Background: an optimization exercise with open tools, aiming at a short achievable clock period and few clock cycles. Do not read the settings as production practice. Where RTL was checked, it was by simulation tests only, not by an equivalence proof against the original. Not every run is shown, and edits may drop behaviour that the tests do not exercise. For runs 2 to 5, only the layout was checked, not whether the RTL still works.

==> flow/design.v <==
module add1(input a,
            input b,
            input c,
            output s,
            output k);
  wire a_xor_b;
  wire and_t;
  wire and_b;
  assign a_xor_b=a ^ b;
  assign s=a_xor_b ^ c;
  assign and_t=a_xor_b & c;
  assign and_b=a & b;
  assign k=and_t | and_b;
endmodule
module dff (
  input clk, 
  input reset,
  input d,
  output reg q, 
  output q_);
  assign q_ = ~q;
  always @(posedge clk)
  begin
    if (reset) begin
      q <= 1'b0;
    end else begin
      q <= d;
    end
  end
endmodule
module jkff (
  input      clk,
  input      reset,
  input      j,
  input      k,
  output reg q,
  output     q_
);
  assign q_ = ~q;
  always @(posedge clk) begin
    if (reset) begin
      q<=0;
    end else begin
      case({j,k})
        2'b00 : q <=    q;
        2'b01 : q <= 1'b0;
        2'b10 : q <= 1'b1;
        2'b11 : q <=   ~q;
      endcase
    end
  end
endmodule
module SN74x02 #(parameter N=4) (
  input  [N-1:0] a,
  input  [N-1:0] b,
  output [N-1:0] y
);
  assign y=~(a|b);
endmodule
module SN74x08 #(parameter N=4) (
  input  [N-1:0] a,
  input  [N-1:0] b,
  output [N-1:0] y
);
  assign y=a & b;
endmodule
module SN74x86 #(parameter N=4) (
  input  [N-1:0] a,
  input  [N-1:0] b,
  output [N-1:0] y
);
  assign y=a^b;
endmodule
module SN74x157 #(
  parameter N=4
) (
  input  [N-1:0] p0,
  input  [N-1:0] p1,
  input          sel,
  input          g_,
  output [N-1:0] y
);
  wire sel0=~sel;
  wire sel1= sel;
  wire g=~g_;
  wire [N-1:0] int0;
  wire [N-1:0] int1;
  assign int0=(p0 & {N{sel0 & g}});
  assign int1=(p1 & {N{sel1 & g}});
  assign y=int0 | int1;
endmodule
module SN74x163 #(parameter N=4) (
  input  [N-1:0] d,
  input          load_,
  input          clk,
  input          clr_,
  input          p,
  input          t,
  output [N-1:0] q,
  output         rco,
  output [N-1:0] j,
  output [N-1:0] k,
  output [N-1:0] top,
  output [N-1:0] mid,
  output [N-1:0] bot,
  output         ttop,
  output [N  :0] tmid,
  output [N-1:0] q_,
  output         en
);
  genvar i;
  generate
    for(i=0;i<N;i=i+1) begin
      jkff jk(
        .j(j[i]),
        .k(k[i]),
        .clk(clk),
        .reset(1'b0),
        .q(q[i]),
        .q_(q_[i])
      );
    end
  endgenerate
   and  (en     ,p    ,t);
  nand  (ttop   ,load_,clr_);
  assign tmid[0]=en;
  generate
    for(i=0;i<N;i=i+1) begin
      and  (tmid[i+1],q[i],tmid[i]);
    end
  endgenerate
  assign rco=tmid[N];
  generate
    for(i=0;i<N;i=i+1) begin
      nand(top[i],ttop   ,bot[i]);
       or (mid[i],tmid[i],ttop  );
      nand(bot[i],d[i]   ,clr_  ,ttop);
    end
  endgenerate
  assign j = top & mid;
  assign k = mid & bot;
endmodule
module SN74x173 #(parameter N=4) (
              input  [N-1:0] d,
              input          m,
              input          n,
              input          g1_,
              input          g2_,
              input          clk,
              input          clr,
              output [N-1:0] q,
              output clk_,
              output in_en,
              output in_en_,
              output out_en,
              output [N-1:0] q_int,
              output [N-1:0] d_int,
              output [N-1:0] top,
              output [N-1:0] bot);
  assign out_en=(~m)&(~n);  
  assign in_en=(~g1_)&(~g2_);  
  assign in_en_=~in_en;
  assign clk_=~clk;
  genvar i;
  generate 
    for (i=0; i<N; i=i+1) begin
      dff flipflop(.d(d_int[i]),
                   .q(q_int[i]),
                   .clk(clk),
                   .reset(clr));
    end
  endgenerate
  assign top=q_int & {N{in_en_}};  
  assign bot=d     & {N{in_en }};  
  assign d_int=top | bot;
  assign q=out_en?q_int:{N{1'b0}};
endmodule
module SN74x283 #(parameter N=4) (
              input  [N-1:0] a,
              input  [N-1:0] b,
              input          c,
              output [N-1:0] s,
              output         k);
  wire [N:0]     w_CARRY;
  assign w_CARRY[0] = c;        
  genvar             ii;
  generate 
    for (ii=0; ii<N; ii=ii+1) 
      begin
        add1 full_adder_inst
            ( 
              .a(a[ii]),
              .b(b[ii]),
              .c(w_CARRY[ii]),
              .s(s[ii]),
              .k(w_CARRY[ii+1])
              );
      end
  endgenerate
  assign k = w_CARRY[N];
endmodule
module bus_interface #(
  parameter N=8
) (
  input  [N-1:0] a,
  input          g,
  output [N-1:0] y
);
  assign y=g?a:{N{1'b0}};
endmodule
module ram_chip #(
  parameter N=4,
  parameter A=4,
  parameter DEPTH = 1<<A  
) (
  input              clk,
  input      [A-1:0] a, 
  input              we,
  input      [N-1:0] d,
  output     [N-1:0] o
);
  reg [N-1:0] memory_array [0:DEPTH-1]; 
  always @(posedge clk)
  begin
    if(we) memory_array[a] <= d;
  end
  assign o=memory_array[a];
endmodule
module ALU #(
  parameter N=8
) (
  input  [N-1:0] a,
  input  [N-1:0] b,
  input          eo,
  input          su,
  output [N-1:0] s_int,
  output [N-1:0] bus,
  output         cf);
  wire [N-1:0] b_int;
  assign b_int=b ^ {N{su}};
  SN74x283 #(.N(N)) u21(
        .a(a    ),
        .b(b_int),
        .c(su   ),
        .s(s_int),
        .k(cf   ));
  bus_interface #(.N(N)) u17(.a(s_int),
                             .y(bus  ),
                             .g(eo   ));
endmodule
module ZeroDet #(
  parameter N=8
) (
  input [N-1:0] s,
  output        zf
);
  wire [N-1:0] tree_int;
  assign tree_int[0]=s[0];
  genvar i;
  generate
    for(i=0;i<N-1;i=i+1) begin
      assign tree_int[i+1]=tree_int[i] | s[i+1];
    end
  endgenerate
  assign zf=~tree_int[N-1];
endmodule
module ALUFlags #(
  parameter N=8
) (
  input  [N-1:0] a,
  input  [N-1:0] b,
  input          eo,
  input          su,
  input          fi_,
  input          clk,
  input          clr,
  output [N-1:0] s_int,
  output [N-1:0] bus,
  output         cf,
  output         zf,
  output         cf_int,
  output         zf_int
);
  ALU #(.N(N)) alu (
    .a(a),
    .b(b),
    .eo(eo),
    .su(su),
    .s_int(s_int),
    .bus(bus),
    .cf(cf_int)
  );
  ZeroDet #(.N(N)) zeroDet (
    .s(s_int),
    .zf(zf_int)
  );
  SN74x173 #(.N(2)) flagReg (
    .d({cf_int,zf_int}),
    .q({cf    ,zf    }),
    .m(1'b0),.n(1'b0),
    .g1_(fi_),.g2_(fi_),
    .clk(clk),.clr(clr)
  );
endmodule
module register #(
  parameter N=8
) (
  input  [N-1:0] bus,
  output [N-1:0] bus_out,
  input          clk,
  input          clr,
  input          i_,
  input          o,
  output [N-1:0] val
);
  SN74x173 #(N) u12(
    .d(bus),
    .q(val),
    .m(1'b0),.n(1'b0),
    .g1_(i_),.g2_(i_),
    .clk(clk),.clr(clr));
  bus_interface #(.N(N)) u17(.a(val),
                             .y(bus_out),
                             .g(o));
endmodule
module memory_address_register #(
  parameter A=4
) (
  input  [A-1:0] bus,
  input          mi_,
  input          clk,
  input          clr,
  output [A-1:0] a,    
  input  [A-1:0] sw_mar,  
  input          prog,
  output [A-1:0] q
);
  SN74x173 #(.N(A)) u34(
    .d(bus),
    .q(q),
    .m(1'b0),
    .n(1'b0),
    .g1_(mi_),
    .g2_(mi_),
    .clk(clk),
    .clr(clr)
  );
  SN74x157 #(.N(A)) u33(
    .p0(sw_mar),
    .p1(q),
    .sel(prog),
    .g_(1'b0),
    .y(a)
  );
endmodule
module random_access_memory #(
  parameter N=8,
  parameter A=4
) (
  input  [A-1:0] a,
  input  [N-1:0] bus,
  output [N-1:0] bus_out,
  input          ro,    
  input          prog,  
  input          clk,
  input          ri,    
  input  [N-1:0] sw_dat,
  input          sw4,   
  output [N-1:0] memval
);
  wire [N-1:0] mux2mem; 
  wire [N-1:0] mem2inv;
  wire         we;
  assign we=prog?ri:~sw4;
  ram_chip #(
    .A(A),
    .N(N)
  ) u12(
    .o(memval),
    .d(mux2mem),
    .clk(clk),
    .we(we),
    .a(a)
  );
  SN74x157 #(
    .N(N)
  ) u27(
    .p0(sw_dat),
    .p1(bus   ),
    .y(mux2mem),
    .sel(prog),
    .g_(1'b0)
  );
  bus_interface #(.N(N)) u30 (
    .a(memval),
    .g(ro),
    .y(bus_out)
  );
endmodule
module program_counter #(
  parameter A=4
) (  
  input  [A-1:0] bus,
  output [A-1:0] bus_out,
  input          clr_,
  input          clk,
  input          ce,
  input          j_,
  input          co,
  output [A-1:0] pcval
);
  SN74x163 #(.N(A)) u35(
    .clk(clk),
    .clr_(clr_),
    .p(ce),
    .t(ce),
    .load_(j_),
    .d(bus),
    .q(pcval)
  );
  bus_interface #(.N(A)) u36(
    .a(pcval),
    .g(co),
    .y(bus_out)
  );
endmodule
module control_unit #(  
  parameter N=8,
  parameter A=4,
  parameter O=N-A,
  parameter MAXPHASE=4,
  parameter T=$clog2(MAXPHASE+1)
) (
  input          clk_, 
  output         clr,
  input          sw8,  
  input          cf,
  input          zf,
  input  [O-1:0] ir,
  output         hlt,  
  output         mi,   
  output         ri,   
  output         ro,   
  output         io,   
  output         ii,   
  output         ai,   
  output         ao,   
  output         eo,   
  output         su,   
  output         bi,   
  output         oi,   
  output         ce,   
  output         co,   
  output         j,    
  output         fi,   
  output [T-1:0] t     
);
  wire                  phase_reset;
  wire                  rco;
  SN74x163 #(.N(T)) u48 (
    .clk(clk_),
    .clr_(~(clr|phase_reset)),
    .p(~hlt),  
    .t(1'b1),
    .load_(1'b1),
    .d({T{1'b1}}),
    .q(t),
	 .rco(rco)
  );
  assign clr=sw8;
  assign phase_reset=(t==MAXPHASE);
  assign hlt=    (t==2  & (ir==15)                                    );
  assign mi =    (t==0                                                )|
                 (t==2  & (ir== 1|ir== 2|ir== 3|ir== 4|ir== 5)        );
  assign ri =    (t==3  & (ir== 4)                                    );  
  assign ro =    (t==1                                                )|
                 (t==3  & (ir== 1|ir== 2|ir== 3)                      );
  assign io =    (t==2  & (ir== 1|ir== 2|ir== 3|ir== 4|ir== 5|ir== 6|ir==7|ir==8) );
  assign ii =    (t==1                                                );  
  assign ai =    (t==2  & (ir== 5)                                    )|
                 (t==3  & (ir== 1)                                    )|
                 (t==4  & (ir== 2|ir== 3)                             );
  assign ao =    (t==2  & (ir==14)                                    )|
                 (t==3  & (ir== 4)                                    );
  assign eo =    (t==4  & (ir== 2|ir== 3)                             );  
  assign su =    (t==4  & (ir== 3)                                    );  
  assign bi =    (t==3  & (ir== 2|ir== 3|ir== 4)                      );  
  assign oi =    (t==2  & (ir==14)                                    );  
  assign ce =    (t==1                                                );
  assign co =    (t==0                                                );
  assign j  =    (t==2  & (ir== 6|(ir==7&cf)|(ir==8&zf))              );  
  assign fi =    (t==4  & (ir== 2|ir== 3)                             );  
endmodule
module computer #(
  parameter N=8,    
  parameter A=4     
) (
  input          clk,
  input  [N-1:0] sw_dat,
  input  [A-1:0] sw_mar,
  input          prog,  
  input          sw4,   
  input          sw8,   
  output [N-1:0] aval,
  output [N-1:0] bval,
  output [N-1:0] irval,
  output [N-1:0] oval,
  output [N-1:0] aluval,
  output [A-1:0] marval,
  output [N-1:0] memval,
  output [A-1:0] pcval,
  output [N-1:0] outval,
  output [N-1:0] bus,
  output         cf,
  output         zf,
  output [2:0]   t,
  output         hlt,  
  output         mi,   
  output         ri,   
  output         ro,   
  output         io,   
  output         ii,   
  output         ai,   
  output         ao,   
  output         eo,   
  output         su,   
  output         bi,   
  output         oi,   
  output         ce,   
  output         co,   
  output         j,    
  output         fi,   
  output         clr
);
  wire [N-1:0] a_bus, b_bus, ir_bus, o_bus, alu_bus, ram_bus;
  wire [A-1:0] pc_bus;
  assign bus=a_bus|alu_bus|ram_bus|(ir_bus&{{(N-A){1'b0}},{A{1'b1}}})|{{(N-A){1'b0}},pc_bus};
  assign outval=oval;
  register #(.N(N)) a (
    .bus(bus),
    .bus_out(a_bus),
    .val(aval),
    .clk(clk),
    .clr(clr),
    .i_(~ai),
    .o(ao)
  );
  register #(.N(N)) b (
    .bus(bus),
    .bus_out(b_bus),
    .val(bval),
    .clk(clk),
    .clr(clr),
    .i_(~bi),
    .o(1'b0)  
  );
  register #(.N(N)) ir (
    .bus(bus),
    .bus_out(ir_bus),
    .val(irval),
    .clk(clk),
    .clr(clr),
    .i_(~ii),
    .o(io)
  );
  register #(.N(N)) o (
    .bus(bus),
    .bus_out(o_bus),
    .val(oval),
    .clk(clk),
    .clr(clr),
    .i_(~oi),
    .o(1'b0) 
  );
  ALUFlags #(.N(N)) alu (
    .a(aval),
    .b(bval),
    .eo(eo),
    .su(su),
    .fi_(~fi),
    .clk(clk),
    .clr(clr),
    .s_int(aluval),
    .bus(alu_bus),
    .cf(cf),
    .zf(zf)
  );
  memory_address_register #(.A(A)) mar (
    .bus(bus[A-1:0]),
    .mi_(~mi),
    .clk(clk),
    .clr(clr),
    .a(marval),
    .sw_mar(sw_mar),  
    .prog(prog)
  );
  random_access_memory #(.N(N),.A(A)) ram (
    .a(marval),
    .bus(bus),
    .bus_out(ram_bus),
    .ro(ro),
    .prog(prog),
    .clk(clk),
    .ri(ri),
    .sw_dat(sw_dat),
    .sw4(sw4),
    .memval(memval)
  );
  program_counter #(.A(A)) pc (  
    .bus(bus[A-1:0]),
    .bus_out(pc_bus),
    .clr_(~clr),
    .clk(clk),
    .ce(ce),
    .j_(~j),
    .co(co),
    .pcval(pcval)
  );
  control_unit #(.N(N),.A(A)) control (
    .clk_(clk),  
    .clr(clr),
    .sw8(sw8),
    .ir(irval[N-1:A]),
    .cf(cf),
    .zf(zf),
    .hlt(hlt),
    .mi(mi),  
    .ri(ri),  
    .ro(ro),  
    .io(io),  
    .ii(ii),  
    .ai(ai),  
    .ao(ao),  
    .eo(eo),  
    .su(su),  
    .bi(bi),  
    .oi(oi),  
    .ce(ce),  
    .co(co),  
    .j(j),   
    .fi(fi),
    .t(t)
  );
endmodule
module sap1 (
  input        clk,
  input        sw8,     
  input        prog,    
  input        sw4,     
  input  [3:0] sw_mar,  
  input  [7:0] sw_dat,  
  output [7:0] oval,    
  output       out_valid,  
  output       hlt,     
  output [7:0] memval   
);
  wire oi;
  reg  out_valid_q;
  computer #(.N(8),.A(4)) cpu (
    .clk(clk),
    .sw_dat(sw_dat),
    .sw_mar(sw_mar),
    .prog(prog),
    .sw4(sw4),
    .sw8(sw8),
    .oval(oval),
    .memval(memval),
    .hlt(hlt),
    .oi(oi),
    .aval(),.bval(),.irval(),.aluval(),.marval(),.pcval(),.outval(),.bus(),
    .cf(),.zf(),.t(),.mi(),.ri(),.ro(),.io(),.ii(),.ai(),.ao(),.eo(),.su(),
    .bi(),.ce(),.co(),.j(),.fi(),.clr()
  );
  always @(posedge clk) out_valid_q <= oi & ~sw8;
  assign out_valid=out_valid_q;
endmodule
==> flow/run.sh <==
#!/bin/bash
# synth_recipe.tcl (not shown) runs the flow's synth.tcl, then flattens the netlist and writes it again
# the make line also repeats each setting of config.mk as NAME=value (left out here)
make -C /OpenROAD-flow-scripts/flow DESIGN_CONFIG=/design/flow/config.mk WORK_HOME=/design/flow/orfs CLKGATE_MAP_FILE= SYNTH_SCRIPT=/design/flow/synth_recipe.tcl finish
==> flow/config.mk <==
export PLATFORM = sky130hd
export DESIGN_NAME = sap1
export DESIGN_NICKNAME = sap1
export VERILOG_FILES = /design/flow/design.v
export SDC_FILE = /design/flow/constraint.sdc
export NUM_CORES = 8
export LEC_CHECK = 0
export CAP_MARGIN = 20
export CORE_MARGIN = 2
export CORE_UTILIZATION = 40
export SLEW_MARGIN = 20
==> flow/constraint.sdc <==
create_clock -name core_clock -period 5.5 [get_ports {clk}]
set_input_delay 1.1000 -clock core_clock [delete_from_list [all_inputs] [get_ports {clk}]]
set_output_delay 1.1000 -clock core_clock [all_outputs]
set_load 0.01 [all_outputs]
==> impl_metrics.toml, run 1 <==
[synth]
synthSimpleGateAreaFrac = 0.177
synth_ff_type = "edfxtp_1"
yosysSeqAreaShare = 0.529
yosysWarnings = 4
avgSynthCellArea_um2 = 11.5
synth_cell_type_count = 69
synth_compound_area_frac = 0.180

[routing]
ant_nets = 0
wl_met3_um = 1480
via_per_inst = 6.26
firstDrtPassIters = 5
wl_met2_um = 12600

[timing]
skew_ns = 0.0164
tns_ns = 0
worst_pin_slew_ns = 1.04
setup_ws_ns = 0.398
drv_slew = 0
fmax_ghz = 0.196

[die]
core_area_mm2 = 0.0225
fp.dieH_um = 155

[run_status]
status = "no timing/DRC/antenna violations"

[clock_tree]
max-clock-path-buffers = 2
worstSkewPairLatency_ns = 0.44
htreeDepth = 4
cts_tree = "yes"

[run]
cap_viol_max_count = 0

[worst_setup_path]
reg2reg_depth = 20
r2r_end = "cpu.ram.u12.memory_array[6][7]"

[layout]
layout_commonest_cell = "edfxtp_1"
antenna_cells = 0
drive_above_1_share = 0.138

[global_routing]
grt_max_degree = 60
Testbench counts for the RTL of run 1, summed over its fixed seeds: cycles 61,435.
==> run 1: area by class of cell <==
type                       count  area (um2)  share of cell area
inverter                      42         158              0.0151
clock buffer                  17         425              0.0408
tap                          285         357              0.0342
timing repair buffer          83         723              0.0694
clock inverter                15         193              0.0185
multi-input combinational    494        3720               0.357
sequential                   174        4840               0.464
==> run 1: critical path: cells and delay by family, from the launching register on <==
family,cells,cell delay (ns)
adders and majority gates,7,2.69
buffers and inverters,6,0.80
and+or+nand+nor,4,0.48
DFF,1,0.52
AOI/OAI and AO/OA,3,0.41
==> run 1: Yosys cell counts (4+ instances only) <==
master | number | area (um2)
a32o_1 | 6 | 60.1
a32oi_1 | 7 | 61.3
nor3b_1 | 6 | 45.0
buf_6 | 6 | 67.6
nor2b_1 | 5 | 31.3
buf_2 | 25 | 125
o41ai_1 | 44 | 385
and2_1 | 4 | 25.0
a21oi_1 | 7 | 35.0
nand4b_1 | 47 | 412
nand4_1 | 25 | 156
dfxtp_1 | 39 | 781
inv_1 | 40 | 150
mux2i_1 | 18 | 180
a22o_1 | 9 | 78.8
o31ai_1 | 5 | 37.5
o21a_1 | 26 | 195
xnor2_1 | 6 | 52.6
a22oi_1 | 6 | 45.0
o21ai_0 | 14 | 70.1
a41o_1 | 22 | 220
o22ai_1 | 12 | 75.1
and4b_1 | 29 | 290
edfxtp_1 | 135 | 4050
clkbuf_1 | 35 | 131
buf_4 | 14 | 105
a211oi_1 | 9 | 67.6
nor2_1 | 61 | 229
nand2_1 | 48 | 180
nor3_1 | 5 | 25.0
a221o_1 | 6 | 60.1
fa_1 | 7 | 140
==> run 1: how the worst min path moves through the flow <==
stage / startpoint / endpoint / slack (ns)
4_1_cts: flip-flop / flip-flop / 0.48
2_1_floorplan: flip-flop / flip-flop / 0.43
6_report: flip-flop / flip-flop / 0.47
5_1_grt: flip-flop / flip-flop / 0.49
3_3_place_gp: flip-flop / flip-flop / 0.44
3_5_place_dp: flip-flop / flip-flop / 0.46
==> run 1: metrics by stage <==
stage                     utilization  std cells  area [um2]
after global routing            0.463       1110       10400
after floorplan                     -        792        9140
after CTS                       0.463       1110       10400
final                           0.463       1110       10400
after global placement          0.435       1078        9800
after detailed placement        0.435       1078        9800
Run 1, power grid:
Scale: 3 px per um. Pins as bars on the die edge. Tap cells in grey.
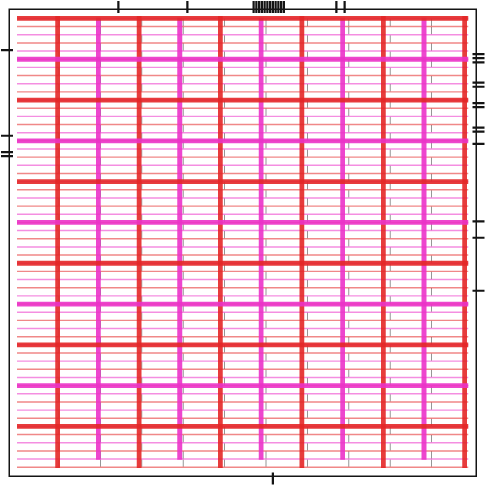
VDD -> magenta
VSS -> red
met5 straps = 11
met1 rails = 56
tap cells = 285

Run 1, signal routing as the flow saved it:
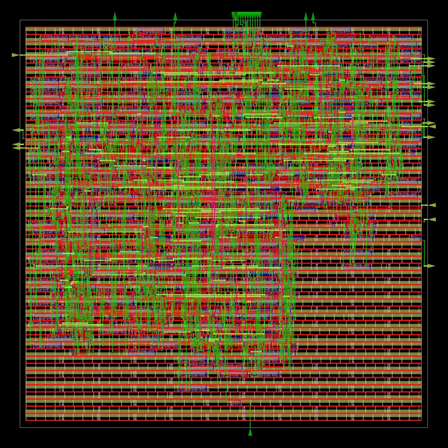
DRT met1 WL: 10400 um
total number of vias: 6949
max layer used: met4

Run 1, routed metal, one colour a layer:
Scale: 4 px per um.
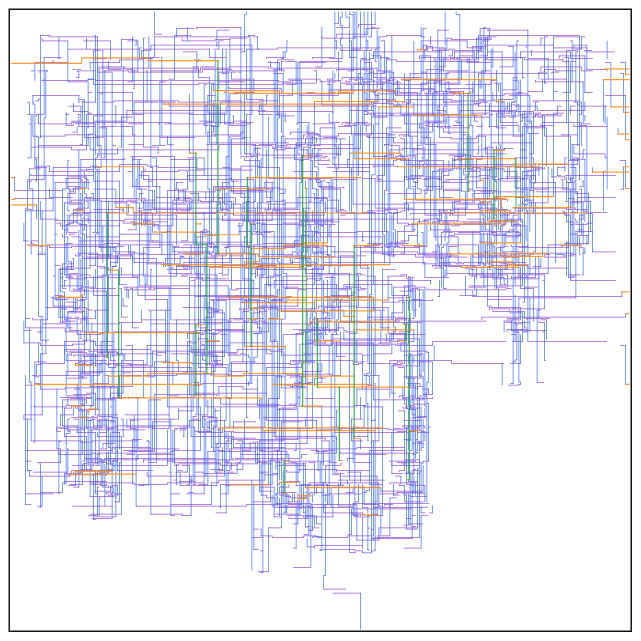
M1 -> purple  # wire length 10400 um
M3 -> orange  # wire length 1480 um
M4 -> green  # wire length 541 um
M2 -> blue  # wire length 12600 um

Run 1, clock wires, drivers and flops:
Scale: 4 px per um.
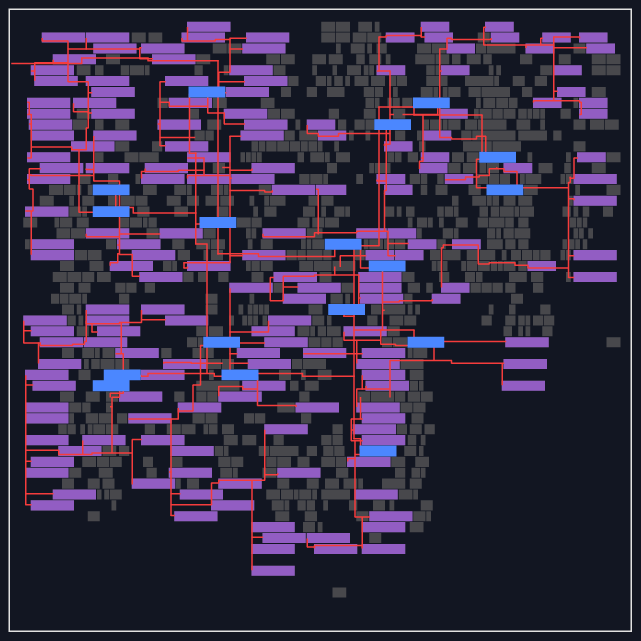
flip-flops -> purple  # count 174
clock wires -> red  # length 2180 um
clock-net drivers -> blue  # count 17
flops lie = widely spread
routed clock nets = 18

Run 1, placed cells, one colour a class:
Scale: 3 px per um.
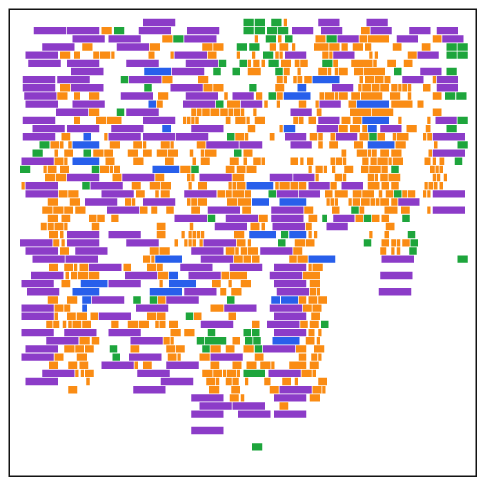

==> run 2: changes to the inputs <==
==> flow/design.v (replaced) <==
module sap1 (
  input        clk,
  input        sw8,     
  input        prog,    
  input        sw4,     
  input  [3:0] sw_mar,  
  input  [7:0] sw_dat,  
  output [7:0] oval,    
  output       out_valid,  
  output       hlt,     
  output [7:0] memval   
);
  reg [7:0] mem [0:15];
  reg [7:0] ir;
  reg [3:0] pc;
  reg [7:0] a;
  reg       cf, zf;
  reg [7:0] oval_q;
  reg       outv_q;
  reg       hlt_q;
  reg [7:0] memval_q;
  wire [3:0] op = ir[7:4];
  wire [3:0] n  = ir[3:0];
  wire       run = ~sw8 & ~hlt_q;
  wire [7:0] opnd = mem[n];
  wire       is_sub = (op == 4'd3);
  wire [8:0] sum = {1'b0, a} + {1'b0, opnd ^ {8{is_sub}}} + {8'd0, is_sub};
  wire taken = (op == 4'd6) | (op == 4'd7 & cf) | (op == 4'd8 & zf);
  wire [3:0] npc = taken ? n : pc;
  wire store = run & prog & (op == 4'd4);
  wire [7:0] fetched = (store && n == npc) ? a : mem[npc];
  integer i;
  always @(posedge clk) begin
    memval_q <= mem[sw_mar];
    if (~prog & ~sw4) mem[sw_mar] <= sw_dat;
    else if (store) mem[n] <= a;
  end
  always @(posedge clk) begin
    if (sw8) begin
      a <= 8'd0; cf <= 1'b0; zf <= 1'b0;
      oval_q <= 8'd0; outv_q <= 1'b0; hlt_q <= 1'b0;
      pc <= 4'd1;
      ir <= mem[0];
    end else begin
      outv_q <= 1'b0;
      if (~hlt_q) begin
        case (op)
          4'd1: a <= opnd;
          4'd2, 4'd3: begin a <= sum[7:0]; cf <= sum[8]; zf <= (sum[7:0] == 8'd0); end
          4'd5: a <= {4'd0, n};
          4'd14: begin oval_q <= a; outv_q <= 1'b1; end
          4'd15: hlt_q <= 1'b1;
          default: ;
        endcase
        if (op != 4'd15) begin
          ir <= fetched;
          pc <= npc + 4'd1;
        end
      end
    end
  end
  assign oval = oval_q;
  assign out_valid = outv_q;
  assign hlt = hlt_q;
  assign memval = memval_q;
endmodule
Run 2, placed cells, one colour a class:
Scale: 3 px per um.
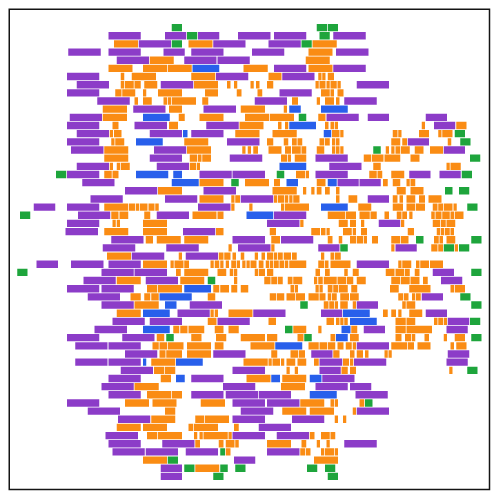
clock drivers and dummy loads -> blue  # cells 32
remaining buffers and delay cells -> green  # cells 47
registers -> purple  # cells 172
remaining logic cells -> orange  # cells 523

Run 2, signal routing as the flow saved it:
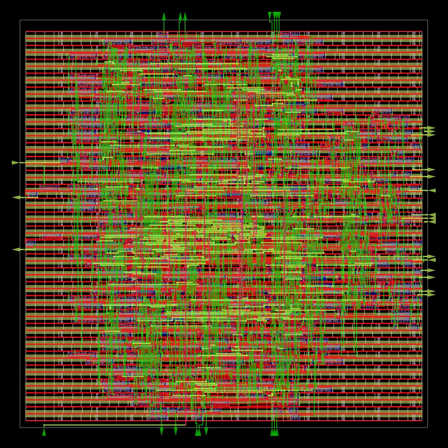
WL met3: 2840 um
DRT met1 WL: 11900 um
drt wl/cell: 27.0 um

Run 2, routed metal, one colour a layer:
Scale: 4 px per um.
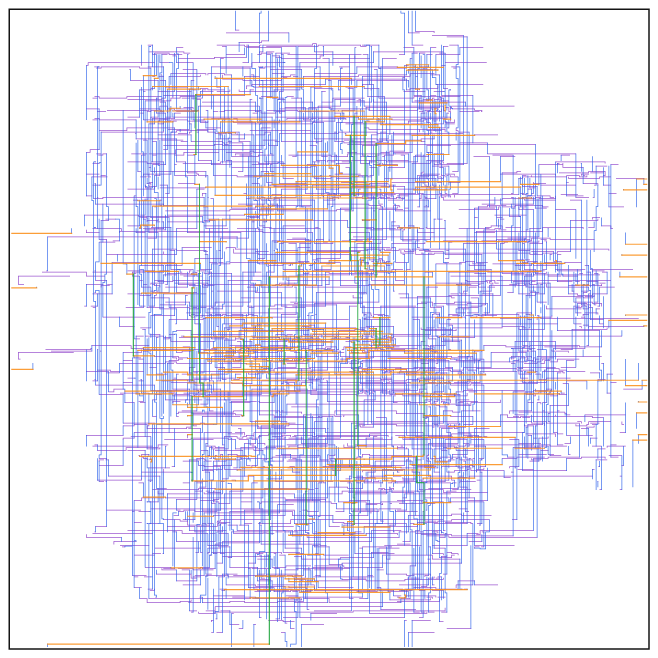
M2 -> blue  # wire length 14200 um
M1 -> purple  # wire length 11900 um
M3 -> orange  # wire length 2840 um
M4 -> green  # wire length 616 um

Run 2, clock wires, drivers and flops:
Scale: 4 px per um.
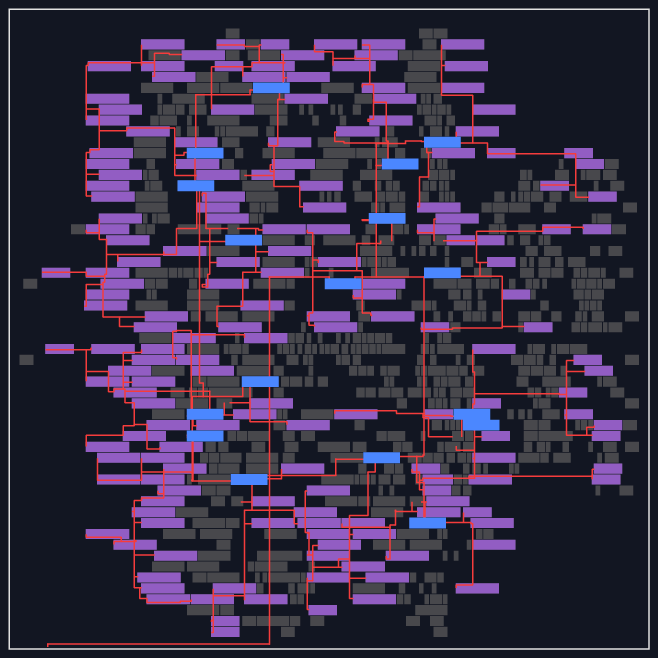
clock wires -> red  # length 2200 um
clock-net drivers -> blue  # count 17
flip-flops -> purple  # count 172
routed clock nets = 18

==> run 2 against run 1 <==
Against the previous run:
- critical path type unchanged
- still clean
- utilization is 0.45 points lower
- routed wire length increased by 18%
- largest cell class unchanged
==> impl_metrics.toml, run 2 <==
[run_status]
status = "no timing/DRC/antenna violations"

[clock_tree]
htreeDepth = 4

[worst_setup_path]
crit_family = "multiplexers"
cp_num_buf_inv = 1
reg2reg_depth = 13
r2r_end = "zf"

[routing]
firstDrtPassIters = 6
vias = 7138

[hold_path]
hold_end = "oval_q[6]"
min_from = "oval_q[6]"

[synth]
yosysMostFrequentCell = "edfxtp_1"
synth.area.top_cells = "edfxtp_1 (42%), mux4_2 (18%), dfxtp_1 (7.4%)"
ys_top_cells_by_count = "edfxtp_1 (136), nand2_1 (99), mux4_2 (79), nor2_1 (50), dfxtp_1 (36)"
yosys.area.top_type = "edfxtp_1"
yosysSeqAreaShare = 0.496
yosysWarnings = 1
synth_compound_area_frac = 0.117
avgSynthCellArea_um2 = 12.8
synthSimpleGateAreaFrac = 0.115

[timing]
tns_ns = 0
fmax_ghz = 0.245
worst_pin_slew_ns = 1.10

[die]
fp.dieH_um = 160
core_area_mm2 = 0.0236

[placed_design]
dpl_cell_area_mm2 = 0.0102

[layout]
antenna_cells = 0
fin_area_mm2 = 0.0108
layout_commonest_cell = "edfxtp_1"

[global_routing]
grt_max_degree = 51

[power_and_ir_drop]
run 2: routing by layer:
layer / vias up / track usage / part of all wire / wire, um
li1: 3023 / - / - / -
met4: 0 / 0.0756 / 0.021 / 616
met1: 3611 / 0.319 / 0.40 / 11900
met5: - / 0 / 0 / 0
met2: 455 / 0.375 / 0.48 / 14200
met3: 49 / 0.0464 / 0.096 / 2840
run 2: cells by family (layout without fill, tap and decap cells):
group / count (synthesis) / after routing
AOI/OAI and AO/OA: 151 / 151
xor gates and xnor gates: 20 / 20
adders and majority gates: 9 / 9
buffers and inverters: 69 / 89
DFF: 172 / 172
muxes: 101 / 101
and+or+nand+nor: 232 / 232
run 2: layout make-up:
type                            instances  area, um2
Clock buffer                           18        429
Sequential cell                       172       4810
Tap cell                              319        399
Inverter                               10       40.0
Fill cell                            2066      12800
Multi-Input combinational cell        513       4540
Clock inverter                         14        173
Timing Repair Buffer                   47        430
run 2: how the worst max path moves through the flow:
stage | start | to | slack (ns) | cells after the start
after global routing | flip-flop | zf | 1.10 | 13
after detailed placement | sw8 | mem[10][2] | 1.33 | 6
after floorplan | flip-flop | a[7] | 1.53 | 15
after CTS | flip-flop | zf | 1.42 | 13
final | flip-flop | zf | 1.42 | 13
after global placement | sw8 | mem[2][1] | 1.23 | 6
run 2: per-stage QoR:
stage | instances | utilization | worst slack, ns | hold WS [ns]
4_1_cts | 1093 | 0.458 | 1.42 | 0.496
3_3_place_gp | 1061 | 0.432 | 1.23 | 0.471
3_5_place_dp | 1061 | 0.433 | 1.33 | 0.473
2_1_floorplan | 754 | - | 1.53 | 0.436
5_1_grt | 1093 | 0.458 | 1.10 | 0.518
6_report | 1093 | 0.458 | 1.42 | 0.496
run 2: worst min-delay path: stages (launching register included):
cell	delay (ns)
dfxtp_1	0.33
mux2i_1	0.06
nor2_1	0.07
Run 2, power grid:
Scale: 3 px per um. Pins as bars on the die edge. Tap cells in grey.
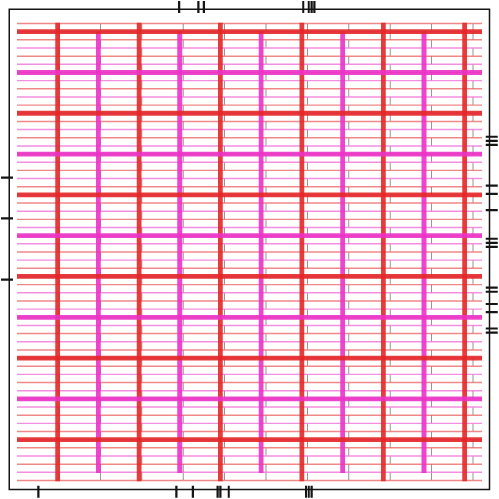

==> run 3: changes to the inputs <==
--- a/flow/config.mk
+++ b/flow/config.mk
@@ -5,7 +5,10 @@
 export SDC_FILE = /design/flow/constraint.sdc
 export NUM_CORES = 8
 export LEC_CHECK = 0
+export ABC_CLOCK_PERIOD_IN_PS = 2000
 export CAP_MARGIN = 20
 export CORE_MARGIN = 2
 export CORE_UTILIZATION = 40
+export SETUP_SLACK_MARGIN = 3.5
 export SLEW_MARGIN = 20
+export TNS_END_PERCENT = 100
Run 3, power grid:
Scale: 3 px per um. Pins as bars on the die edge. Tap cells in grey.
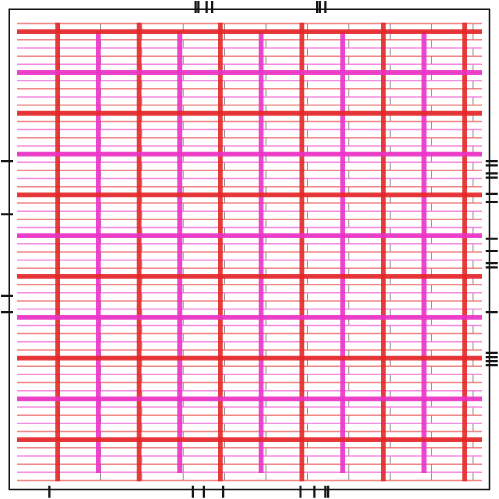
VSS -> red
VDD -> magenta
signal pins = 34
rows = 56
met4 straps = 11
met1 rails = 57

Run 3, signal routing as the flow saved it:
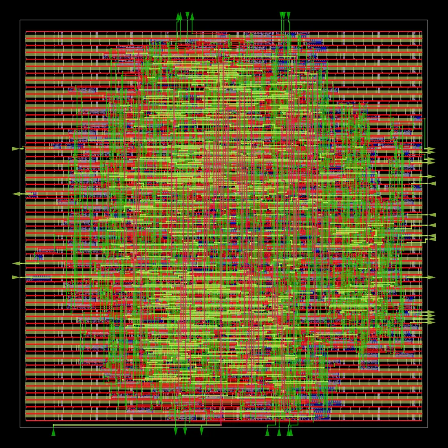
DR WL met2: 17900 um
DRT met1 WL: 13700 um
total number of vias: 8520
drt total wl: 39400 um

==> run 3 against run 2 <==
Against the previous run:
- still clean
- clock skew fell by 0.00070 ns
- synthesized cell count unchanged
- sequential cell count unchanged
- utilization up 14 points
- critical path type unchanged
- critical endpoint unchanged
==> impl_metrics.toml, run 3 <==
[run_status]
status = "no timing/DRC/antenna violations"

[synth]
yosysSeqAreaShare = 0.496
synth_compound_area_frac = 0.117
yosysMostFrequentCell = "edfxtp_1"
synth.area.top_cells = "edfxtp_1 (42%), mux4_2 (18%), dfxtp_1 (7.4%)"
ys_top_cells_by_count = "edfxtp_1 (136), nand2_1 (99), mux4_2 (79), nor2_1 (50), dfxtp_1 (36)"
yosys.area.top_type = "edfxtp_1"
synthDominantCellAreaShare = 0.422
synth_ff_type = "edfxtp_1"
yosysWarnings = 1
synthCells = 754
synth_cell_type_count = 69
avgSynthCellArea_um2 = 12.8

[layout]
fillCellCount = 1704
antenna_cells = 0
layout_commonest_cell = "edfxtp_1"
drive_above_1_share = 0.538

[routing]
firstDrtPassIters = 5
via_per_inst = 6.83
wl_per_cell_um = 31.6
ant_nets = 0

[timing]
skew_ns = 0.00801
fin_crit_ns = 3.70
worst_pin_slew_ns = 0.750
drv_slew = 0
fmax_ghz = 0.270
tns_ns = 0

[clock_tree]
htreeDepth = 4
cts_tree = "yes"
cts_buffers = 17
worstSkewPairLatency_ns = 0.45
max-clock-path-buffers = 2

[run]
cap_viol_max_count = 0

[die]
fp.dieH_um = 160
core_area_mm2 = 0.0236
start_util = 0.410

[worst_setup_path]
path_max_fanout = 5
crit_path_max_incr_delay_ns = 0.60

[global_routing]
grt_max_degree = 36
Run 3, clock wires, drivers and flops:
Scale: 4 px per um.
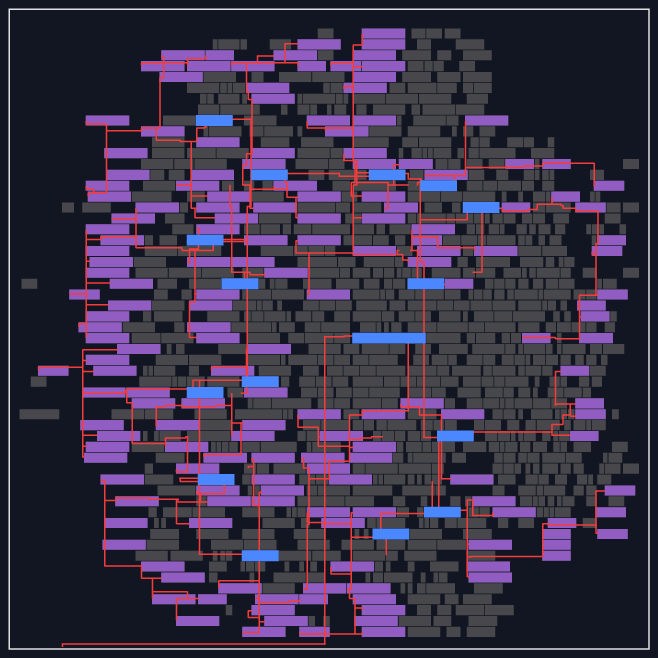
clock-net drivers -> blue  # count 17
flip-flops -> purple  # count 172
clock wires -> red  # length 2190 um
routed clock nets = 18

Run 3, placed cells, one colour a class:
Scale: 3 px per um.
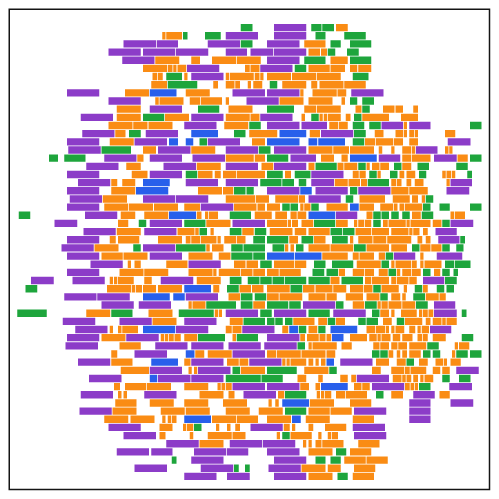
clock drivers and dummy loads -> blue  # cells 32
registers -> purple  # cells 172
remaining buffers and delay cells -> green  # cells 191
remaining logic cells -> orange  # cells 534

[run 3: cell counts after synthesis]
No cell type changed its count.
[run 3: area by class of cell]
cell class	instances	area, um2	share of cell area
Inverter	10	62.6	0.00439
Tap cell	319	399	0.0280
Timing Repair Buffer	191	2290	0.160
Clock inverter	15	199	0.0140
Multi-Input combinational cell	521	6000	0.421
Clock buffer	17	425	0.0299
Timing Repair inverter	3	37.5	0.00264
Sequential cell	172	4830	0.339
[run 3: path summary, 6_finish.rpt]
kind	startpoint	end	slack, ns	depth (start not counted)
worst max-delay path	flip-flop	zf	1.80	12
worst max register to register	flip-flop	zf	1.80	12
worst min-delay path	zf	zf	0.48	2
worst min register to register	zf	zf	0.48	2
[run 3: what timing repair did]
item,CTS,global route
gates cloned,17,2
buffers inserted,119,16
endpoints found under the setup margin,317,311
gates resized for setup,317,78
pin swaps,86,47
[run 3: worst max-delay path, delay by kind of cell, from the launching register on]
family | cells | cell delay (ns)
buf+inv | 3 | 0.44
simple gates | 3 | 0.83
flops | 1 | 0.42
xor+xnor | 2 | 0.33
mux | 2 | 1.09
fa+ha+maj | 1 | 0.37
compound gates | 1 | 0.14
[run 3: per-layer routing]
layer | global-route usage | part of all wire
met5 | 0 | 0
met4 | 0.164 | 0.066
met3 | 0.0906 | 0.13
met2 | 0.464 | 0.45
met1 | 0.389 | 0.35
[run 3: through the flow]
stage / setup WS (ns) / cells / instance area [um2] / hold slack, ns / util
after detailed placement: 1.45 / 1062 / 10700 / 0.483 / 0.455
after floorplan: 2.00 / 754 / 10400 / 0.436 / -
after CTS: 1.96 / 1230 / 13600 / 0.493 / 0.577
final: 1.80 / 1248 / 14200 / 0.485 / 0.603
after global routing: 1.75 / 1248 / 14200 / 0.493 / 0.603
after global placement: 1.45 / 1062 / 10700 / 0.465 / 0.455
--- run 4 (changed files replaced; the others as in run 3) ---
==> flow/design.v <==
module sap1_bd #(parameter I = 0) (
  input  [31:0]      w,     
  input  [3:0]       pr,    
  output [149-1:0]   d
);
  function [15:0] oh;
    input integer v;
    begin
      oh = 16'd1 << (v % 16);
    end
  endfunction
  function [15:0] dec4;
    input [3:0] v;
    integer j;
    begin
      for (j = 0; j < 16; j = j + 1) dec4[j] = (v == j);
    end
  endfunction
  wire [15:0] ah  [0:4];
  wire [15:0] tg  [0:3];
  wire [3:0]  nf  [0:3];
  wire [3:0]  isj, isjmp, isc, isjc, islda, isldi, isalu, issub, issta, isout, ishlt;
  genvar k;
  generate
    for (k = 0; k < 4; k = k + 1) begin : dc
      wire [3:0] op = w[8*k+4 +: 4];
      assign nf[k]    = w[8*k +: 4];
      assign tg[k]    = dec4(nf[k]);
      assign isjmp[k] = (op == 4'd6);
      assign isjc[k]  = (op == 4'd7);
      assign isc[k]   = (op == 4'd7) | (op == 4'd8);
      assign isj[k]   = isjmp[k] | isc[k];
      assign islda[k] = (op == 4'd1);
      assign isalu[k] = (op == 4'd2) | (op == 4'd3);
      assign issub[k] = (op == 4'd3);
      assign issta[k] = (op == 4'd4);
      assign isldi[k] = (op == 4'd5);
      assign isout[k] = (op == 4'd14);
      assign ishlt[k] = (op == 4'd15);
    end
    for (k = 0; k < 5; k = k + 1) begin : ad
      assign ah[k] = oh(I + k);
    end
  endgenerate
  wire sm01 = issta[0] & (nf[0] == (I + 1) % 16);
  wire sm0  = issta[0] & ((nf[0] == (I + 1) % 16) | (nf[0] == (I + 2) % 16) | (nf[0] == (I + 3) % 16));
  wire sm1  = issta[1] & ((nf[1] == (I + 2) % 16) | (nf[1] == (I + 3) % 16));
  wire x0 = ~isj[0];
  wire x1 = x0 & ~ishlt[0] & ~isj[1] & ~(isalu[0] & isalu[1]) & ~(isout[0] & isout[1])
               & ~(isout[0] & ishlt[1]) & ~sm01;
  wire nojp = (x0 & sm0) | (x1 & sm1);
  wire lda0 = x0 & islda[0], ldi0 = x0 & isldi[0], alu0 = x0 & isalu[0];
  wire sta0 = x0 & issta[0], out0 = x0 & isout[0], hlt0 = x0 & ishlt[0];
  wire lda1 = x1 & islda[1], ldi1 = x1 & isldi[1], alu1 = x1 & isalu[1];
  wire sta1 = x1 & issta[1], out1 = x1 & isout[1], hlt1 = x1 & ishlt[1];
  wire ld0 = lda0 | ldi0, ld1 = lda1 | ldi1;
  wire byp = sta0 & (nf[0] == nf[1]);
  wire [15:0] pa_sel = ld1 ? ((lda1 & ~byp) ? tg[1] : 16'd0) : (lda0 ? tg[0] : 16'd0);
  wire        pa_a   = lda1 & byp;
  wire        pa_imm = ld1 ? ldi1 : ldi0;
  wire [3:0]  imm    = ld1 ? nf[1] : nf[0];
  wire        in1_pa = alu1 & ld0;
  wire [15:0] s1_sel = in1_pa & lda0 ? tg[0] : 16'd0;
  wire        s1_a   = ~in1_pa;
  wire        s1_imm = in1_pa & ldi0;
  wire [15:0] pb_sel = alu1 ? (byp ? 16'd0 : tg[1]) : (alu0 ? tg[0] : 16'd0);
  wire        pb_a   = alu1 & byp;
  wire        alu    = alu0 | alu1;
  wire        sub    = alu1 ? issub[1] : issub[0];
  wire        v0_pa  = ld0;
  wire        v0_sum = alu0;
  wire        a_pa   = ld1 | (ld0 & ~alu1);
  wire        a_sum  = alu1 | (alu0 & ~ld1);
  wire [15:0] we     = (sta0 ? tg[0] : 16'd0) | (sta1 ? tg[1] : 16'd0);
  wire [15:0] wv0    = sta1 ? tg[1] : 16'd0;
  wire        out    = out0 | out1;
  wire        out_v0 = out1;
  wire        hlt    = hlt0 | hlt1;
  wire q0 = ~x0, q1 = x0 & ~x1, q2 = x1;
  wire [15:0] jn   [0:2];
  wire [15:0] jalt [0:2];
  generate
    for (k = 0; k < 3; k = k + 1) begin : jp
      wire taken  = isjmp[k] | (isc[k] & pr[k]);
      wire follow = isc[k] & ~pr[k] & isjmp[k+1];
      assign jn[k]   = (~isj[k] | nojp) ? ah[k] : taken ? tg[k] : follow ? tg[k+1] : ah[k+1];
      assign jalt[k] = pr[k] ? ah[k+1] : tg[k];
    end
  endgenerate
  wire [15:0] nxt    = q0 ? jn[0] : q1 ? jn[1] : jn[2];
  wire        c_en   = ~hlt & ~nojp & (q0 ? isc[0] : q1 ? isc[1] : isc[2]);
  wire        c_jc   = q0 ? isjc[0] : q1 ? isjc[1] : isjc[2];
  wire        c_pred = q0 ? pr[0] : q1 ? pr[1] : pr[2];
  wire [15:0] c_alt  = q0 ? jalt[0] : q1 ? jalt[1] : jalt[2];
  wire [15:0] c_addr = q0 ? ah[0] : q1 ? ah[1] : ah[2];
  assign d = {nxt, pa_sel, s1_sel, pb_sel, we, wv0, c_alt, c_addr,
              pa_a, pa_imm, s1_a, s1_imm, pb_a, alu, sub, a_pa, a_sum, v0_pa, v0_sum,
              out, out_v0, hlt, c_en, c_jc, c_pred, imm};
endmodule
module sap1 (
  input        clk,
  input        sw8,     
  input        prog,    
  input        sw4,     
  input  [3:0] sw_mar,  
  input  [7:0] sw_dat,  
  output [7:0] oval,    
  output       out_valid,  
  output       hlt,     
  output [7:0] memval   
);
  reg [7:0]     mem [0:15];
  reg [149-1:0] bd  [0:15];    
  reg [15:0]    pc;            
  reg [15:0]    pred;          
  reg [7:0]     a;
  reg           cf, zf;
  reg [7:0]     oval_q;
  reg           outv_q;
  reg           hlt_q;
  reg [7:0]     memval_q;
  reg           mis_q;         
  reg [15:0]    alt_q;         
  reg [15:0]    wr_q;          
  reg           bv;            
  reg [149-1:0] b;             
  integer i;
  genvar gi;
  generate
    for (gi = 0; gi < 16; gi = gi + 1) begin : dg
      wire [149-1:0] d;
      sap1_bd #(.I(gi)) u (
        .w({mem[(gi+3)%16], mem[(gi+2)%16], mem[(gi+1)%16], mem[gi]}),
        .pr({pred[(gi+3)%16], pred[(gi+2)%16], pred[(gi+1)%16], pred[gi]}),
        .d(d));
      always @(posedge clk) bd[gi] <= d;
    end
  endgenerate
  wire [15:0] b_nxt    = b[148:133];
  wire [15:0] b_pa_sel = b[132:117];
  wire [15:0] b_s1_sel = b[116:101];
  wire [15:0] b_pb_sel = b[100:85];
  wire [15:0] b_we     = b[84:69];
  wire [15:0] b_wv0    = b[68:53];
  wire [15:0] b_c_alt  = b[52:37];
  wire [15:0] b_c_addr = b[36:21];
  wire b_pa_a = b[20], b_pa_imm = b[19], b_s1_a = b[18], b_s1_imm = b[17], b_pb_a = b[16];
  wire b_alu = b[15], b_sub = b[14], b_a_pa = b[13], b_a_sum = b[12], b_v0_pa = b[11];
  wire b_v0_sum = b[10], b_out = b[9], b_out_v0 = b[8], b_hlt = b[7], b_c_en = b[6];
  wire b_c_jc = b[5], b_c_pred = b[4];
  wire [3:0] b_imm = b[3:0];
  wire run = ~sw8 & ~hlt_q & bv & ~mis_q;
  reg  [7:0] pa, p1, p2;
  always @* begin
    pa = ({8{b_pa_a}} & a) | ({8{b_pa_imm}} & {4'd0, b_imm});
    p1 = ({8{b_s1_a}} & a) | ({8{b_s1_imm}} & {4'd0, b_imm});
    p2 = {8{b_pb_a}} & a;
    for (i = 0; i < 16; i = i + 1) begin
      pa = pa | ({8{b_pa_sel[i]}} & mem[i]);
      p1 = p1 | ({8{b_s1_sel[i]}} & mem[i]);
      p2 = p2 | ({8{b_pb_sel[i]}} & mem[i]);
    end
  end
  wire [8:0] sum = {1'b0, p1} + {1'b0, p2 ^ {8{b_sub}}} + {8'd0, b_sub};
  wire       cf_n = sum[8];
  wire       zf_n = (sum[7:0] == 8'd0);
  wire [7:0] v0 = b_v0_pa ? pa : b_v0_sum ? sum[7:0] : a;
  wire [7:0] a_n = b_a_pa ? pa : b_a_sum ? sum[7:0] : a;
  wire       flag = b_alu ? (b_c_jc ? cf_n : zf_n) : (b_c_jc ? cf : zf);
  wire       mis = run & b_c_en & (flag != b_c_pred);
  wire [15:0] pcx = mis_q ? alt_q : pc;
  reg  [149-1:0] fsel;
  always @* begin
    fsel = {149{1'b0}};
    for (i = 0; i < 16; i = i + 1) fsel = fsel | ({149{pcx[i]}} & bd[i]);
  end
  wire [15:0] win = pcx | {pcx[14:0], pcx[15]} | {pcx[13:0], pcx[15:14]} | {pcx[12:0], pcx[15:13]};
  wire        loadw = ~prog & ~sw4;
  wire [15:0] ldw = loadw ? (16'd1 << sw_mar) : 16'd0;
  wire [15:0] stw = run ? b_we : 16'd0;
  wire        stale = |((stw | wr_q) & win);
  wire        stale0 = |(ldw[3:0] | wr_q[3:0]);
  always @(posedge clk) begin
    memval_q <= mem[sw_mar];
    wr_q <= ldw | stw;
    for (i = 0; i < 16; i = i + 1) begin
      if (ldw[i]) mem[i] <= sw_dat;
      else if (stw[i]) mem[i] <= b_wv0[i] ? v0 : a;
    end
  end
  always @(posedge clk) begin
    mis_q <= mis;
    alt_q <= b_c_alt;
    if (sw8) begin
      a <= 8'd0; cf <= 1'b0; zf <= 1'b0;
      oval_q <= 8'd0; outv_q <= 1'b0; hlt_q <= 1'b0;
      pred <= 16'd0;
    end else begin
      outv_q <= run & b_out;
      if (run) begin
        a <= a_n;
        if (b_alu) begin cf <= cf_n; zf <= zf_n; end
        if (b_out) oval_q <= b_out_v0 ? v0 : a;
        if (b_hlt) hlt_q <= 1'b1;
        if (b_c_en) pred <= (pred & ~b_c_addr) | (b_c_addr & {16{flag}});
      end
    end
  end
  always @(posedge clk) begin
    if (sw8) begin
      bv <= ~stale0;
      pc <= stale0 ? 16'd1 : bd[0][148:133];
      b  <= bd[0];
    end else if (~hlt_q) begin
      bv <= ~stale;
      pc <= stale ? pcx : fsel[148:133];
      b  <= fsel;
    end
  end
  assign oval = oval_q;
  assign out_valid = outv_q;
  assign hlt = hlt_q;
  assign memval = memval_q;
endmodule
==> flow/config.mk <==
export PLATFORM = sky130hd
export DESIGN_NAME = sap1
export DESIGN_NICKNAME = sap1
export VERILOG_FILES = /design/flow/design.v
export SDC_FILE = /design/flow/constraint.sdc
export NUM_CORES = 8
export LEC_CHECK = 0
export ABC_CLOCK_PERIOD_IN_PS = 2000
export CAP_MARGIN = 20
export CORE_MARGIN = 2
export CORE_UTILIZATION = 40
export SETUP_SLACK_MARGIN = 3.2
export SLEW_MARGIN = 20
export TNS_END_PERCENT = 100
==> run 4 against run 3 <==
Against the previous run:
- the flow now stops in global routing (5_1_grt)
- synthesized area grew to 11 times the previous value
- synthesized cell count grew to 15 times the previous value
==> impl_metrics.toml, run 4 <==
[clock_tree]
cts_root_buffer = "clkbuf_16"
cts.sinks = 2531
cts_buffers = 283
max-clock-path-buffers = 4
htreeDepth = 5

[run_status]
firstError = "[ERROR GRT-0116] Global routing finished with congestion. Check the congestion regions in the DRC Viewer."
status = "did not finish"
haltStage = "global routing (5_1_grt)"

[die]
num_io_pins = 34
fp.dieH_um = 515
start_util = 0.403
rows = 187

[synth]
synth_compound_area_frac = 0.259
syn_area_mm2 = 0.105
yosysMostFrequentCell = "dfxtp_1"
avgSynthCellArea_um2 = 9.24
synthDominantCellAreaShare = 0.431
synth.area.top_cells = "dfxtp_1 (43%), edfxtp_1 (8.0%), o22ai_1 (5.4%)"
synth-seq-cells = 2531
yosys.area.top_type = "dfxtp_1"
synthXorXnorAreaFrac = 0.00628
yosysSeqAreaShare = 0.511
synthSimpleGateAreaFrac = 0.143
synth.mux.area_fraction = 0.0279
asyncSetResetFlopFracSynth = 0
synthCells = 11320
yosysWarnings = 19
synth_ff_type = "dfxtp_1"
ys_top_cells_by_count = "dfxtp_1 (2253), nor2_1 (1343), clkbuf_1 (1034), o22ai_1 (901), nand2_1 (821)"
synth_adder_area_share = 0.00103
synth_cell_type_count = 115

[placed_design]
gp_congestion = 1.26
io_buffers = 33
dp_hpwl_um = 616000

[global_routing]
grt_max_degree = 79
grt_pass1_vias = 156612
track_usage = 0.922
grt_overflow = 3845
## run 4: cell count changes after synthesis, sizes merged, moves of 410 or more
cell    change
nor2     +1295
a22oi     +413
dfxtp    +2217
a221oi    +410
clkbuf   +1010
o22ai     +903
a22o      +423
nand2     +728
## run 4: cell families after synthesis
family	Yosys count
DFF	2531
adders and majority gates	8
xor gates and xnor gates	75
muxes	271
and+or+nand+nor	3301
buffers and inverters	1392
AOI/OAI and AO/OA	3742
## run 4: per-stage QoR
stage	area [um2]	hold slack [ns]	std cells	setup slack [ns]
4_1_cts	163000	0.342	16454	1.11
3_5_place_dp	113000	0.328	14382	0.788
3_3_place_gp	113000	0.324	14378	0.550
2_1_floorplan	106000	0.323	11320	1.98
## run 4: worst max-delay path by stage
stage	startpoint	endpoint	slack, ns
after floorplan	b[89]	flip-flop	1.98
after global placement	b[109]	flip-flop	0.55
after detailed placement	b[97]	flip-flop	0.79
after CTS	b[109]	flip-flop	1.11
## run 4: metal layers
metal,overflow,global-route usage
met1,469,0.924
met2,1643,0.984
met3,579,0.878
met5,110,0.766
met4,1044,0.890
## run 4: what timing repair did
item                       in CTS
pin swaps                    1072
setup endpoints to repair    2747
gates resized for setup      5101
cloned                        280
buffers inserted             1281
--- run 5 (changed files replaced; the others as in run 4) ---
==> flow/design.v <==
module sap1_bd #(parameter I = 0) (
  input  [31:0] w,     
  input  [3:0]  pr,    
  output [55:0] d
);
  function [15:0] oh;
    input integer v;
    begin
      oh = 16'd1 << (v % 16);
    end
  endfunction
  function [15:0] dec4;
    input [3:0] v;
    integer j;
    begin
      for (j = 0; j < 16; j = j + 1) dec4[j] = (v == j);
    end
  endfunction
  wire [3:0]  nf  [0:3];
  wire [15:0] tg  [0:3];
  wire [3:0]  isj, isjmp, isc, isjc, islda, isldi, isalu, issub, issta, isout, ishlt;
  genvar k;
  generate
    for (k = 0; k < 4; k = k + 1) begin : dc
      wire [3:0] op = w[8*k+4 +: 4];
      assign nf[k]    = w[8*k +: 4];
      assign tg[k]    = dec4(nf[k]);
      assign isjmp[k] = (op == 4'd6);
      assign isjc[k]  = (op == 4'd7);
      assign isc[k]   = (op == 4'd7) | (op == 4'd8);
      assign isj[k]   = isjmp[k] | isc[k];
      assign islda[k] = (op == 4'd1);
      assign isalu[k] = (op == 4'd2) | (op == 4'd3);
      assign issub[k] = (op == 4'd3);
      assign issta[k] = (op == 4'd4);
      assign isldi[k] = (op == 4'd5);
      assign isout[k] = (op == 4'd14);
      assign ishlt[k] = (op == 4'd15);
    end
  endgenerate
  wire sm01 = issta[0] & (nf[0] == (I + 1) % 16);
  wire sm0  = issta[0] & ((nf[0] == (I + 1) % 16) | (nf[0] == (I + 2) % 16) | (nf[0] == (I + 3) % 16));
  wire sm1  = issta[1] & ((nf[1] == (I + 2) % 16) | (nf[1] == (I + 3) % 16));
  wire x0 = ~isj[0];
  wire x1 = x0 & ~ishlt[0] & ~isj[1] & ~(isalu[0] & isalu[1]) & ~(isout[0] & isout[1])
               & ~(isout[0] & ishlt[1]) & ~sm01;
  wire nojp = (x0 & sm0) | (x1 & sm1);
  wire lda0 = x0 & islda[0], ldi0 = x0 & isldi[0], alu0 = x0 & isalu[0];
  wire sta0 = x0 & issta[0], out0 = x0 & isout[0], hlt0 = x0 & ishlt[0];
  wire lda1 = x1 & islda[1], ldi1 = x1 & isldi[1], alu1 = x1 & isalu[1];
  wire sta1 = x1 & issta[1], out1 = x1 & isout[1], hlt1 = x1 & ishlt[1];
  wire ld0 = lda0 | ldi0, ld1 = lda1 | ldi1;
  wire byp = sta0 & (nf[0] == nf[1]);
  wire pa_mem = ld1 ? (lda1 & ~byp) : lda0;
  wire pa_s1  = ld1;
  wire pa_a   = lda1 & byp;
  wire pa_imm = ld1 ? ldi1 : ldi0;
  wire in1_pa = alu1 & ld0;
  wire s1_mem = in1_pa & lda0;
  wire s1_imm = in1_pa & ldi0;
  wire pb_mem = alu1 ? ~byp : alu0;
  wire pb_s1  = alu1;
  wire pb_a   = alu1 & byp;
  wire alu    = alu0 | alu1;
  wire sub    = alu1 ? issub[1] : issub[0];
  wire v0_pa  = ld0;
  wire v0_sum = alu0;
  wire a_pa   = ld1 | (ld0 & ~alu1);
  wire a_sum  = alu1 | (alu0 & ~ld1);
  wire out    = out0 | out1;
  wire hlt    = hlt0 | hlt1;
  wire q0 = ~x0, q1 = x0 & ~x1, q2 = x1;
  wire [15:0] jn [0:2];
  wire [3:0]  ja [0:2];
  generate
    for (k = 0; k < 3; k = k + 1) begin : jp
      wire taken  = isjmp[k] | (isc[k] & pr[k]);
      wire follow = isc[k] & ~pr[k] & isjmp[k+1];
      assign jn[k] = (~isj[k] | nojp) ? oh(I + k) : taken ? tg[k] : follow ? tg[k+1] : oh(I + k + 1);
      assign ja[k] = pr[k] ? (I + k + 1) % 16 : nf[k];
    end
  endgenerate
  wire [15:0] nxt    = q0 ? jn[0] : q1 ? jn[1] : jn[2];
  wire        c_en   = ~hlt & ~nojp & (q0 ? isc[0] : q1 ? isc[1] : isc[2]);
  wire        c_jc   = q0 ? isjc[0] : q1 ? isjc[1] : isjc[2];
  wire        c_pred = q0 ? pr[0] : q1 ? pr[1] : pr[2];
  wire [3:0]  c_alt  = q0 ? ja[0] : q1 ? ja[1] : ja[2];
  wire [3:0]  c_addr = (I + (q1 ? 1 : q2 ? 2 : 0)) % 16;
  assign d = {nxt, nf[1], nf[0], c_alt, c_addr,
              pa_mem, pa_s1, pa_a, pa_imm, s1_mem, s1_imm, in1_pa, pb_mem, pb_s1, pb_a,
              alu, sub, v0_pa, v0_sum, a_pa, a_sum, sta0, sta1, out0, out1, hlt,
              c_en, c_jc, c_pred};
endmodule
module sap1_add8 (
  input  [7:0] x,
  input  [7:0] y,
  input        ci,
  output [7:0] s,
  output       co,
  output       z
);
  wire [7:0] p = x ^ y;
  wire [7:0] g0 = (x & y) | {7'd0, p[0] & ci};
  wire [7:0] g1, p1, g2, p2, g3;
  genvar i;
  generate
    for (i = 0; i < 8; i = i + 1) begin : ks
      if (i >= 1) begin
        assign g1[i] = g0[i] | (p[i] & g0[i-1]);
        assign p1[i] = p[i] & p[i-1];
      end else begin
        assign g1[i] = g0[i];
        assign p1[i] = p[i];
      end
      if (i >= 2) begin
        assign g2[i] = g1[i] | (p1[i] & g1[i-2]);
        assign p2[i] = p1[i] & p1[i-2];
      end else begin
        assign g2[i] = g1[i];
        assign p2[i] = p1[i];
      end
      if (i >= 4) assign g3[i] = g2[i] | (p2[i] & g2[i-4]);
      else        assign g3[i] = g2[i];
    end
  endgenerate
  wire [8:0] c = {g3, ci};
  assign s  = p ^ c[7:0];
  assign co = c[8];
  wire [7:0] need = {x[6:0] | y[6:0], ci};
  assign z = ~|(p ^ need);
endmodule
module sap1_e1 (
  input  [55:0]  d,
  input  [127:0] memf,      
  input  [15:0]  st_v,      
  input  [15:0]  st_a,      
  output [7:0]   opa,
  output [7:0]   op1,
  output [7:0]   op2,
  output [3:0]   sa, s1, s2,    
  output [2:0]   asel,      
  output [2:0]   vsel,      
  output [2:0]   osel,      
  output [3:0]   fsel,      
  output [15:0]  wa,        
  output [15:0]  wv,        
  output [15:0]  alt,
  output [15:0]  caddr,
  output         sub, alu, out, hlt, c_en, c_pred
);
  function [15:0] dec4;
    input [3:0] v;
    integer j;
    begin
      for (j = 0; j < 16; j = j + 1) dec4[j] = (v == j);
    end
  endfunction
  wire [15:0] nxt = d[55:40];
  wire [3:0]  nf1 = d[39:36], nf0 = d[35:32], c_alt = d[31:28], c_addr = d[27:24];
  wire pa_mem = d[23], pa_s1 = d[22], pa_a = d[21], pa_imm = d[20], s1_mem = d[19], s1_imm = d[18];
  wire in1_pa = d[17], pb_mem = d[16], pb_s1 = d[15], pb_a = d[14];
  assign alu = d[13];
  assign sub = d[12];
  wire v0_pa = d[11], v0_sum = d[10], a_pa = d[9], a_sum = d[8], sta0 = d[7], sta1 = d[6];
  wire out0 = d[5], out1 = d[4];
  assign hlt = d[3];
  assign c_en = d[2];
  wire c_jc = d[1];
  assign c_pred = d[0];
  assign out = out0 | out1;
  wire [15:0] t0 = dec4(nf0), t1 = dec4(nf1);
  wire [15:0] pa_sel = pa_mem ? (pa_s1 ? t1 : t0) : 16'd0;
  wire [15:0] s1_sel = s1_mem ? t0 : 16'd0;
  wire [15:0] pb_sel = pb_mem ? (pb_s1 ? t1 : t0) : 16'd0;
  wire [3:0]  imm    = pa_s1 ? nf1 : nf0;
  reg [7:0] ra, r1, r2;
  integer i;
  always @* begin
    ra = {8{pa_imm}} & {4'd0, imm};
    r1 = {8{s1_imm}} & {4'd0, nf0};
    r2 = 8'd0;
    for (i = 0; i < 16; i = i + 1) begin
      ra = ra | ({8{pa_sel[i]}} & memf[8*i +: 8]);
      r1 = r1 | ({8{s1_sel[i]}} & memf[8*i +: 8]);
      r2 = r2 | ({8{pb_sel[i]}} & memf[8*i +: 8]);
    end
  end
  assign opa  = ra;
  assign op1  = r1;
  assign op2 = r2;
  wire ha1 = |(pa_sel & st_v), ha0 = |(pa_sel & st_a);
  wire h11 = |(s1_sel & st_v), h10 = |(s1_sel & st_a);
  wire h21 = |(pb_sel & st_v), h20 = |(pb_sel & st_a);
  assign sa = pa_a ? 4'b1000 : ha1 ? 4'b0100 : ha0 ? 4'b0010 : 4'b0001;
  assign s1 = ~in1_pa ? 4'b1000 : h11 ? 4'b0100 : h10 ? 4'b0010 : 4'b0001;
  assign s2 = pb_a ? 4'b1000 : h21 ? 4'b0100 : h20 ? 4'b0010 : 4'b0001;
  assign asel = {a_pa, a_sum, ~a_pa & ~a_sum};
  assign vsel = {v0_pa, v0_sum, ~v0_pa & ~v0_sum};
  assign osel = out1 ? {v0_pa, v0_sum, ~v0_pa & ~v0_sum} : 3'b001;
  assign fsel = {alu & c_jc, alu & ~c_jc, ~alu & c_jc, ~alu & ~c_jc};
  assign wa   = (sta0 ? t0 : 16'd0) & ~(sta1 ? t1 : 16'd0);
  assign wv   = sta1 ? t1 : 16'd0;
  assign alt  = dec4(c_alt);
  assign caddr = dec4(c_addr);
endmodule
module sap1 (
  input        clk,
  input        sw8,     
  input        prog,    
  input        sw4,     
  input  [3:0] sw_mar,  
  input  [7:0] sw_dat,  
  output [7:0] oval,    
  output       out_valid,  
  output       hlt,     
  output [7:0] memval   
);
  function [15:0] dec4;
    input [3:0] v;
    integer j;
    begin
      for (j = 0; j < 16; j = j + 1) dec4[j] = (v == j);
    end
  endfunction
  function [15:0] win4;   
    input [15:0] x;
    begin
      win4 = x | {x[14:0], x[15]} | {x[13:0], x[15:14]} | {x[12:0], x[15:13]};
    end
  endfunction
  reg [7:0]   mem [0:15];
  reg [55:0]  bd  [0:15];    
  reg [15:0]  pc;            
  reg [15:0]  pred;          
  reg [7:0]   a;
  reg         cf, zf;
  reg [7:0]   oval_q;
  reg         outv_q;
  reg         hlt_q;
  reg [7:0]   memval_q;
  reg         mis_q;         
  reg [15:0]  alt_q;         
  reg [15:0]  wr_q;          
  reg         pu_q, pf_q;    
  reg [15:0]  pa_q;          
  reg         ldv_q;         
  reg [15:0]  lda_q;
  reg [7:0]   ldd_q;
  reg [7:0]   sd1_q;         
  reg         dv_q;          
  reg [15:0]  dva_q;
  reg         bv1;
  reg [55:0]  b1;
  reg         bv2;
  reg [7:0]   px, py, pl;    
  reg [3:0]   fsel;
  reg [2:0]   asel, vsel, osel;
  reg [15:0]  e_wa, e_wv, e_alt, e_caddr;
  reg         e_sub, e_alu, e_out, e_hlt, e_c_en, e_c_pred;
  integer i;
  genvar gi;
  wire        loadw = ~prog & ~sw4;
  wire [15:0] ldw = ldv_q ? lda_q : 16'd0;
  wire [15:0] dstw = dv_q ? dva_q : 16'd0;
  wire [127:0] memf;
  generate
    for (gi = 0; gi < 16; gi = gi + 1) begin : mf
      assign memf[8*gi +: 8] = ldw[gi] ? ldd_q : dstw[gi] ? sd1_q : mem[gi];
    end
  endgenerate
  generate
    for (gi = 0; gi < 16; gi = gi + 1) begin : dg
      wire [55:0] d;
      sap1_bd #(.I(gi)) u (
        .w({mem[(gi+3)%16], mem[(gi+2)%16], mem[(gi+1)%16], mem[gi]}),
        .pr({pred[(gi+3)%16], pred[(gi+2)%16], pred[(gi+1)%16], pred[gi]}),
        .d(d));
      always @(posedge clk) bd[gi] <= d;
    end
  endgenerate
  wire run2 = ~sw8 & ~hlt_q & bv2 & ~mis_q;
  wire [7:0] sum;
  wire       cf_n, zf_n;
  sap1_add8 add (.x(px), .y(py), .ci(e_sub), .s(sum), .co(cf_n), .z(zf_n));
  wire [7:0] pa  = pl;
  wire [7:0] a_n = ({8{asel[2]}} & pa) | ({8{asel[1]}} & sum) | ({8{asel[0]}} & a);
  wire [7:0] v0  = ({8{vsel[2]}} & pa) | ({8{vsel[1]}} & sum) | ({8{vsel[0]}} & a);
  wire [7:0] ov  = ({8{osel[2]}} & pa) | ({8{osel[1]}} & sum) | ({8{osel[0]}} & a);
  wire       flag = (fsel[3] & cf_n) | (fsel[2] & zf_n) | (fsel[1] & cf) | (fsel[0] & zf);
  wire       mis = run2 & e_c_en & (flag ^ e_c_pred);
  wire [15:0] stw = run2 ? e_wa : 16'd0;
  wire        run2f = ~hlt_q & bv2 & ~mis_q;
  wire [7:0]  n_opa, n_op1, n_op2;
  wire [3:0]  n_sa, n_s1, n_s2, n_fsel;
  wire [2:0]  n_asel, n_vsel, n_osel;
  wire [15:0] n_wa, n_wv, n_alt, n_caddr;
  wire        n_sub, n_alu, n_out, n_hlt, n_c_en, n_c_pred;
  sap1_e1 e1n (.d(b1), .memf(memf), .st_v(run2f ? e_wv : 16'd0), .st_a(run2f ? e_wa : 16'd0),
    .opa(n_opa), .op1(n_op1), .op2(n_op2), .sa(n_sa), .s1(n_s1), .s2(n_s2),
    .asel(n_asel), .vsel(n_vsel), .osel(n_osel), .fsel(n_fsel), .wa(n_wa), .wv(n_wv),
    .alt(n_alt), .caddr(n_caddr), .sub(n_sub), .alu(n_alu), .out(n_out), .hlt(n_hlt),
    .c_en(n_c_en), .c_pred(n_c_pred));
  wire [7:0]  r_opa, r_op1, r_op2;
  wire [3:0]  r_sa, r_s1, r_s2, r_fsel;
  wire [2:0]  r_asel, r_vsel, r_osel;
  wire [15:0] r_wa, r_wv, r_alt, r_caddr;
  wire        r_sub, r_alu, r_out, r_hlt, r_c_en, r_c_pred;
  sap1_e1 e1r (.d(bd[0]), .memf(memf), .st_v(16'd0), .st_a(16'd0),
    .opa(r_opa), .op1(r_op1), .op2(r_op2), .sa(r_sa), .s1(r_s1), .s2(r_s2),
    .asel(r_asel), .vsel(r_vsel), .osel(r_osel), .fsel(r_fsel), .wa(r_wa), .wv(r_wv),
    .alt(r_alt), .caddr(r_caddr), .sub(r_sub), .alu(r_alu), .out(r_out), .hlt(r_hlt),
    .c_en(r_c_en), .c_pred(r_c_pred));
  wire [7:0] an_h = run2f ? a_n : a;           
  wire [7:0] xn = {8{n_sub}};
  wire [7:0] sumx = sum;
  wire [7:0] anx = run2f ? (({8{asel[2]}} & (pa ^ xn)) | ({8{asel[1]}} & (sumx ^ xn)) | ({8{asel[0]}} & (a ^ xn))) : (a ^ xn);
  wire [7:0] v0x = ({8{vsel[2]}} & (pa ^ xn)) | ({8{vsel[1]}} & (sumx ^ xn)) | ({8{vsel[0]}} & (a ^ xn));
  wire [7:0] n_px = ({8{n_s1[3]}} & an_h) | ({8{n_s1[2]}} & v0) | ({8{n_s1[1]}} & a) | ({8{n_s1[0]}} & n_op1);
  wire [7:0] n_py = ({8{n_s2[3]}} & anx) | ({8{n_s2[2]}} & v0x) | ({8{n_s2[1]}} & (a ^ xn)) | ({8{n_s2[0]}} & (n_op2 ^ xn));
  wire [7:0] n_pl = ({8{n_sa[3]}} & an_h) | ({8{n_sa[2]}} & v0) | ({8{n_sa[1]}} & a) | ({8{n_sa[0]}} & n_opa);
  wire [15:0] pcx = mis_q ? alt_q : pc;
  wire [15:0] bd0_nxt = bd[0][55:40];
  reg  [55:0] fpick, rpick;
  always @* begin
    fpick = 56'd0;
    rpick = 56'd0;
    for (i = 0; i < 16; i = i + 1) begin
      fpick = fpick | ({56{pcx[i]}} & bd[i]);
      rpick = rpick | ({56{bd0_nxt[i]}} & bd[i]);
    end
  end
  function [15:0] stores;
    input [55:0] d;
    begin
      stores = (d[7] ? dec4(d[35:32]) : 16'd0) | (d[6] ? dec4(d[39:36]) : 16'd0);
    end
  endfunction
  wire [15:0] wpend = wr_q | ldw | dstw | (run2f ? (e_wa | e_wv) : 16'd0)
                    | ((bv1 & ~mis_q) ? stores(b1) : 16'd0);
  wire        stale = |(wpend & win4(pcx));
  wire        rst_bad = loadw | |((wr_q | ldw | dstw) & (win4(16'd1) | win4(bd0_nxt)))
                      | |(stores(bd[0]) & win4(bd0_nxt));
  always @(posedge clk) begin
    memval_q <= memf[8*sw_mar +: 8];
    ldv_q <= loadw;
    lda_q <= dec4(sw_mar);
    ldd_q <= sw_dat;
    wr_q  <= ldw | stw | dstw;
    for (i = 0; i < 16; i = i + 1) begin
      if (ldw[i]) mem[i] <= ldd_q;
      else if (stw[i]) mem[i] <= a;
      else if (dstw[i]) mem[i] <= sd1_q;
    end
    if (pu_q) pred <= (pred & ~pa_q) | (pa_q & {16{pf_q}});
    if (sw8) pred <= 16'd0;
    pu_q <= run2 & e_c_en;
    pf_q <= flag;
    pa_q <= e_caddr;
    mis_q <= ~sw8 & mis;
    alt_q <= e_alt;
    sd1_q <= v0;
    dv_q  <= run2 & |e_wv;
    dva_q <= e_wv;
  end
  always @(posedge clk) begin
    if (sw8) begin
      a <= 8'd0; cf <= 1'b0; zf <= 1'b0;
      oval_q <= 8'd0; outv_q <= 1'b0; hlt_q <= 1'b0;
    end else begin
      outv_q <= run2 & e_out;
      if (run2) begin
        a <= a_n;
        if (e_alu) begin cf <= cf_n; zf <= zf_n; end
        if (e_out) oval_q <= ov;
        if (e_hlt) hlt_q <= 1'b1;
      end
    end
  end
  always @(posedge clk) begin
    if (sw8) begin
      bv2 <= ~rst_bad;
      bv1 <= ~rst_bad;
      pc  <= rst_bad ? 16'd1 : rpick[55:40];
      b1  <= rpick;
      px <= r_s1[3] ? 8'd0 : r_op1;
      py <= (r_s2[3] ? 8'd0 : r_op2) ^ {8{r_sub}};
      pl <= r_sa[3] ? 8'd0 : r_opa;
      fsel <= r_fsel;
      asel <= r_asel; vsel <= r_vsel; osel <= r_osel;
      e_wa <= r_wa; e_wv <= r_wv; e_alt <= r_alt; e_caddr <= r_caddr;
      e_sub <= r_sub; e_alu <= r_alu; e_out <= r_out; e_hlt <= r_hlt;
      e_c_en <= r_c_en; e_c_pred <= r_c_pred;
    end else begin
      bv2 <= bv1 & ~mis_q;
      bv1 <= ~stale;
      pc  <= stale ? pcx : fpick[55:40];
      b1  <= fpick;
      px <= n_px; py <= n_py; pl <= n_pl;
      fsel <= n_fsel;
      asel <= n_asel; vsel <= n_vsel; osel <= n_osel;
      e_wa <= n_wa; e_wv <= n_wv; e_alt <= n_alt; e_caddr <= n_caddr;
      e_sub <= n_sub; e_alu <= n_alu; e_out <= n_out; e_hlt <= n_hlt;
      e_c_en <= n_c_en; e_c_pred <= n_c_pred;
    end
  end
  assign oval = oval_q;
  assign out_valid = outv_q;
  assign hlt = hlt_q;
  assign memval = memval_q;
endmodule
==> flow/config.mk <==
export PLATFORM = sky130hd
export DESIGN_NAME = sap1
export DESIGN_NICKNAME = sap1
export VERILOG_FILES = /design/flow/design.v
export SDC_FILE = /design/flow/constraint.sdc
export NUM_CORES = 8
export LEC_CHECK = 0
export ABC_CLOCK_PERIOD_IN_PS = 2000
export CAP_MARGIN = 20
export CORE_MARGIN = 2
export CORE_UTILIZATION = 50
export SETUP_SLACK_MARGIN = 2.9
export SLEW_MARGIN = 20
==> run 5 against run 4 <==
Against the previous run:
- the run again fails in global routing (5_1_grt)
- synthesized cell count down 22%
- synthesized area is 31% lower
==> impl_metrics.toml, run 5 <==
[placed_design]
dp_hpwl_um = 405000
dpl_cell_area_mm2 = 0.0754
gp_congestion = 1.28
io_buffers = 33

[run_status]
haltStage = "global routing (5_1_grt)"
status = "did not finish"
firstError = "[ERROR GRT-0116] Global routing finished with congestion. Check the congestion regions in the DRC Viewer."

[die]
num_io_pins = 34
die_x_um = 384
rows = 139
start_util = 0.504
fp.dieH_um = 384

[synth]
synth_ff_type = "dfxtp_1"
synth.area.top_cells = "dfxtp_1 (35%), a22oi_1 (5.7%), nand3_1 (4.4%)"
synthDominantCellAreaShare = 0.346
yosysSeqAreaShare = 0.346
ys_top_cells_by_count = "dfxtp_1 (1249), nand2_1 (649), nand3_1 (638), nor2_1 (637), a22oi_1 (548)"
synth_cell_type_count = 129
syn_area_mm2 = 0.0723
synth-edff-count = 0
yosysWarnings = 22
yosys.area.top_type = "dfxtp_1"
synth-seq-cells = 1249
asyncSetResetFlopFracSynth = 0
synthCells = 8866
yosysMostFrequentCell = "dfxtp_1"
avgSynthCellArea_um2 = 8.15

[clock_tree]
cts_buffers = 138
ctsHoldBuffers = 0
max-clock-path-buffers = 3
cts_root_buffer = "clkbuf_16"
cts.sinks = 1249
htreeDepth = 4

[global_routing]
grt_pass1_vias = 109832
track_usage = 0.905
grt_overflow = 4313
grt_max_degree = 90
grt_pass1_wl_um = 989000
## run 5: worst min path at each step
| stage | to | start | depth (start not counted) |
|---|---|---|---|
| detailed placement | alt_q[14] | e_alt[14] | 0 |
| global placement | pa_q[0] | e_caddr[0] | 0 |
| floorplan | alt_q[0] | e_alt[0] | 0 |
| CTS | pa_q[7] | e_caddr[7] | 0 |
## run 5: routing by layer
metal	global-route usage	overflow
met5	0.599	47
met3	0.807	200
met4	0.894	1216
met1	0.888	150
met2	1.04	2700
## run 5: logic make-up after synthesis
group,after synthesis,share of synthesized area
other cells,2,0.000104
flops,1249,0.346
buf+inv,994,0.0559
mux,167,0.0262
simple gates,3096,0.224
fa+ha+maj,16,0.00298
xor+xnor,109,0.0134
compound gates,3233,0.331
## run 5: repair_timing
item | in CTS
pin swaps | 272
endpoints found under the setup margin | 903
buffers inserted | 475
gates cloned | 40
gates resized for setup | 1733
## run 5: metrics by stage
step	hold slack (ns)	cells	setup WS, ns
2_1_floorplan	0.310	8869	2.80
3_3_place_gp	0.310	10446	1.18
3_5_place_dp	0.313	10446	1.18
4_1_cts	0.305	11210	2.43
--- run 6 (changed files replaced; the others as in run 5) ---
==> flow/design.v <==
module sap1_bd1 #(parameter I = 0) (
  input  [4*30-1:0] w,     
  output [4:0] d
);
  function [15:0] oh;
    input integer v;
    begin
      oh = 16'd1 << (v % 16);
    end
  endfunction
  wire [3:0]  nf  [0:3];
  wire [15:0] tg  [0:3];
  wire [3:0]  isj, isjmp, isc, isjc, islda, isldi, isalu, issub, issta, isout, ishlt, isrd, later;
  genvar k;
  generate
    for (k = 0; k < 4; k = k + 1) begin : dc
      wire [30-1:0] x = w[30*k +: 30];
      assign tg[k] = x[29:14];
      assign {isjmp[k], isjc[k], isc[k], islda[k], isalu[k], issub[k], issta[k], isldi[k],
              isout[k], ishlt[k]} = x[13:4];
      assign nf[k]    = x[3:0];
      assign isj[k]   = isjmp[k] | isc[k];
      assign isrd[k]  = islda[k] | isalu[k];
      assign later[k] = issta[k] & |(tg[k] & ((k < 1 ? oh(I+1) : 16'd0) | (k < 2 ? oh(I+2) : 16'd0)
                                 | (k < 3 ? oh(I+3) : 16'd0)));
    end
  endgenerate
  function cf;
    input integer j, m;
    begin
      cf = issta[j] & isrd[m] & (nf[j] == nf[m]);
    end
  endfunction
  wire t0 = ~isj[0];
  wire t1 = t0 & ~ishlt[0] & ~later[0] & ~isj[1] & ~(isalu[0] & isalu[1]) & ~(isout[0] & isout[1])
               & ~(isout[0] & ishlt[1]) & ~cf(0, 1);
  wire [2:0] isq = {t1, t0 & ~t1, ~t0};
  wire [2:0] jp = isq & {~ishlt[1] & ~later[1], ~ishlt[0] & ~later[0], 1'b1};
  assign d = {jp, t1, t0};
endmodule
module sap1_bd #(parameter I = 0) (
  input  [4*30-1:0] w,     
  input  [3:0]  pr,         
  input  [4:0]  s,          
  output [33-1:0] d
);
  function [15:0] oh;
    input integer v;
    begin
      oh = 16'd1 << (v % 16);
    end
  endfunction
  wire [3:0]  nf  [0:3];
  wire [15:0] tg  [0:3];
  wire [3:0]  isj, isjmp, isc, isjc, islda, isldi, isalu, issub, issta, isout, ishlt, isrd, later;
  genvar k;
  generate
    for (k = 0; k < 4; k = k + 1) begin : dc
      wire [30-1:0] x = w[30*k +: 30];
      assign tg[k] = x[29:14];
      assign {isjmp[k], isjc[k], isc[k], islda[k], isalu[k], issub[k], issta[k], isldi[k],
              isout[k], ishlt[k]} = x[13:4];
      assign nf[k]    = x[3:0];
      assign isj[k]   = isjmp[k] | isc[k];
      assign isrd[k]  = islda[k] | isalu[k];
      assign later[k] = issta[k] & |(tg[k] & ((k < 1 ? oh(I+1) : 16'd0) | (k < 2 ? oh(I+2) : 16'd0)
                                 | (k < 3 ? oh(I+3) : 16'd0)));
    end
  endgenerate
  wire t0 = s[0], t1 = s[1];
  wire [2:0] isq = {t1, t0 & ~t1, ~t0};
  wire [2:0] jp = s[4:2];
  reg [15:0] nxt;
  reg [3:0]  c_alt, c_addr;
  reg [3:0]  use4;
  reg        c_en, c_jc, c_pred;
  integer m;
  always @* begin
    nxt = 16'd0; c_alt = 4'd0; c_addr = 4'd0; c_en = 1'b0; c_jc = 1'b0; c_pred = 1'b0; use4 = 4'd0;
    for (m = 0; m <= 2; m = m + 1) begin
      if (isq[m]) begin
        c_addr = (I + m) % 16;
        c_jc   = isjc[m];
        c_pred = pr[m];
        c_alt  = pr[m] ? (I + m + 1) % 16 : nf[m];
        c_en   = jp[m] & isc[m];
        if (jp[m] & isj[m])
          nxt = (isjmp[m] | (isc[m] & pr[m])) ? tg[m] : (isc[m] & isjmp[m+1]) ? tg[m+1] : oh(I + m + 1);
        else
          nxt = oh(I + m);
        use4 = (4'b1111 >> (4 - m)) | ((jp[m] ? 4'd1 : 4'd0) << m)
             | (((jp[m] & isc[m] & ~pr[m]) ? 4'd1 : 4'd0) << (m + 1));
      end
    end
  end
  assign d = {nxt, t1, t0, use4, c_en, c_jc, c_pred, c_alt, c_addr};
endmodule
module sap1_add8 (
  input  [7:0] x,
  input  [7:0] y,
  input        ci,
  output [7:0] s,
  output       co,
  output       z
);
  wire [7:0] p = x ^ y;
  wire [7:0] g0 = (x & y) | {7'd0, p[0] & ci};
  wire [7:0] g1, p1, g2, p2, g3;
  genvar i;
  generate
    for (i = 0; i < 8; i = i + 1) begin : ks
      if (i >= 1) begin
        assign g1[i] = g0[i] | (p[i] & g0[i-1]);
        assign p1[i] = p[i] & p[i-1];
      end else begin
        assign g1[i] = g0[i];
        assign p1[i] = p[i];
      end
      if (i >= 2) begin
        assign g2[i] = g1[i] | (p1[i] & g1[i-2]);
        assign p2[i] = p1[i] & p1[i-2];
      end else begin
        assign g2[i] = g1[i];
        assign p2[i] = p1[i];
      end
      if (i >= 4) assign g3[i] = g2[i] | (p2[i] & g2[i-4]);
      else        assign g3[i] = g2[i];
    end
  endgenerate
  wire [8:0] c = {g3, ci};
  assign s  = p ^ c[7:0];
  assign co = c[8];
  wire [7:0] need = {x[6:0] | y[6:0], ci};
  assign z = ~|(p ^ need);
endmodule
module sap1_f (
  input  [15:0]     s,
  input  [33-1:0]  d,       
  input  [2*30-1:0] w,     
  output [177-1:0]  b
);
  function [15:0] dec4;
    input [3:0] v;
    integer j;
    begin
      for (j = 0; j < 16; j = j + 1) dec4[j] = (v == j);
    end
  endfunction
  wire [1:0] tk = d[16:15];
  wire [55:0] sl [0:1];
  wire [1:0]  sub, sta, isalu, isld;
  wire [15:0] stw [0:1];
  wire [15:0] tt  [0:1];
  genvar k;
  generate
    for (k = 0; k < 2; k = k + 1) begin : s1
      wire [30-1:0] x = w[30*k +: 30];
      wire [3:0] nf = x[3:0];
      wire [15:0] t = x[29:14];
      wire lda = tk[k] & x[10];
      wire ldi = tk[k] & x[6];
      wire alu = tk[k] & x[9];
      wire st  = tk[k] & x[7];
      wire out = tk[k] & x[5];
      wire hl  = tk[k] & x[4];
      assign sub[k] = alu & x[8];
      assign isalu[k] = alu;
      assign isld[k] = lda | ldi;
      assign tt[k] = t;
      assign sta[k] = st;
      assign stw[k] = st ? t : 16'd0;
      assign sl[k] = {stw[k], (lda | alu) ? t : 16'd0, nf, 14'd0, lda, ldi, alu, st, out, hl};
    end
  endgenerate
  assign b = {isalu[0] ? tt[0] : isalu[1] ? tt[1] : 16'd0, isalu[1] & isld[0],
              s, d[14:11], |sub, d[10:0], stw[0] | stw[1], sl[1], sl[0]};
endmodule
module sap1_e1 (
  input  [177-1:0] b,
  input  [127:0]   memf,      
  input            ev,        
  input  [31:0]    ews,       
  input  [7:0]     esrc,      
  input  [3:0]     efin,      
  input  [31:0]    pws,       
  output [23:0]    rd,        
  output [17:0]    rsel,      
  output [8:0]     xsel,      
  output [8:0]     ysel,      
  output [7:0]     src,       
  output [3:0]     fin,       
  output [3:0]     osel,      
  output [31:0]    ws,        
  output [15:0]    wm,        
  output [3:0]     fsel,      
  output [15:0]    alt,
  output [15:0]    caddr,
  output [15:0]    used,      
  output           sub, alu, out, hlt, c_en, c_pred
);
  function [15:0] dec4;
    input [3:0] v;
    integer j;
    begin
      for (j = 0; j < 16; j = j + 1) dec4[j] = (v == j);
    end
  endfunction
  wire [15:0] start = b[159:144];
  wire [3:0]  u4    = b[143:140];
  assign sub    = b[139];
  assign c_en   = b[138];
  wire   c_jc   = b[137];
  assign c_pred = b[136];
  assign alt    = dec4(b[135:132]);
  assign caddr  = dec4(b[131:128]);
  assign wm     = b[127:112];
  wire [15:0] ys    = b[176:161];
  wire        x_r0  = b[160];
  wire [15:0] ssel [0:1];
  wire [15:0] rs1  [0:1];
  wire [3:0]  nf   [0:1];
  wire [1:0]  lda, ldi, isalu, sta, iso, ish;
  genvar k;
  generate
    for (k = 0; k < 2; k = k + 1) begin : un
      wire [55:0] x = b[56*k +: 56];
      assign ssel[k] = x[55:40];
      assign rs1[k]  = x[39:24];
      assign nf[k]   = x[23:20];
      assign {lda[k], ldi[k], isalu[k], sta[k], iso[k], ish[k]} = x[5:0];
    end
  endgenerate
  assign alu = |isalu;
  assign out = |iso;
  assign hlt = |ish;
  assign fsel = {alu & c_jc, alu & ~c_jc, ~alu & c_jc, ~alu & ~c_jc};
  wire [15:0] r1 = {start[14:0], start[15]};
  wire [15:0] r2 = {r1[14:0], r1[15]};
  wire [15:0] r3 = {r2[14:0], r2[15]};
  assign used = (u4[0] ? start : 16'd0) | (u4[1] ? r1 : 16'd0) | (u4[2] ? r2 : 16'd0)
              | (u4[3] ? r3 : 16'd0);
  wire [3:0] sv [0:2];
  assign sv[0] = 4'b0001;
  generate
    for (k = 0; k < 2; k = k + 1) begin : sr
      assign sv[k+1] = isalu[k] ? 4'b1000 : (lda[k] | ldi[k]) ? (4'b0010 << k) : sv[k];
    end
  endgenerate
  assign src  = {sv[1], sv[0]};
  assign fin  = sv[2];
  assign osel = ({4{iso[0]}} & sv[0]) | ({4{iso[1]}} & sv[1]);
  generate
    for (k = 0; k < 16; k = k + 1) begin : st
      wire [1:0] s = {ssel[1][k], ssel[0][k]};
      assign ws[2*k +: 2] = {s[1], s[0] & ~s[1]};
    end
  endgenerate
  reg  [23:0] r;
  reg  [17:0] rs;
  reg  [8:0]  ysl;
  integer i, wi;
  reg  [15:0] t;
  reg  [1:0]  hs;      
  reg  [1:0]  hp;      
  reg  [3:0]  hv;
  always @* begin
    r = 24'd0;
    rs = 18'd0;
    ysl = 9'd0;
    for (i = 0; i < 3; i = i + 1) begin
      t = (i == 2) ? ys : rs1[i];
      hs = 2'd0;
      hp = 2'd0;
      for (wi = 0; wi < 16; wi = wi + 1) begin
        r[8*i +: 8] = r[8*i +: 8] | ({8{t[wi]}} & memf[8*wi +: 8]);
        hs = hs | ({2{t[wi] & ev}} & ews[2*wi +: 2]);
        hp = hp | ({2{t[wi]}} & pws[2*wi +: 2]);
      end
      if (i < 2 && ldi[i]) r[8*i +: 8] = {4'd0, nf[i]};
      hv = ({4{hs[0]}} & esrc[0 +: 4]) | ({4{hs[1]}} & esrc[4 +: 4]);
      if (i < 2) rs[9*i +: 9] = (|hs) ? {5'd0, hv} : (|hp) ? {3'd0, hp, 4'd0} : (9'd1 << (6 + i));
      else       ysl = (|hs) ? {5'd0, hv} : (|hp) ? {3'd0, hp, 4'd0} : 9'b100000000;
    end
  end
  assign rd   = r;
  assign rsel = rs;
  wire [8:0] inv = ev ? {5'd0, efin} : 9'd1;
  assign xsel = x_r0 ? rs[0 +: 9] : inv;
  assign ysel = ysl;
endmodule
module sap1 (
  input        clk,
  input        sw8,     
  input        prog,    
  input        sw4,     
  input  [3:0] sw_mar,  
  input  [7:0] sw_dat,  
  output [7:0] oval,    
  output       out_valid,  
  output       hlt,     
  output [7:0] memval   
);
  function [15:0] dec4;
    input [3:0] v;
    integer j;
    begin
      for (j = 0; j < 16; j = j + 1) dec4[j] = (v == j);
    end
  endfunction
  function [30-1:0] wdec;
    input [7:0] v;
    reg [3:0] op;
    begin
      op = v[7:4];
      wdec = {dec4(v[3:0]), op == 4'd6, op == 4'd7, (op == 4'd7) | (op == 4'd8), op == 4'd1,
              (op == 4'd2) | (op == 4'd3), op == 4'd3, op == 4'd4, op == 4'd5, op == 4'd14,
              op == 4'd15, v[3:0]};
    end
  endfunction
  reg [7:0]   mem [0:15];
  reg [30-1:0] dw [0:15];   
  reg [4:0]   bs [0:15];     
  reg [33-1:0] bd [0:15];   
  reg [15:0]  pc;            
  reg [15:0]  pcw_n;         
  reg         rsv_q;         
  reg [15:0]  rs_q;          
  reg [15:0]  pred;          
  reg [7:0]   a;
  reg         cf, zf;
  reg [7:0]   oval_q;
  reg         outv_q;
  reg         hlt_q;
  reg [7:0]   memval_q;
  reg         mis_q;         
  reg [15:0]  alt_q;         
  reg [15:0]  wr_q, wr_qq, wr_qqq;   
  reg         pu_q, pf_q;    
  reg [15:0]  pa_q;          
  reg [15:0]  lda_q;         
  reg [7:0]   ldd_q;
  reg [15:0]  sd;            
  reg [31:0]  pw;            
  reg [15:0]  pwm;           
  reg         bv1;
  reg [177-1:0] b1;
  reg         bv2;
  reg [15:0]  rr;            
  reg [7:0]   px, py;        
  reg [7:0]   e_src;
  reg [3:0]   e_fin, e_osel;
  reg [31:0]  e_ws;
  reg [15:0]  e_wm;
  reg [3:0]   fsel;
  reg [15:0]  e_alt, e_caddr;
  reg         e_sub, e_alu, e_out, e_hlt, e_c_en, e_c_pred;
  integer i, j;
  genvar gi;
  wire        loadw = ~prog & ~sw4;
  wire [127:0] memq;
  generate
    for (gi = 0; gi < 16; gi = gi + 1) begin : mq
      assign memq[8*gi +: 8] = mem[gi];
    end
  endgenerate
  reg [7:0] wv [0:15];
  always @* begin
    for (i = 0; i < 16; i = i + 1) begin
      wv[i] = ({8{pw[2*i]}} & sd[7:0]) | ({8{pw[2*i+1]}} & sd[15:8]);
      if (lda_q[i]) wv[i] = ldd_q;
    end
  end
  generate
    for (gi = 0; gi < 16; gi = gi + 1) begin : dg
      wire [33-1:0] d;
      wire [4:0] ds;
      sap1_bd1 #(.I(gi)) u1 (
        .w({dw[(gi+3)%16], dw[(gi+2)%16], dw[(gi+1)%16], dw[gi]}),
        .d(ds));
      sap1_bd #(.I(gi)) u (
        .w({dw[(gi+3)%16], dw[(gi+2)%16], dw[(gi+1)%16], dw[gi]}),
        .pr({pred[(gi+3)%16], pred[(gi+2)%16], pred[(gi+1)%16], pred[gi]}),
        .s(bs[gi]), .d(d));
      always @(posedge clk) begin
        bs[gi] <= ds;
        bd[gi] <= d;
      end
    end
  endgenerate
  wire run2  = ~sw8 & ~hlt_q & bv2 & ~mis_q;
  wire run2f = ~hlt_q & bv2 & ~mis_q;
  wire [7:0] sum;
  wire       cf_n, zf_n;
  sap1_add8 add (.x(px), .y(py), .ci(e_sub), .s(sum), .co(cf_n), .z(zf_n));
  wire [31:0] vals = {sum, rr, a};
  function [7:0] pick4;
    input [3:0]  s;
    input [31:0] v;
    integer q;
    begin
      pick4 = 8'd0;
      for (q = 0; q < 4; q = q + 1) pick4 = pick4 | ({8{s[q]}} & v[8*q +: 8]);
    end
  endfunction
  wire [7:0] a_n = pick4(e_fin, vals);
  wire [7:0] ov  = pick4(e_osel, vals);
  wire [15:0] sd_n = {pick4(e_src[4 +: 4], vals), pick4(e_src[0 +: 4], vals)};
  wire       flag = (fsel[3] & cf_n) | (fsel[2] & zf_n) | (fsel[1] & cf) | (fsel[0] & zf);
  wire       mis = run2 & e_c_en & (flag ^ e_c_pred);
  wire [23:0] n_rd;
  wire [17:0] n_rsel;
  wire [8:0]  n_xsel, n_ysel;
  wire [7:0]  n_src;
  wire [3:0]  n_fin, n_osel;
  wire [31:0] n_ws;
  wire [15:0] n_wm, n_alt, n_caddr, n_used;
  wire [3:0]  n_fsel;
  wire        n_sub, n_alu, n_out, n_hlt, n_c_en, n_c_pred;
  sap1_e1 e1n (.b(b1), .memf(memq), .ev(run2f), .ews(e_ws), .esrc(e_src), .efin(e_fin), .pws(pw),
    .rd(n_rd), .rsel(n_rsel), .xsel(n_xsel), .ysel(n_ysel), .src(n_src), .fin(n_fin),
    .osel(n_osel), .ws(n_ws), .wm(n_wm), .fsel(n_fsel), .alt(n_alt), .caddr(n_caddr),
    .used(n_used), .sub(n_sub), .alu(n_alu), .out(n_out), .hlt(n_hlt), .c_en(n_c_en),
    .c_pred(n_c_pred));
  wire stale1 = bv1 & ~mis_q & |((wr_qqq | wr_qq | wr_q | lda_q | pwm | (run2f ? e_wm : 16'd0)) & n_used);
  function [7:0] pick9;
    input [8:0]  s;
    input [31:0] v;
    input [15:0] p;
    input [23:0] r;
    integer q;
    begin
      pick9 = 8'd0;
      for (q = 0; q < 4; q = q + 1) pick9 = pick9 | ({8{s[q]}} & v[8*q +: 8]);
      for (q = 0; q < 2; q = q + 1) pick9 = pick9 | ({8{s[4+q]}} & p[8*q +: 8]);
      for (q = 0; q < 3; q = q + 1) pick9 = pick9 | ({8{s[6+q]}} & r[8*q +: 8]);
    end
  endfunction
  wire [15:0] n_rr = {pick9(n_rsel[9 +: 9], vals, sd, n_rd), pick9(n_rsel[0 +: 9], vals, sd, n_rd)};
  wire [7:0]  n_px = pick9(n_xsel, vals, sd, n_rd);
  wire [7:0]  n_py = pick9(n_ysel, vals, sd, n_rd) ^ {8{n_sub}};
  reg  [33-1:0] fd, ad;
  reg  [2*30-1:0] fw, aw;
  always @* begin
    fd = {33{1'b0}};
    fw = {2*30{1'b0}};
    ad = {33{1'b0}};
    aw = {2*30{1'b0}};
    for (i = 0; i < 16; i = i + 1) begin
      fd = fd | ({33{pc[i]}} & bd[i]);
      fw = fw | ({2*30{~pcw_n[i]}} & {dw[(i+1)%16], dw[i]});
      ad = ad | ({33{alt_q[i]}} & bd[i]);
      aw = aw | ({2*30{alt_q[i]}} & {dw[(i+1)%16], dw[i]});
    end
  end
  wire [177-1:0] fb, ab, rb;
  sap1_f fn (.s(pc), .d(fd), .w(fw), .b(fb));
  sap1_f fa (.s(alt_q), .d(ad), .w(aw), .b(ab));
  sap1_f f0 (.s(16'd1), .d(bd[0]), .w({dw[1], dw[0]}), .b(rb));
  always @(posedge clk) begin
    memval_q <= mem[sw_mar];
    if (lda_q[sw_mar] | (pw[2*sw_mar +: 2] != 2'd0)) memval_q <= wv[sw_mar];
    lda_q <= loadw ? dec4(sw_mar) : 16'd0;
    ldd_q <= sw_dat;
    wr_q  <= lda_q | pwm;
    wr_qq <= wr_q;
    wr_qqq <= wr_qq;
    for (i = 0; i < 16; i = i + 1)
      if (lda_q[i] | pwm[i]) begin
        mem[i] <= wv[i];
        dw[i]  <= wdec(wv[i]);
      end
    if (pu_q) pred <= (pred & ~pa_q) | (pa_q & {16{pf_q}});
    if (sw8) pred <= 16'd0;
    pu_q <= run2 & e_c_en;
    pf_q <= flag;
    pa_q <= e_caddr;
    mis_q <= ~sw8 & mis;
    alt_q <= e_alt;
    sd <= sd_n;
    pw <= run2 ? e_ws : 32'd0;
    pwm <= run2 ? e_wm : 16'd0;
  end
  always @(posedge clk) begin
    if (sw8) begin
      a <= 8'd0; cf <= 1'b0; zf <= 1'b0;
      oval_q <= 8'd0; outv_q <= 1'b0; hlt_q <= 1'b0;
    end else begin
      outv_q <= run2 & e_out;
      if (run2) begin
        a <= a_n;
        if (e_alu) begin cf <= cf_n; zf <= zf_n; end
        if (e_out) oval_q <= ov;
        if (e_hlt) hlt_q <= 1'b1;
      end
    end
  end
  always @(posedge clk) begin
    rs_q <= b1[159:144];
    if (sw8) begin
      bv2 <= 1'b0;
      bv1 <= 1'b1;
      rsv_q <= 1'b0;
      pc  <= bd[0][32:17];
      pcw_n <= ~bd[0][32:17];
      b1  <= rb;
    end else begin
      bv2 <= bv1 & ~mis_q & ~stale1;
      bv1 <= mis_q | (~stale1 & ~rsv_q);
      rsv_q <= stale1;
      pc  <= mis_q ? ad[32:17] : rsv_q ? rs_q : fd[32:17];
      pcw_n <= ~(mis_q ? ad[32:17] : rsv_q ? rs_q : fd[32:17]);
      b1  <= mis_q ? ab : fb;
    end
    rr <= n_rr; px <= n_px; py <= n_py;
    e_src <= n_src; e_fin <= n_fin; e_osel <= n_osel; e_ws <= n_ws; e_wm <= n_wm; fsel <= n_fsel;
    e_alt <= n_alt; e_caddr <= n_caddr;
    e_sub <= n_sub; e_alu <= n_alu; e_out <= n_out; e_hlt <= n_hlt;
    e_c_en <= n_c_en; e_c_pred <= n_c_pred;
  end
  assign oval = oval_q;
  assign out_valid = outv_q;
  assign hlt = hlt_q;
  assign memval = memval_q;
endmodule
==> flow/config.mk <==
export PLATFORM = sky130hd
export DESIGN_NAME = sap1
export DESIGN_NICKNAME = sap1
export VERILOG_FILES = /design/flow/design.v
export SDC_FILE = /design/flow/constraint.sdc
export NUM_CORES = 8
export LEC_CHECK = 0
export ABC_CLOCK_PERIOD_IN_PS = 2000
export CAP_MARGIN = 40
export CORE_MARGIN = 2
export CORE_UTILIZATION = 30
export SETUP_SLACK_MARGIN = 3.0
export SLEW_MARGIN = 30
Run 6, placed cells, one colour a class:
Scale: 1 px per um.
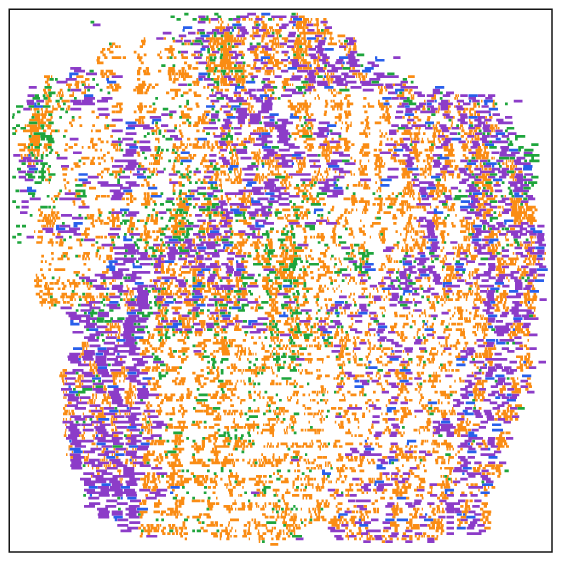
registers -> purple  # cells 1679
clock drivers and dummy loads -> blue  # cells 355
remaining logic cells -> orange  # cells 7069
remaining buffers and delay cells -> green  # cells 1174

Run 6, routed metal, one colour a layer:
Scale: 1 px per um.
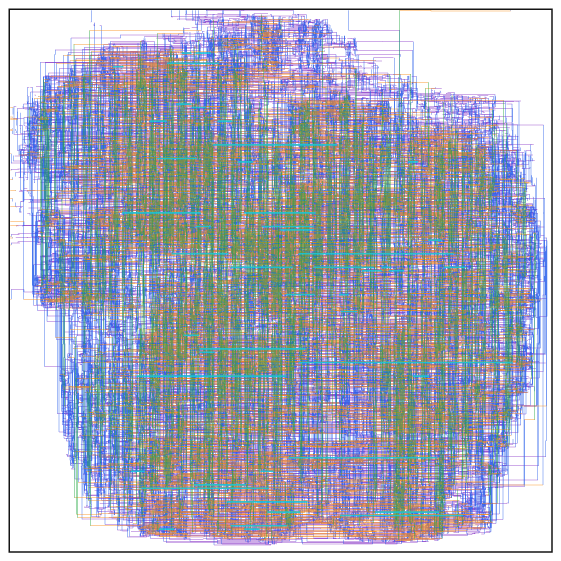
M3 -> orange  # wire length 132 mm
M4 -> green  # wire length 77.6 mm
M2 -> blue  # wire length 262 mm
M5 -> cyan  # wire length 2240 um
M1 -> purple  # wire length 253 mm

Run 6, power grid:
Pins as bars on the die edge. Tap cells in grey.
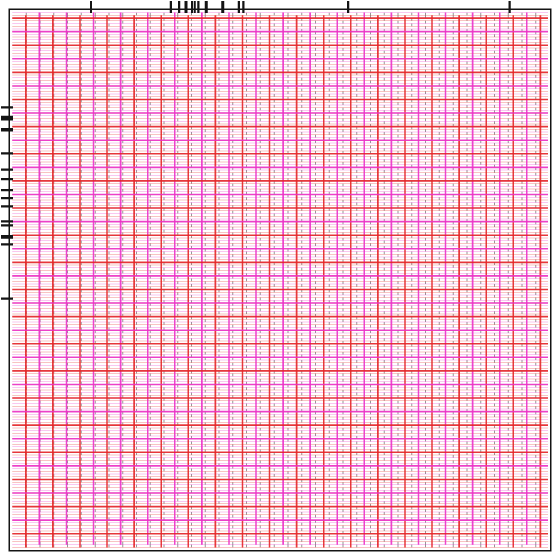
VSS -> red
VDD -> magenta
tap cells = 3781
met1 rails = 198
met5 straps = 39
rows = 197

Run 6, clock wires, drivers and flops:
Scale: 1 px per um.
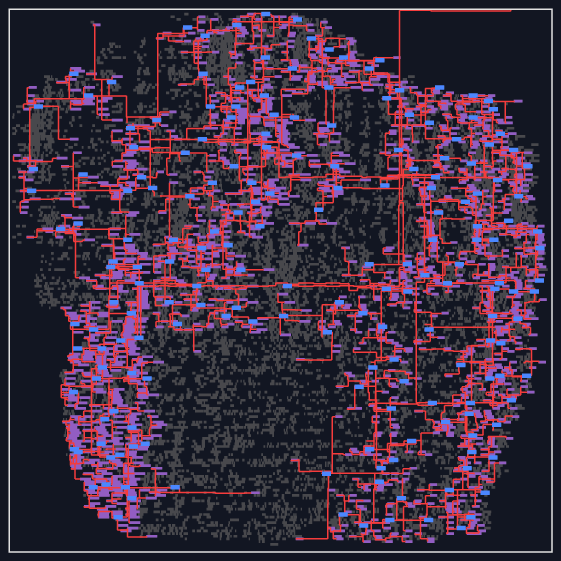
clock-net drivers -> blue  # count 192
flip-flops -> purple  # count 1679
clock wires -> red  # length 24.1 mm
routed clock nets = 193

==> run 6 against run 5 <==
Against the previous run:
- the run now finishes clean
- synthesized area up 20%
- synthesized cell count up 8.8%
==> impl_metrics.toml, run 6 <==
[run_status]
status = "no timing/DRC/antenna violations"

[timing]
fin_crit_ns = 2.80
whs_ns = 0.313
tns_ns = 0
skew_ns = 0.0862
worst_pin_slew_ns = 1.08

[global_routing]
grt_pass1_vias = 92672
top_usage_layer = "met2"
use_met2 = 0.605
grt_pass1_wl_um = 921000
grt_overflow = 0
use_met3 = 0.293
track_usage = 0.468

[layout]
layout_commonest_cell = "dfxtp_1"
multi_input_area_mm2 = 0.0460
fillCellCount = 28438
register_area_mm2 = 0.0394

[synth]
synthDominantCellAreaShare = 0.262
synthCells = 9650
yosys.area.top_type = "dfxtp_1"
yosysWarnings = 46
synth.area.top_cells = "dfxtp_1 (26%), edfxtp_1 (19%), a22oi_1 (6.4%)"
syn_area_mm2 = 0.0866
synth-seq-cells = 1679
synth-edff-count = 544
ys_top_cells_by_count = "dfxtp_1 (1135), nand2_1 (793), nor2_1 (767), a22oi_1 (734), clkbuf_1 (678)"

[routing]
wl_met3_um = 132000
wl_met1_um = 253000
ant_nets = 0
wl_per_cell_um = 51.5

[clock_tree]
cts_tree = "yes"
cts.sinks = 1679
max-clock-path-buffers = 4
cts_root_buffer = "clkbuf_16"
worstSkewPairLatency_ns = 0.99
ctsHoldBuffers = 0

[placed_design]
dp_hpwl_um = 517000
io_buffers = 33
gp_congestion = 1.19

[hold_path]
min_from = "e_caddr[15]"

[die]
core_area_mm2 = 0.288
rows = 197
start_util = 0.301
fp.dieH_um = 541

[worst_setup_path]
reg2reg_depth = 8
Testbench counts for the RTL of run 6, summed over its fixed seeds: cycles 8,794.
## run 6: cell types whose count changed after synthesis, sizes merged, moves of 182 or more
cell / delta
nand3: -303
o22ai: -182
a22o: +343
a221oi: +373
edfxtp: +544
o21ai: +221
a22oi: +185
## run 6: worst max-delay path: stages, from the launching register on
cell and delay [ns]:
edfxtp_1 0.38, buf_4 0.33, a22o_1 0.27, a221oi_1 0.27, nand4_1 0.31, mux2i_2 0.36, nor3_2 0.07, a221o_1 0.33
a221o_1 0.35
## run 6: worst max path at each step
stage | endpoint | cells past startpoint | from | slack (ns)
global placement | memval_q[0] | 11 | sw_mar[1] | 1.22
finish | px[0] | 8 | dw[9][0] | 2.70
CTS | px[3] | 7 | b1[35] | 2.78
detailed placement | memval_q[6] | 11 | sw_mar[1] | 1.31
global route | py[6] | 10 | e_sub | 2.81
floorplan | memval_q[3] | 9 | sw_mar[0] | 2.62
## run 6: area by class of cell
class | instances | area share
inverter | 337 | 0.0124
clock inverter | 94 | 0.00976
antenna | 78 | 0.00178
tap | 3781 | 0.0431
timing repair buffer | 1174 | 0.104
clock buffer | 261 | 0.0498
multi-input combinational | 6732 | 0.419
sequential | 1679 | 0.359
## run 6: kinds of logic (layout without fill, tap and decap cells)
kind of cell,after synthesis,count (layout),synth area share
flip-flops,1679,1679,0.451
buffers and inverters,1250,1866,0.0576
AND/OR/NAND/NOR,2914,2916,0.161
adder cells (fa/ha/maj),16,16,0.00249
multiplexers,95,95,0.0117
AO/OA/AOI/OAI,3621,3623,0.309
XOR/XNOR,74,74,0.00749
other,1,86,0.0000433
## run 6: through the flow
step	worst slack, ns	utilization	instance area, um2
5_1_grt	2.81	0.381	110000
4_1_cts	2.78	0.366	105000
3_5_place_dp	1.31	0.325	93500
6_report	2.70	0.382	110000
3_3_place_gp	1.22	0.320	92100
2_1_floorplan	2.62	-	86700
## run 6: what timing repair did
item	CTS	global route
resized for setup	747	496
gates cloned	11	12
buffers inserted	277	204
pin swaps	78	148
setup endpoints to repair	573	283
Run 6, signal routing as the flow saved it:
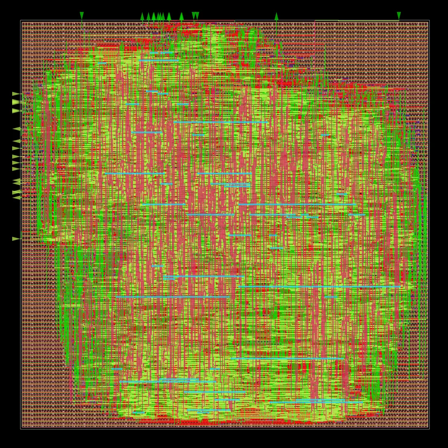

==> run 7: changes to the inputs <==
--- a/flow/design.v
+++ b/flow/design.v
@@ -33,7 +33,7 @@
   endfunction
   wire t0 = ~isj[0];
   wire t1 = t0 & ~ishlt[0] & ~later[0] & ~isj[1] & ~(isalu[0] & isalu[1]) & ~(isout[0] & isout[1])
-               & ~(isout[0] & ishlt[1]) & ~cf(0, 1);
+               & ~(isout[0] & ishlt[1]) & ~(isalu[0] & isout[1]) & ~cf(0, 1);
   wire [2:0] isq = {t1, t0 & ~t1, ~t0};
   wire [2:0] jp = isq & {~ishlt[1] & ~later[1], ~ishlt[0] & ~later[0], 1'b1};
   assign d = {jp, t1, t0};
@@ -403,8 +403,8 @@
     end
   endfunction
   wire [7:0] a_n = pick4(e_fin, vals);
-  wire [7:0] ov  = pick4(e_osel, vals);
-  wire [15:0] sd_n = {pick4(e_src[4 +: 4], vals), pick4(e_src[0 +: 4], vals)};
+  wire [7:0] ov  = pick4(e_osel & 4'b0111, vals);    
+  wire [15:0] sd_n = {pick4(e_src[4 +: 4], vals), a};
   wire       flag = (fsel[3] & cf_n) | (fsel[2] & zf_n) | (fsel[1] & cf) | (fsel[0] & zf);
   wire       mis = run2 & e_c_en & (flag ^ e_c_pred);
   wire [23:0] n_rd;
--- a/flow/config.mk
+++ b/flow/config.mk
@@ -6,8 +6,8 @@
 export NUM_CORES = 8
 export LEC_CHECK = 0
 export ABC_CLOCK_PERIOD_IN_PS = 2000
-export CAP_MARGIN = 40
+export CAP_MARGIN = 25
 export CORE_MARGIN = 2
 export CORE_UTILIZATION = 30
 export SETUP_SLACK_MARGIN = 3.0
-export SLEW_MARGIN = 30
+export SLEW_MARGIN = 20
Run 7, signal routing as the flow saved it:
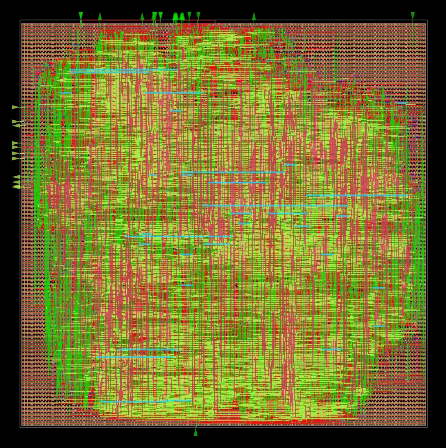
drt wl/cell: 51.6 um
total number of vias: 105k
DRT met1 WL: 259000 um
max layer used: met5

Run 7, clock wires, drivers and flops:
Scale: 1 px per um.
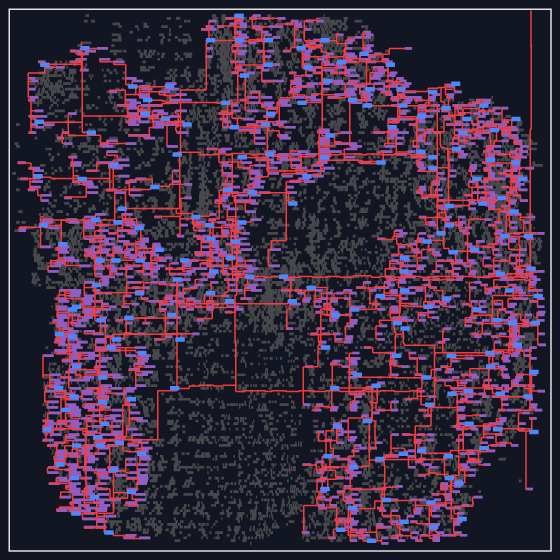
clock wires -> red  # length 23.8 mm
flip-flops -> purple  # count 1678
clock-net drivers -> blue  # count 193
flops lie = widely spread
routed clock nets = 194

Run 7, placed cells, one colour a class:
Scale: 1 px per um.
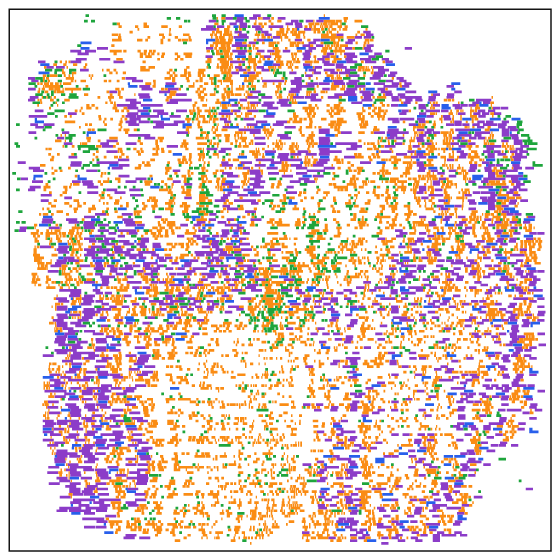
registers -> purple  # cells 1678
remaining buffers and delay cells -> green  # cells 1049
clock drivers and dummy loads -> blue  # cells 355
remaining logic cells -> orange  # cells 7123

Run 7, routed metal, one colour a layer:
Scale: 1 px per um.
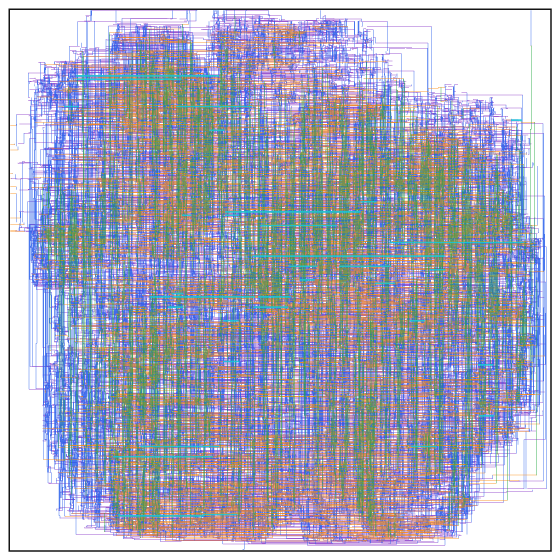
M5 -> cyan  # wire length 1630 um
M2 -> blue  # wire length 265 mm
M4 -> green  # wire length 69.3 mm
M3 -> orange  # wire length 130 mm
M1 -> purple  # wire length 259 mm

==> run 7 against run 6 <==
Against the previous run:
- still clean on timing, DRC and antenna
- die area decreased by 0.38%
- synthesized area is 0.38% lower
- worst setup slack worse by 0.011 ns
- sequential share of layout area grew 0.53 points
- first-iteration DRC count fell by 1.5%
- register-to-register slack is essentially flat
- maximum frequency down 0.38%
- clock skew is 0.022 ns higher
- synthesized cell count up 0.65%
- critical path type unchanged
- largest cell class unchanged
==> impl_metrics.toml, run 7 <==
[die]
start_util = 0.302
core_area_mm2 = 0.286

[synth]
ys_top_cells_by_count = "dfxtp_1 (1134), nand2_1 (979), a22oi_1 (782), nor2_1 (776), clkbuf_1 (752)"
yosysSeqAreaShare = 0.453
syn_area_mm2 = 0.0863
yosysWarnings = 46
asyncSetResetFlopFracSynth = 0
synth-seq-cells = 1678
yosys.area.top_type = "dfxtp_1"
synth_ff_type = "dfxtp_1"
synth-edff-count = 544
synthDominantCellAreaShare = 0.263

[placed_design]
dp.cells = 13125
dpl_worst_slack_ns = 0.944
io_buffers = 33
gp_congestion = 1.12

[layout]
multi_input_area_mm2 = 0.0457
utilization = 0.378
layout_commonest_cell = "dfxtp_1"
layoutNonFillerInstCount = 14036
drive_above_1_share = 0.209

[clock_tree]
cts_tree = "yes"
max-clock-path-buffers = 4
cts_root_buffer = "clkbuf_16"
ctsHoldBuffers = 0
cts.sinks = 1678

[run_status]
status = "no timing/DRC/antenna violations"

[timing]
setup_ws_ns = 2.69
fmax_ghz = 0.356
skew_ns = 0.108
worst_pin_slew_ns = 1.24
fin_crit_ns = 2.81

[worst_setup_path]
crit_top_cell = "fa_2"
path_max_fanout = 4

[global_routing]
grt_pass1_wl_um = 923000

[routing]
ant_nets = 0
drt_wl_total_um = 724000

[run]
cap_viol_max_count = 0
Testbench counts for the RTL of run 7, summed over its fixed seeds: cycles 8,794.
==> run 7: what timing repair did <==
item                                    in CTS  in global routing
endpoints found under the setup margin     879                319
buffers inserted                           334                132
gates cloned                                 8                  9
pin swaps                                   75                150
gates resized for setup                    805                448
==> run 7: worst paths after layout <==
path,start,to,slack (ns),depth (start not counted)
worst max-delay path,e_sub,py[6],2.69,10
worst min-delay path,e_caddr[12],pa_q[12],0.29,0
worst max register to register,e_sub,py[6],2.69,10
worst min register to register,e_caddr[12],pa_q[12],0.29,0
==> run 7: kinds of logic (layout without fill, tap and decap cells) <==
family                     after synthesis  after routing  share of synthesized area
buffers and inverters                 1205           1686                     0.0533
adders and majority gates               16             16                    0.00250
muxes                                   93             93                     0.0116
DFF                                   1678           1678                      0.453
xor gates and xnor gates                82             82                    0.00833
and+or+nand+nor                       3090           3093                      0.168
AOI/OAI and AO/OA                     3548           3549                      0.304
other                                    1             77                  0.0000435
==> run 7: metrics by stage <==
step / hold slack (ns) / area, um2
after floorplan: 0.310 / 86300
after global placement: 0.310 / 92000
after detailed placement: 0.312 / 92300
after CTS: 0.305 / 105000
after global routing: 0.320 / 108000
final: 0.293 / 108000
==> run 7: cell type report <==
class                           instances  share of cell area
Antenna cell                           69             0.00160
Clock buffer                          262              0.0513
Clock inverter                         93              0.0106
Inverter                              282              0.0103
Multi-Input combinational cell       6841               0.423
Sequential cell                      1678               0.365
Tap cell                             3762              0.0436
Timing Repair Buffer                 1049              0.0947
==> run 7: metal layers <==
layer | global-route usage | wire (um) | part of all wire
met5 | 0.0202 | 1630 | 0.0022
met4 | 0.335 | 69300 | 0.096
met3 | 0.286 | 130000 | 0.18
met2 | 0.610 | 265000 | 0.37
met1 | 0.560 | 259000 | 0.36

separate check: timing with driven ports:
In the flow no input, the clock included, has a driving cell. The finished layouts below were timed again as built, in two steps.
Step 1 (the two cells are an assumption about what drives the block):
set clk [get_ports {clk}]
set_driving_cell -lib_cell sky130_fd_sc_hd__clkbuf_16 $clk
set_driving_cell -lib_cell sky130_fd_sc_hd__buf_2 [delete_from_list [all_inputs] $clk]
Step 2, shift: input delay + t, output delay - t, t = (earliest + latest rising clock arrival at the registers) / 2. This alone moves slack from input paths to output paths.
Three values: no drivers, after step 1, after step 2; two values: the first two.
run	shift t [ns]	setup WS [ns]	hold WS [ns]	worst data-port slew with drivers (ns)
run 1	0.479	0.398 / 0.398 / 0.398	0.474 / 0.474 / 0.474	0.06
run 2	0.490	1.425 / 1.425 / 1.362	0.496 / 0.496 / 0.496	0.03
run 3	0.489	1.803 / 1.803 / 1.803	0.485 / 0.485 / 0.485	0.20
run 6	1.054	2.703 / 2.703 / 1.927	0.313 / 0.313 / 0.313	0.17
run 7	1.044	2.693 / 2.693 / 1.933	0.293 / 0.293 / 0.293	0.08
After both steps every run listed still meets setup and hold. The setup slack of run 6, which loses most, moves by 0.000 ns with the drivers and by -0.776 ns with both steps.
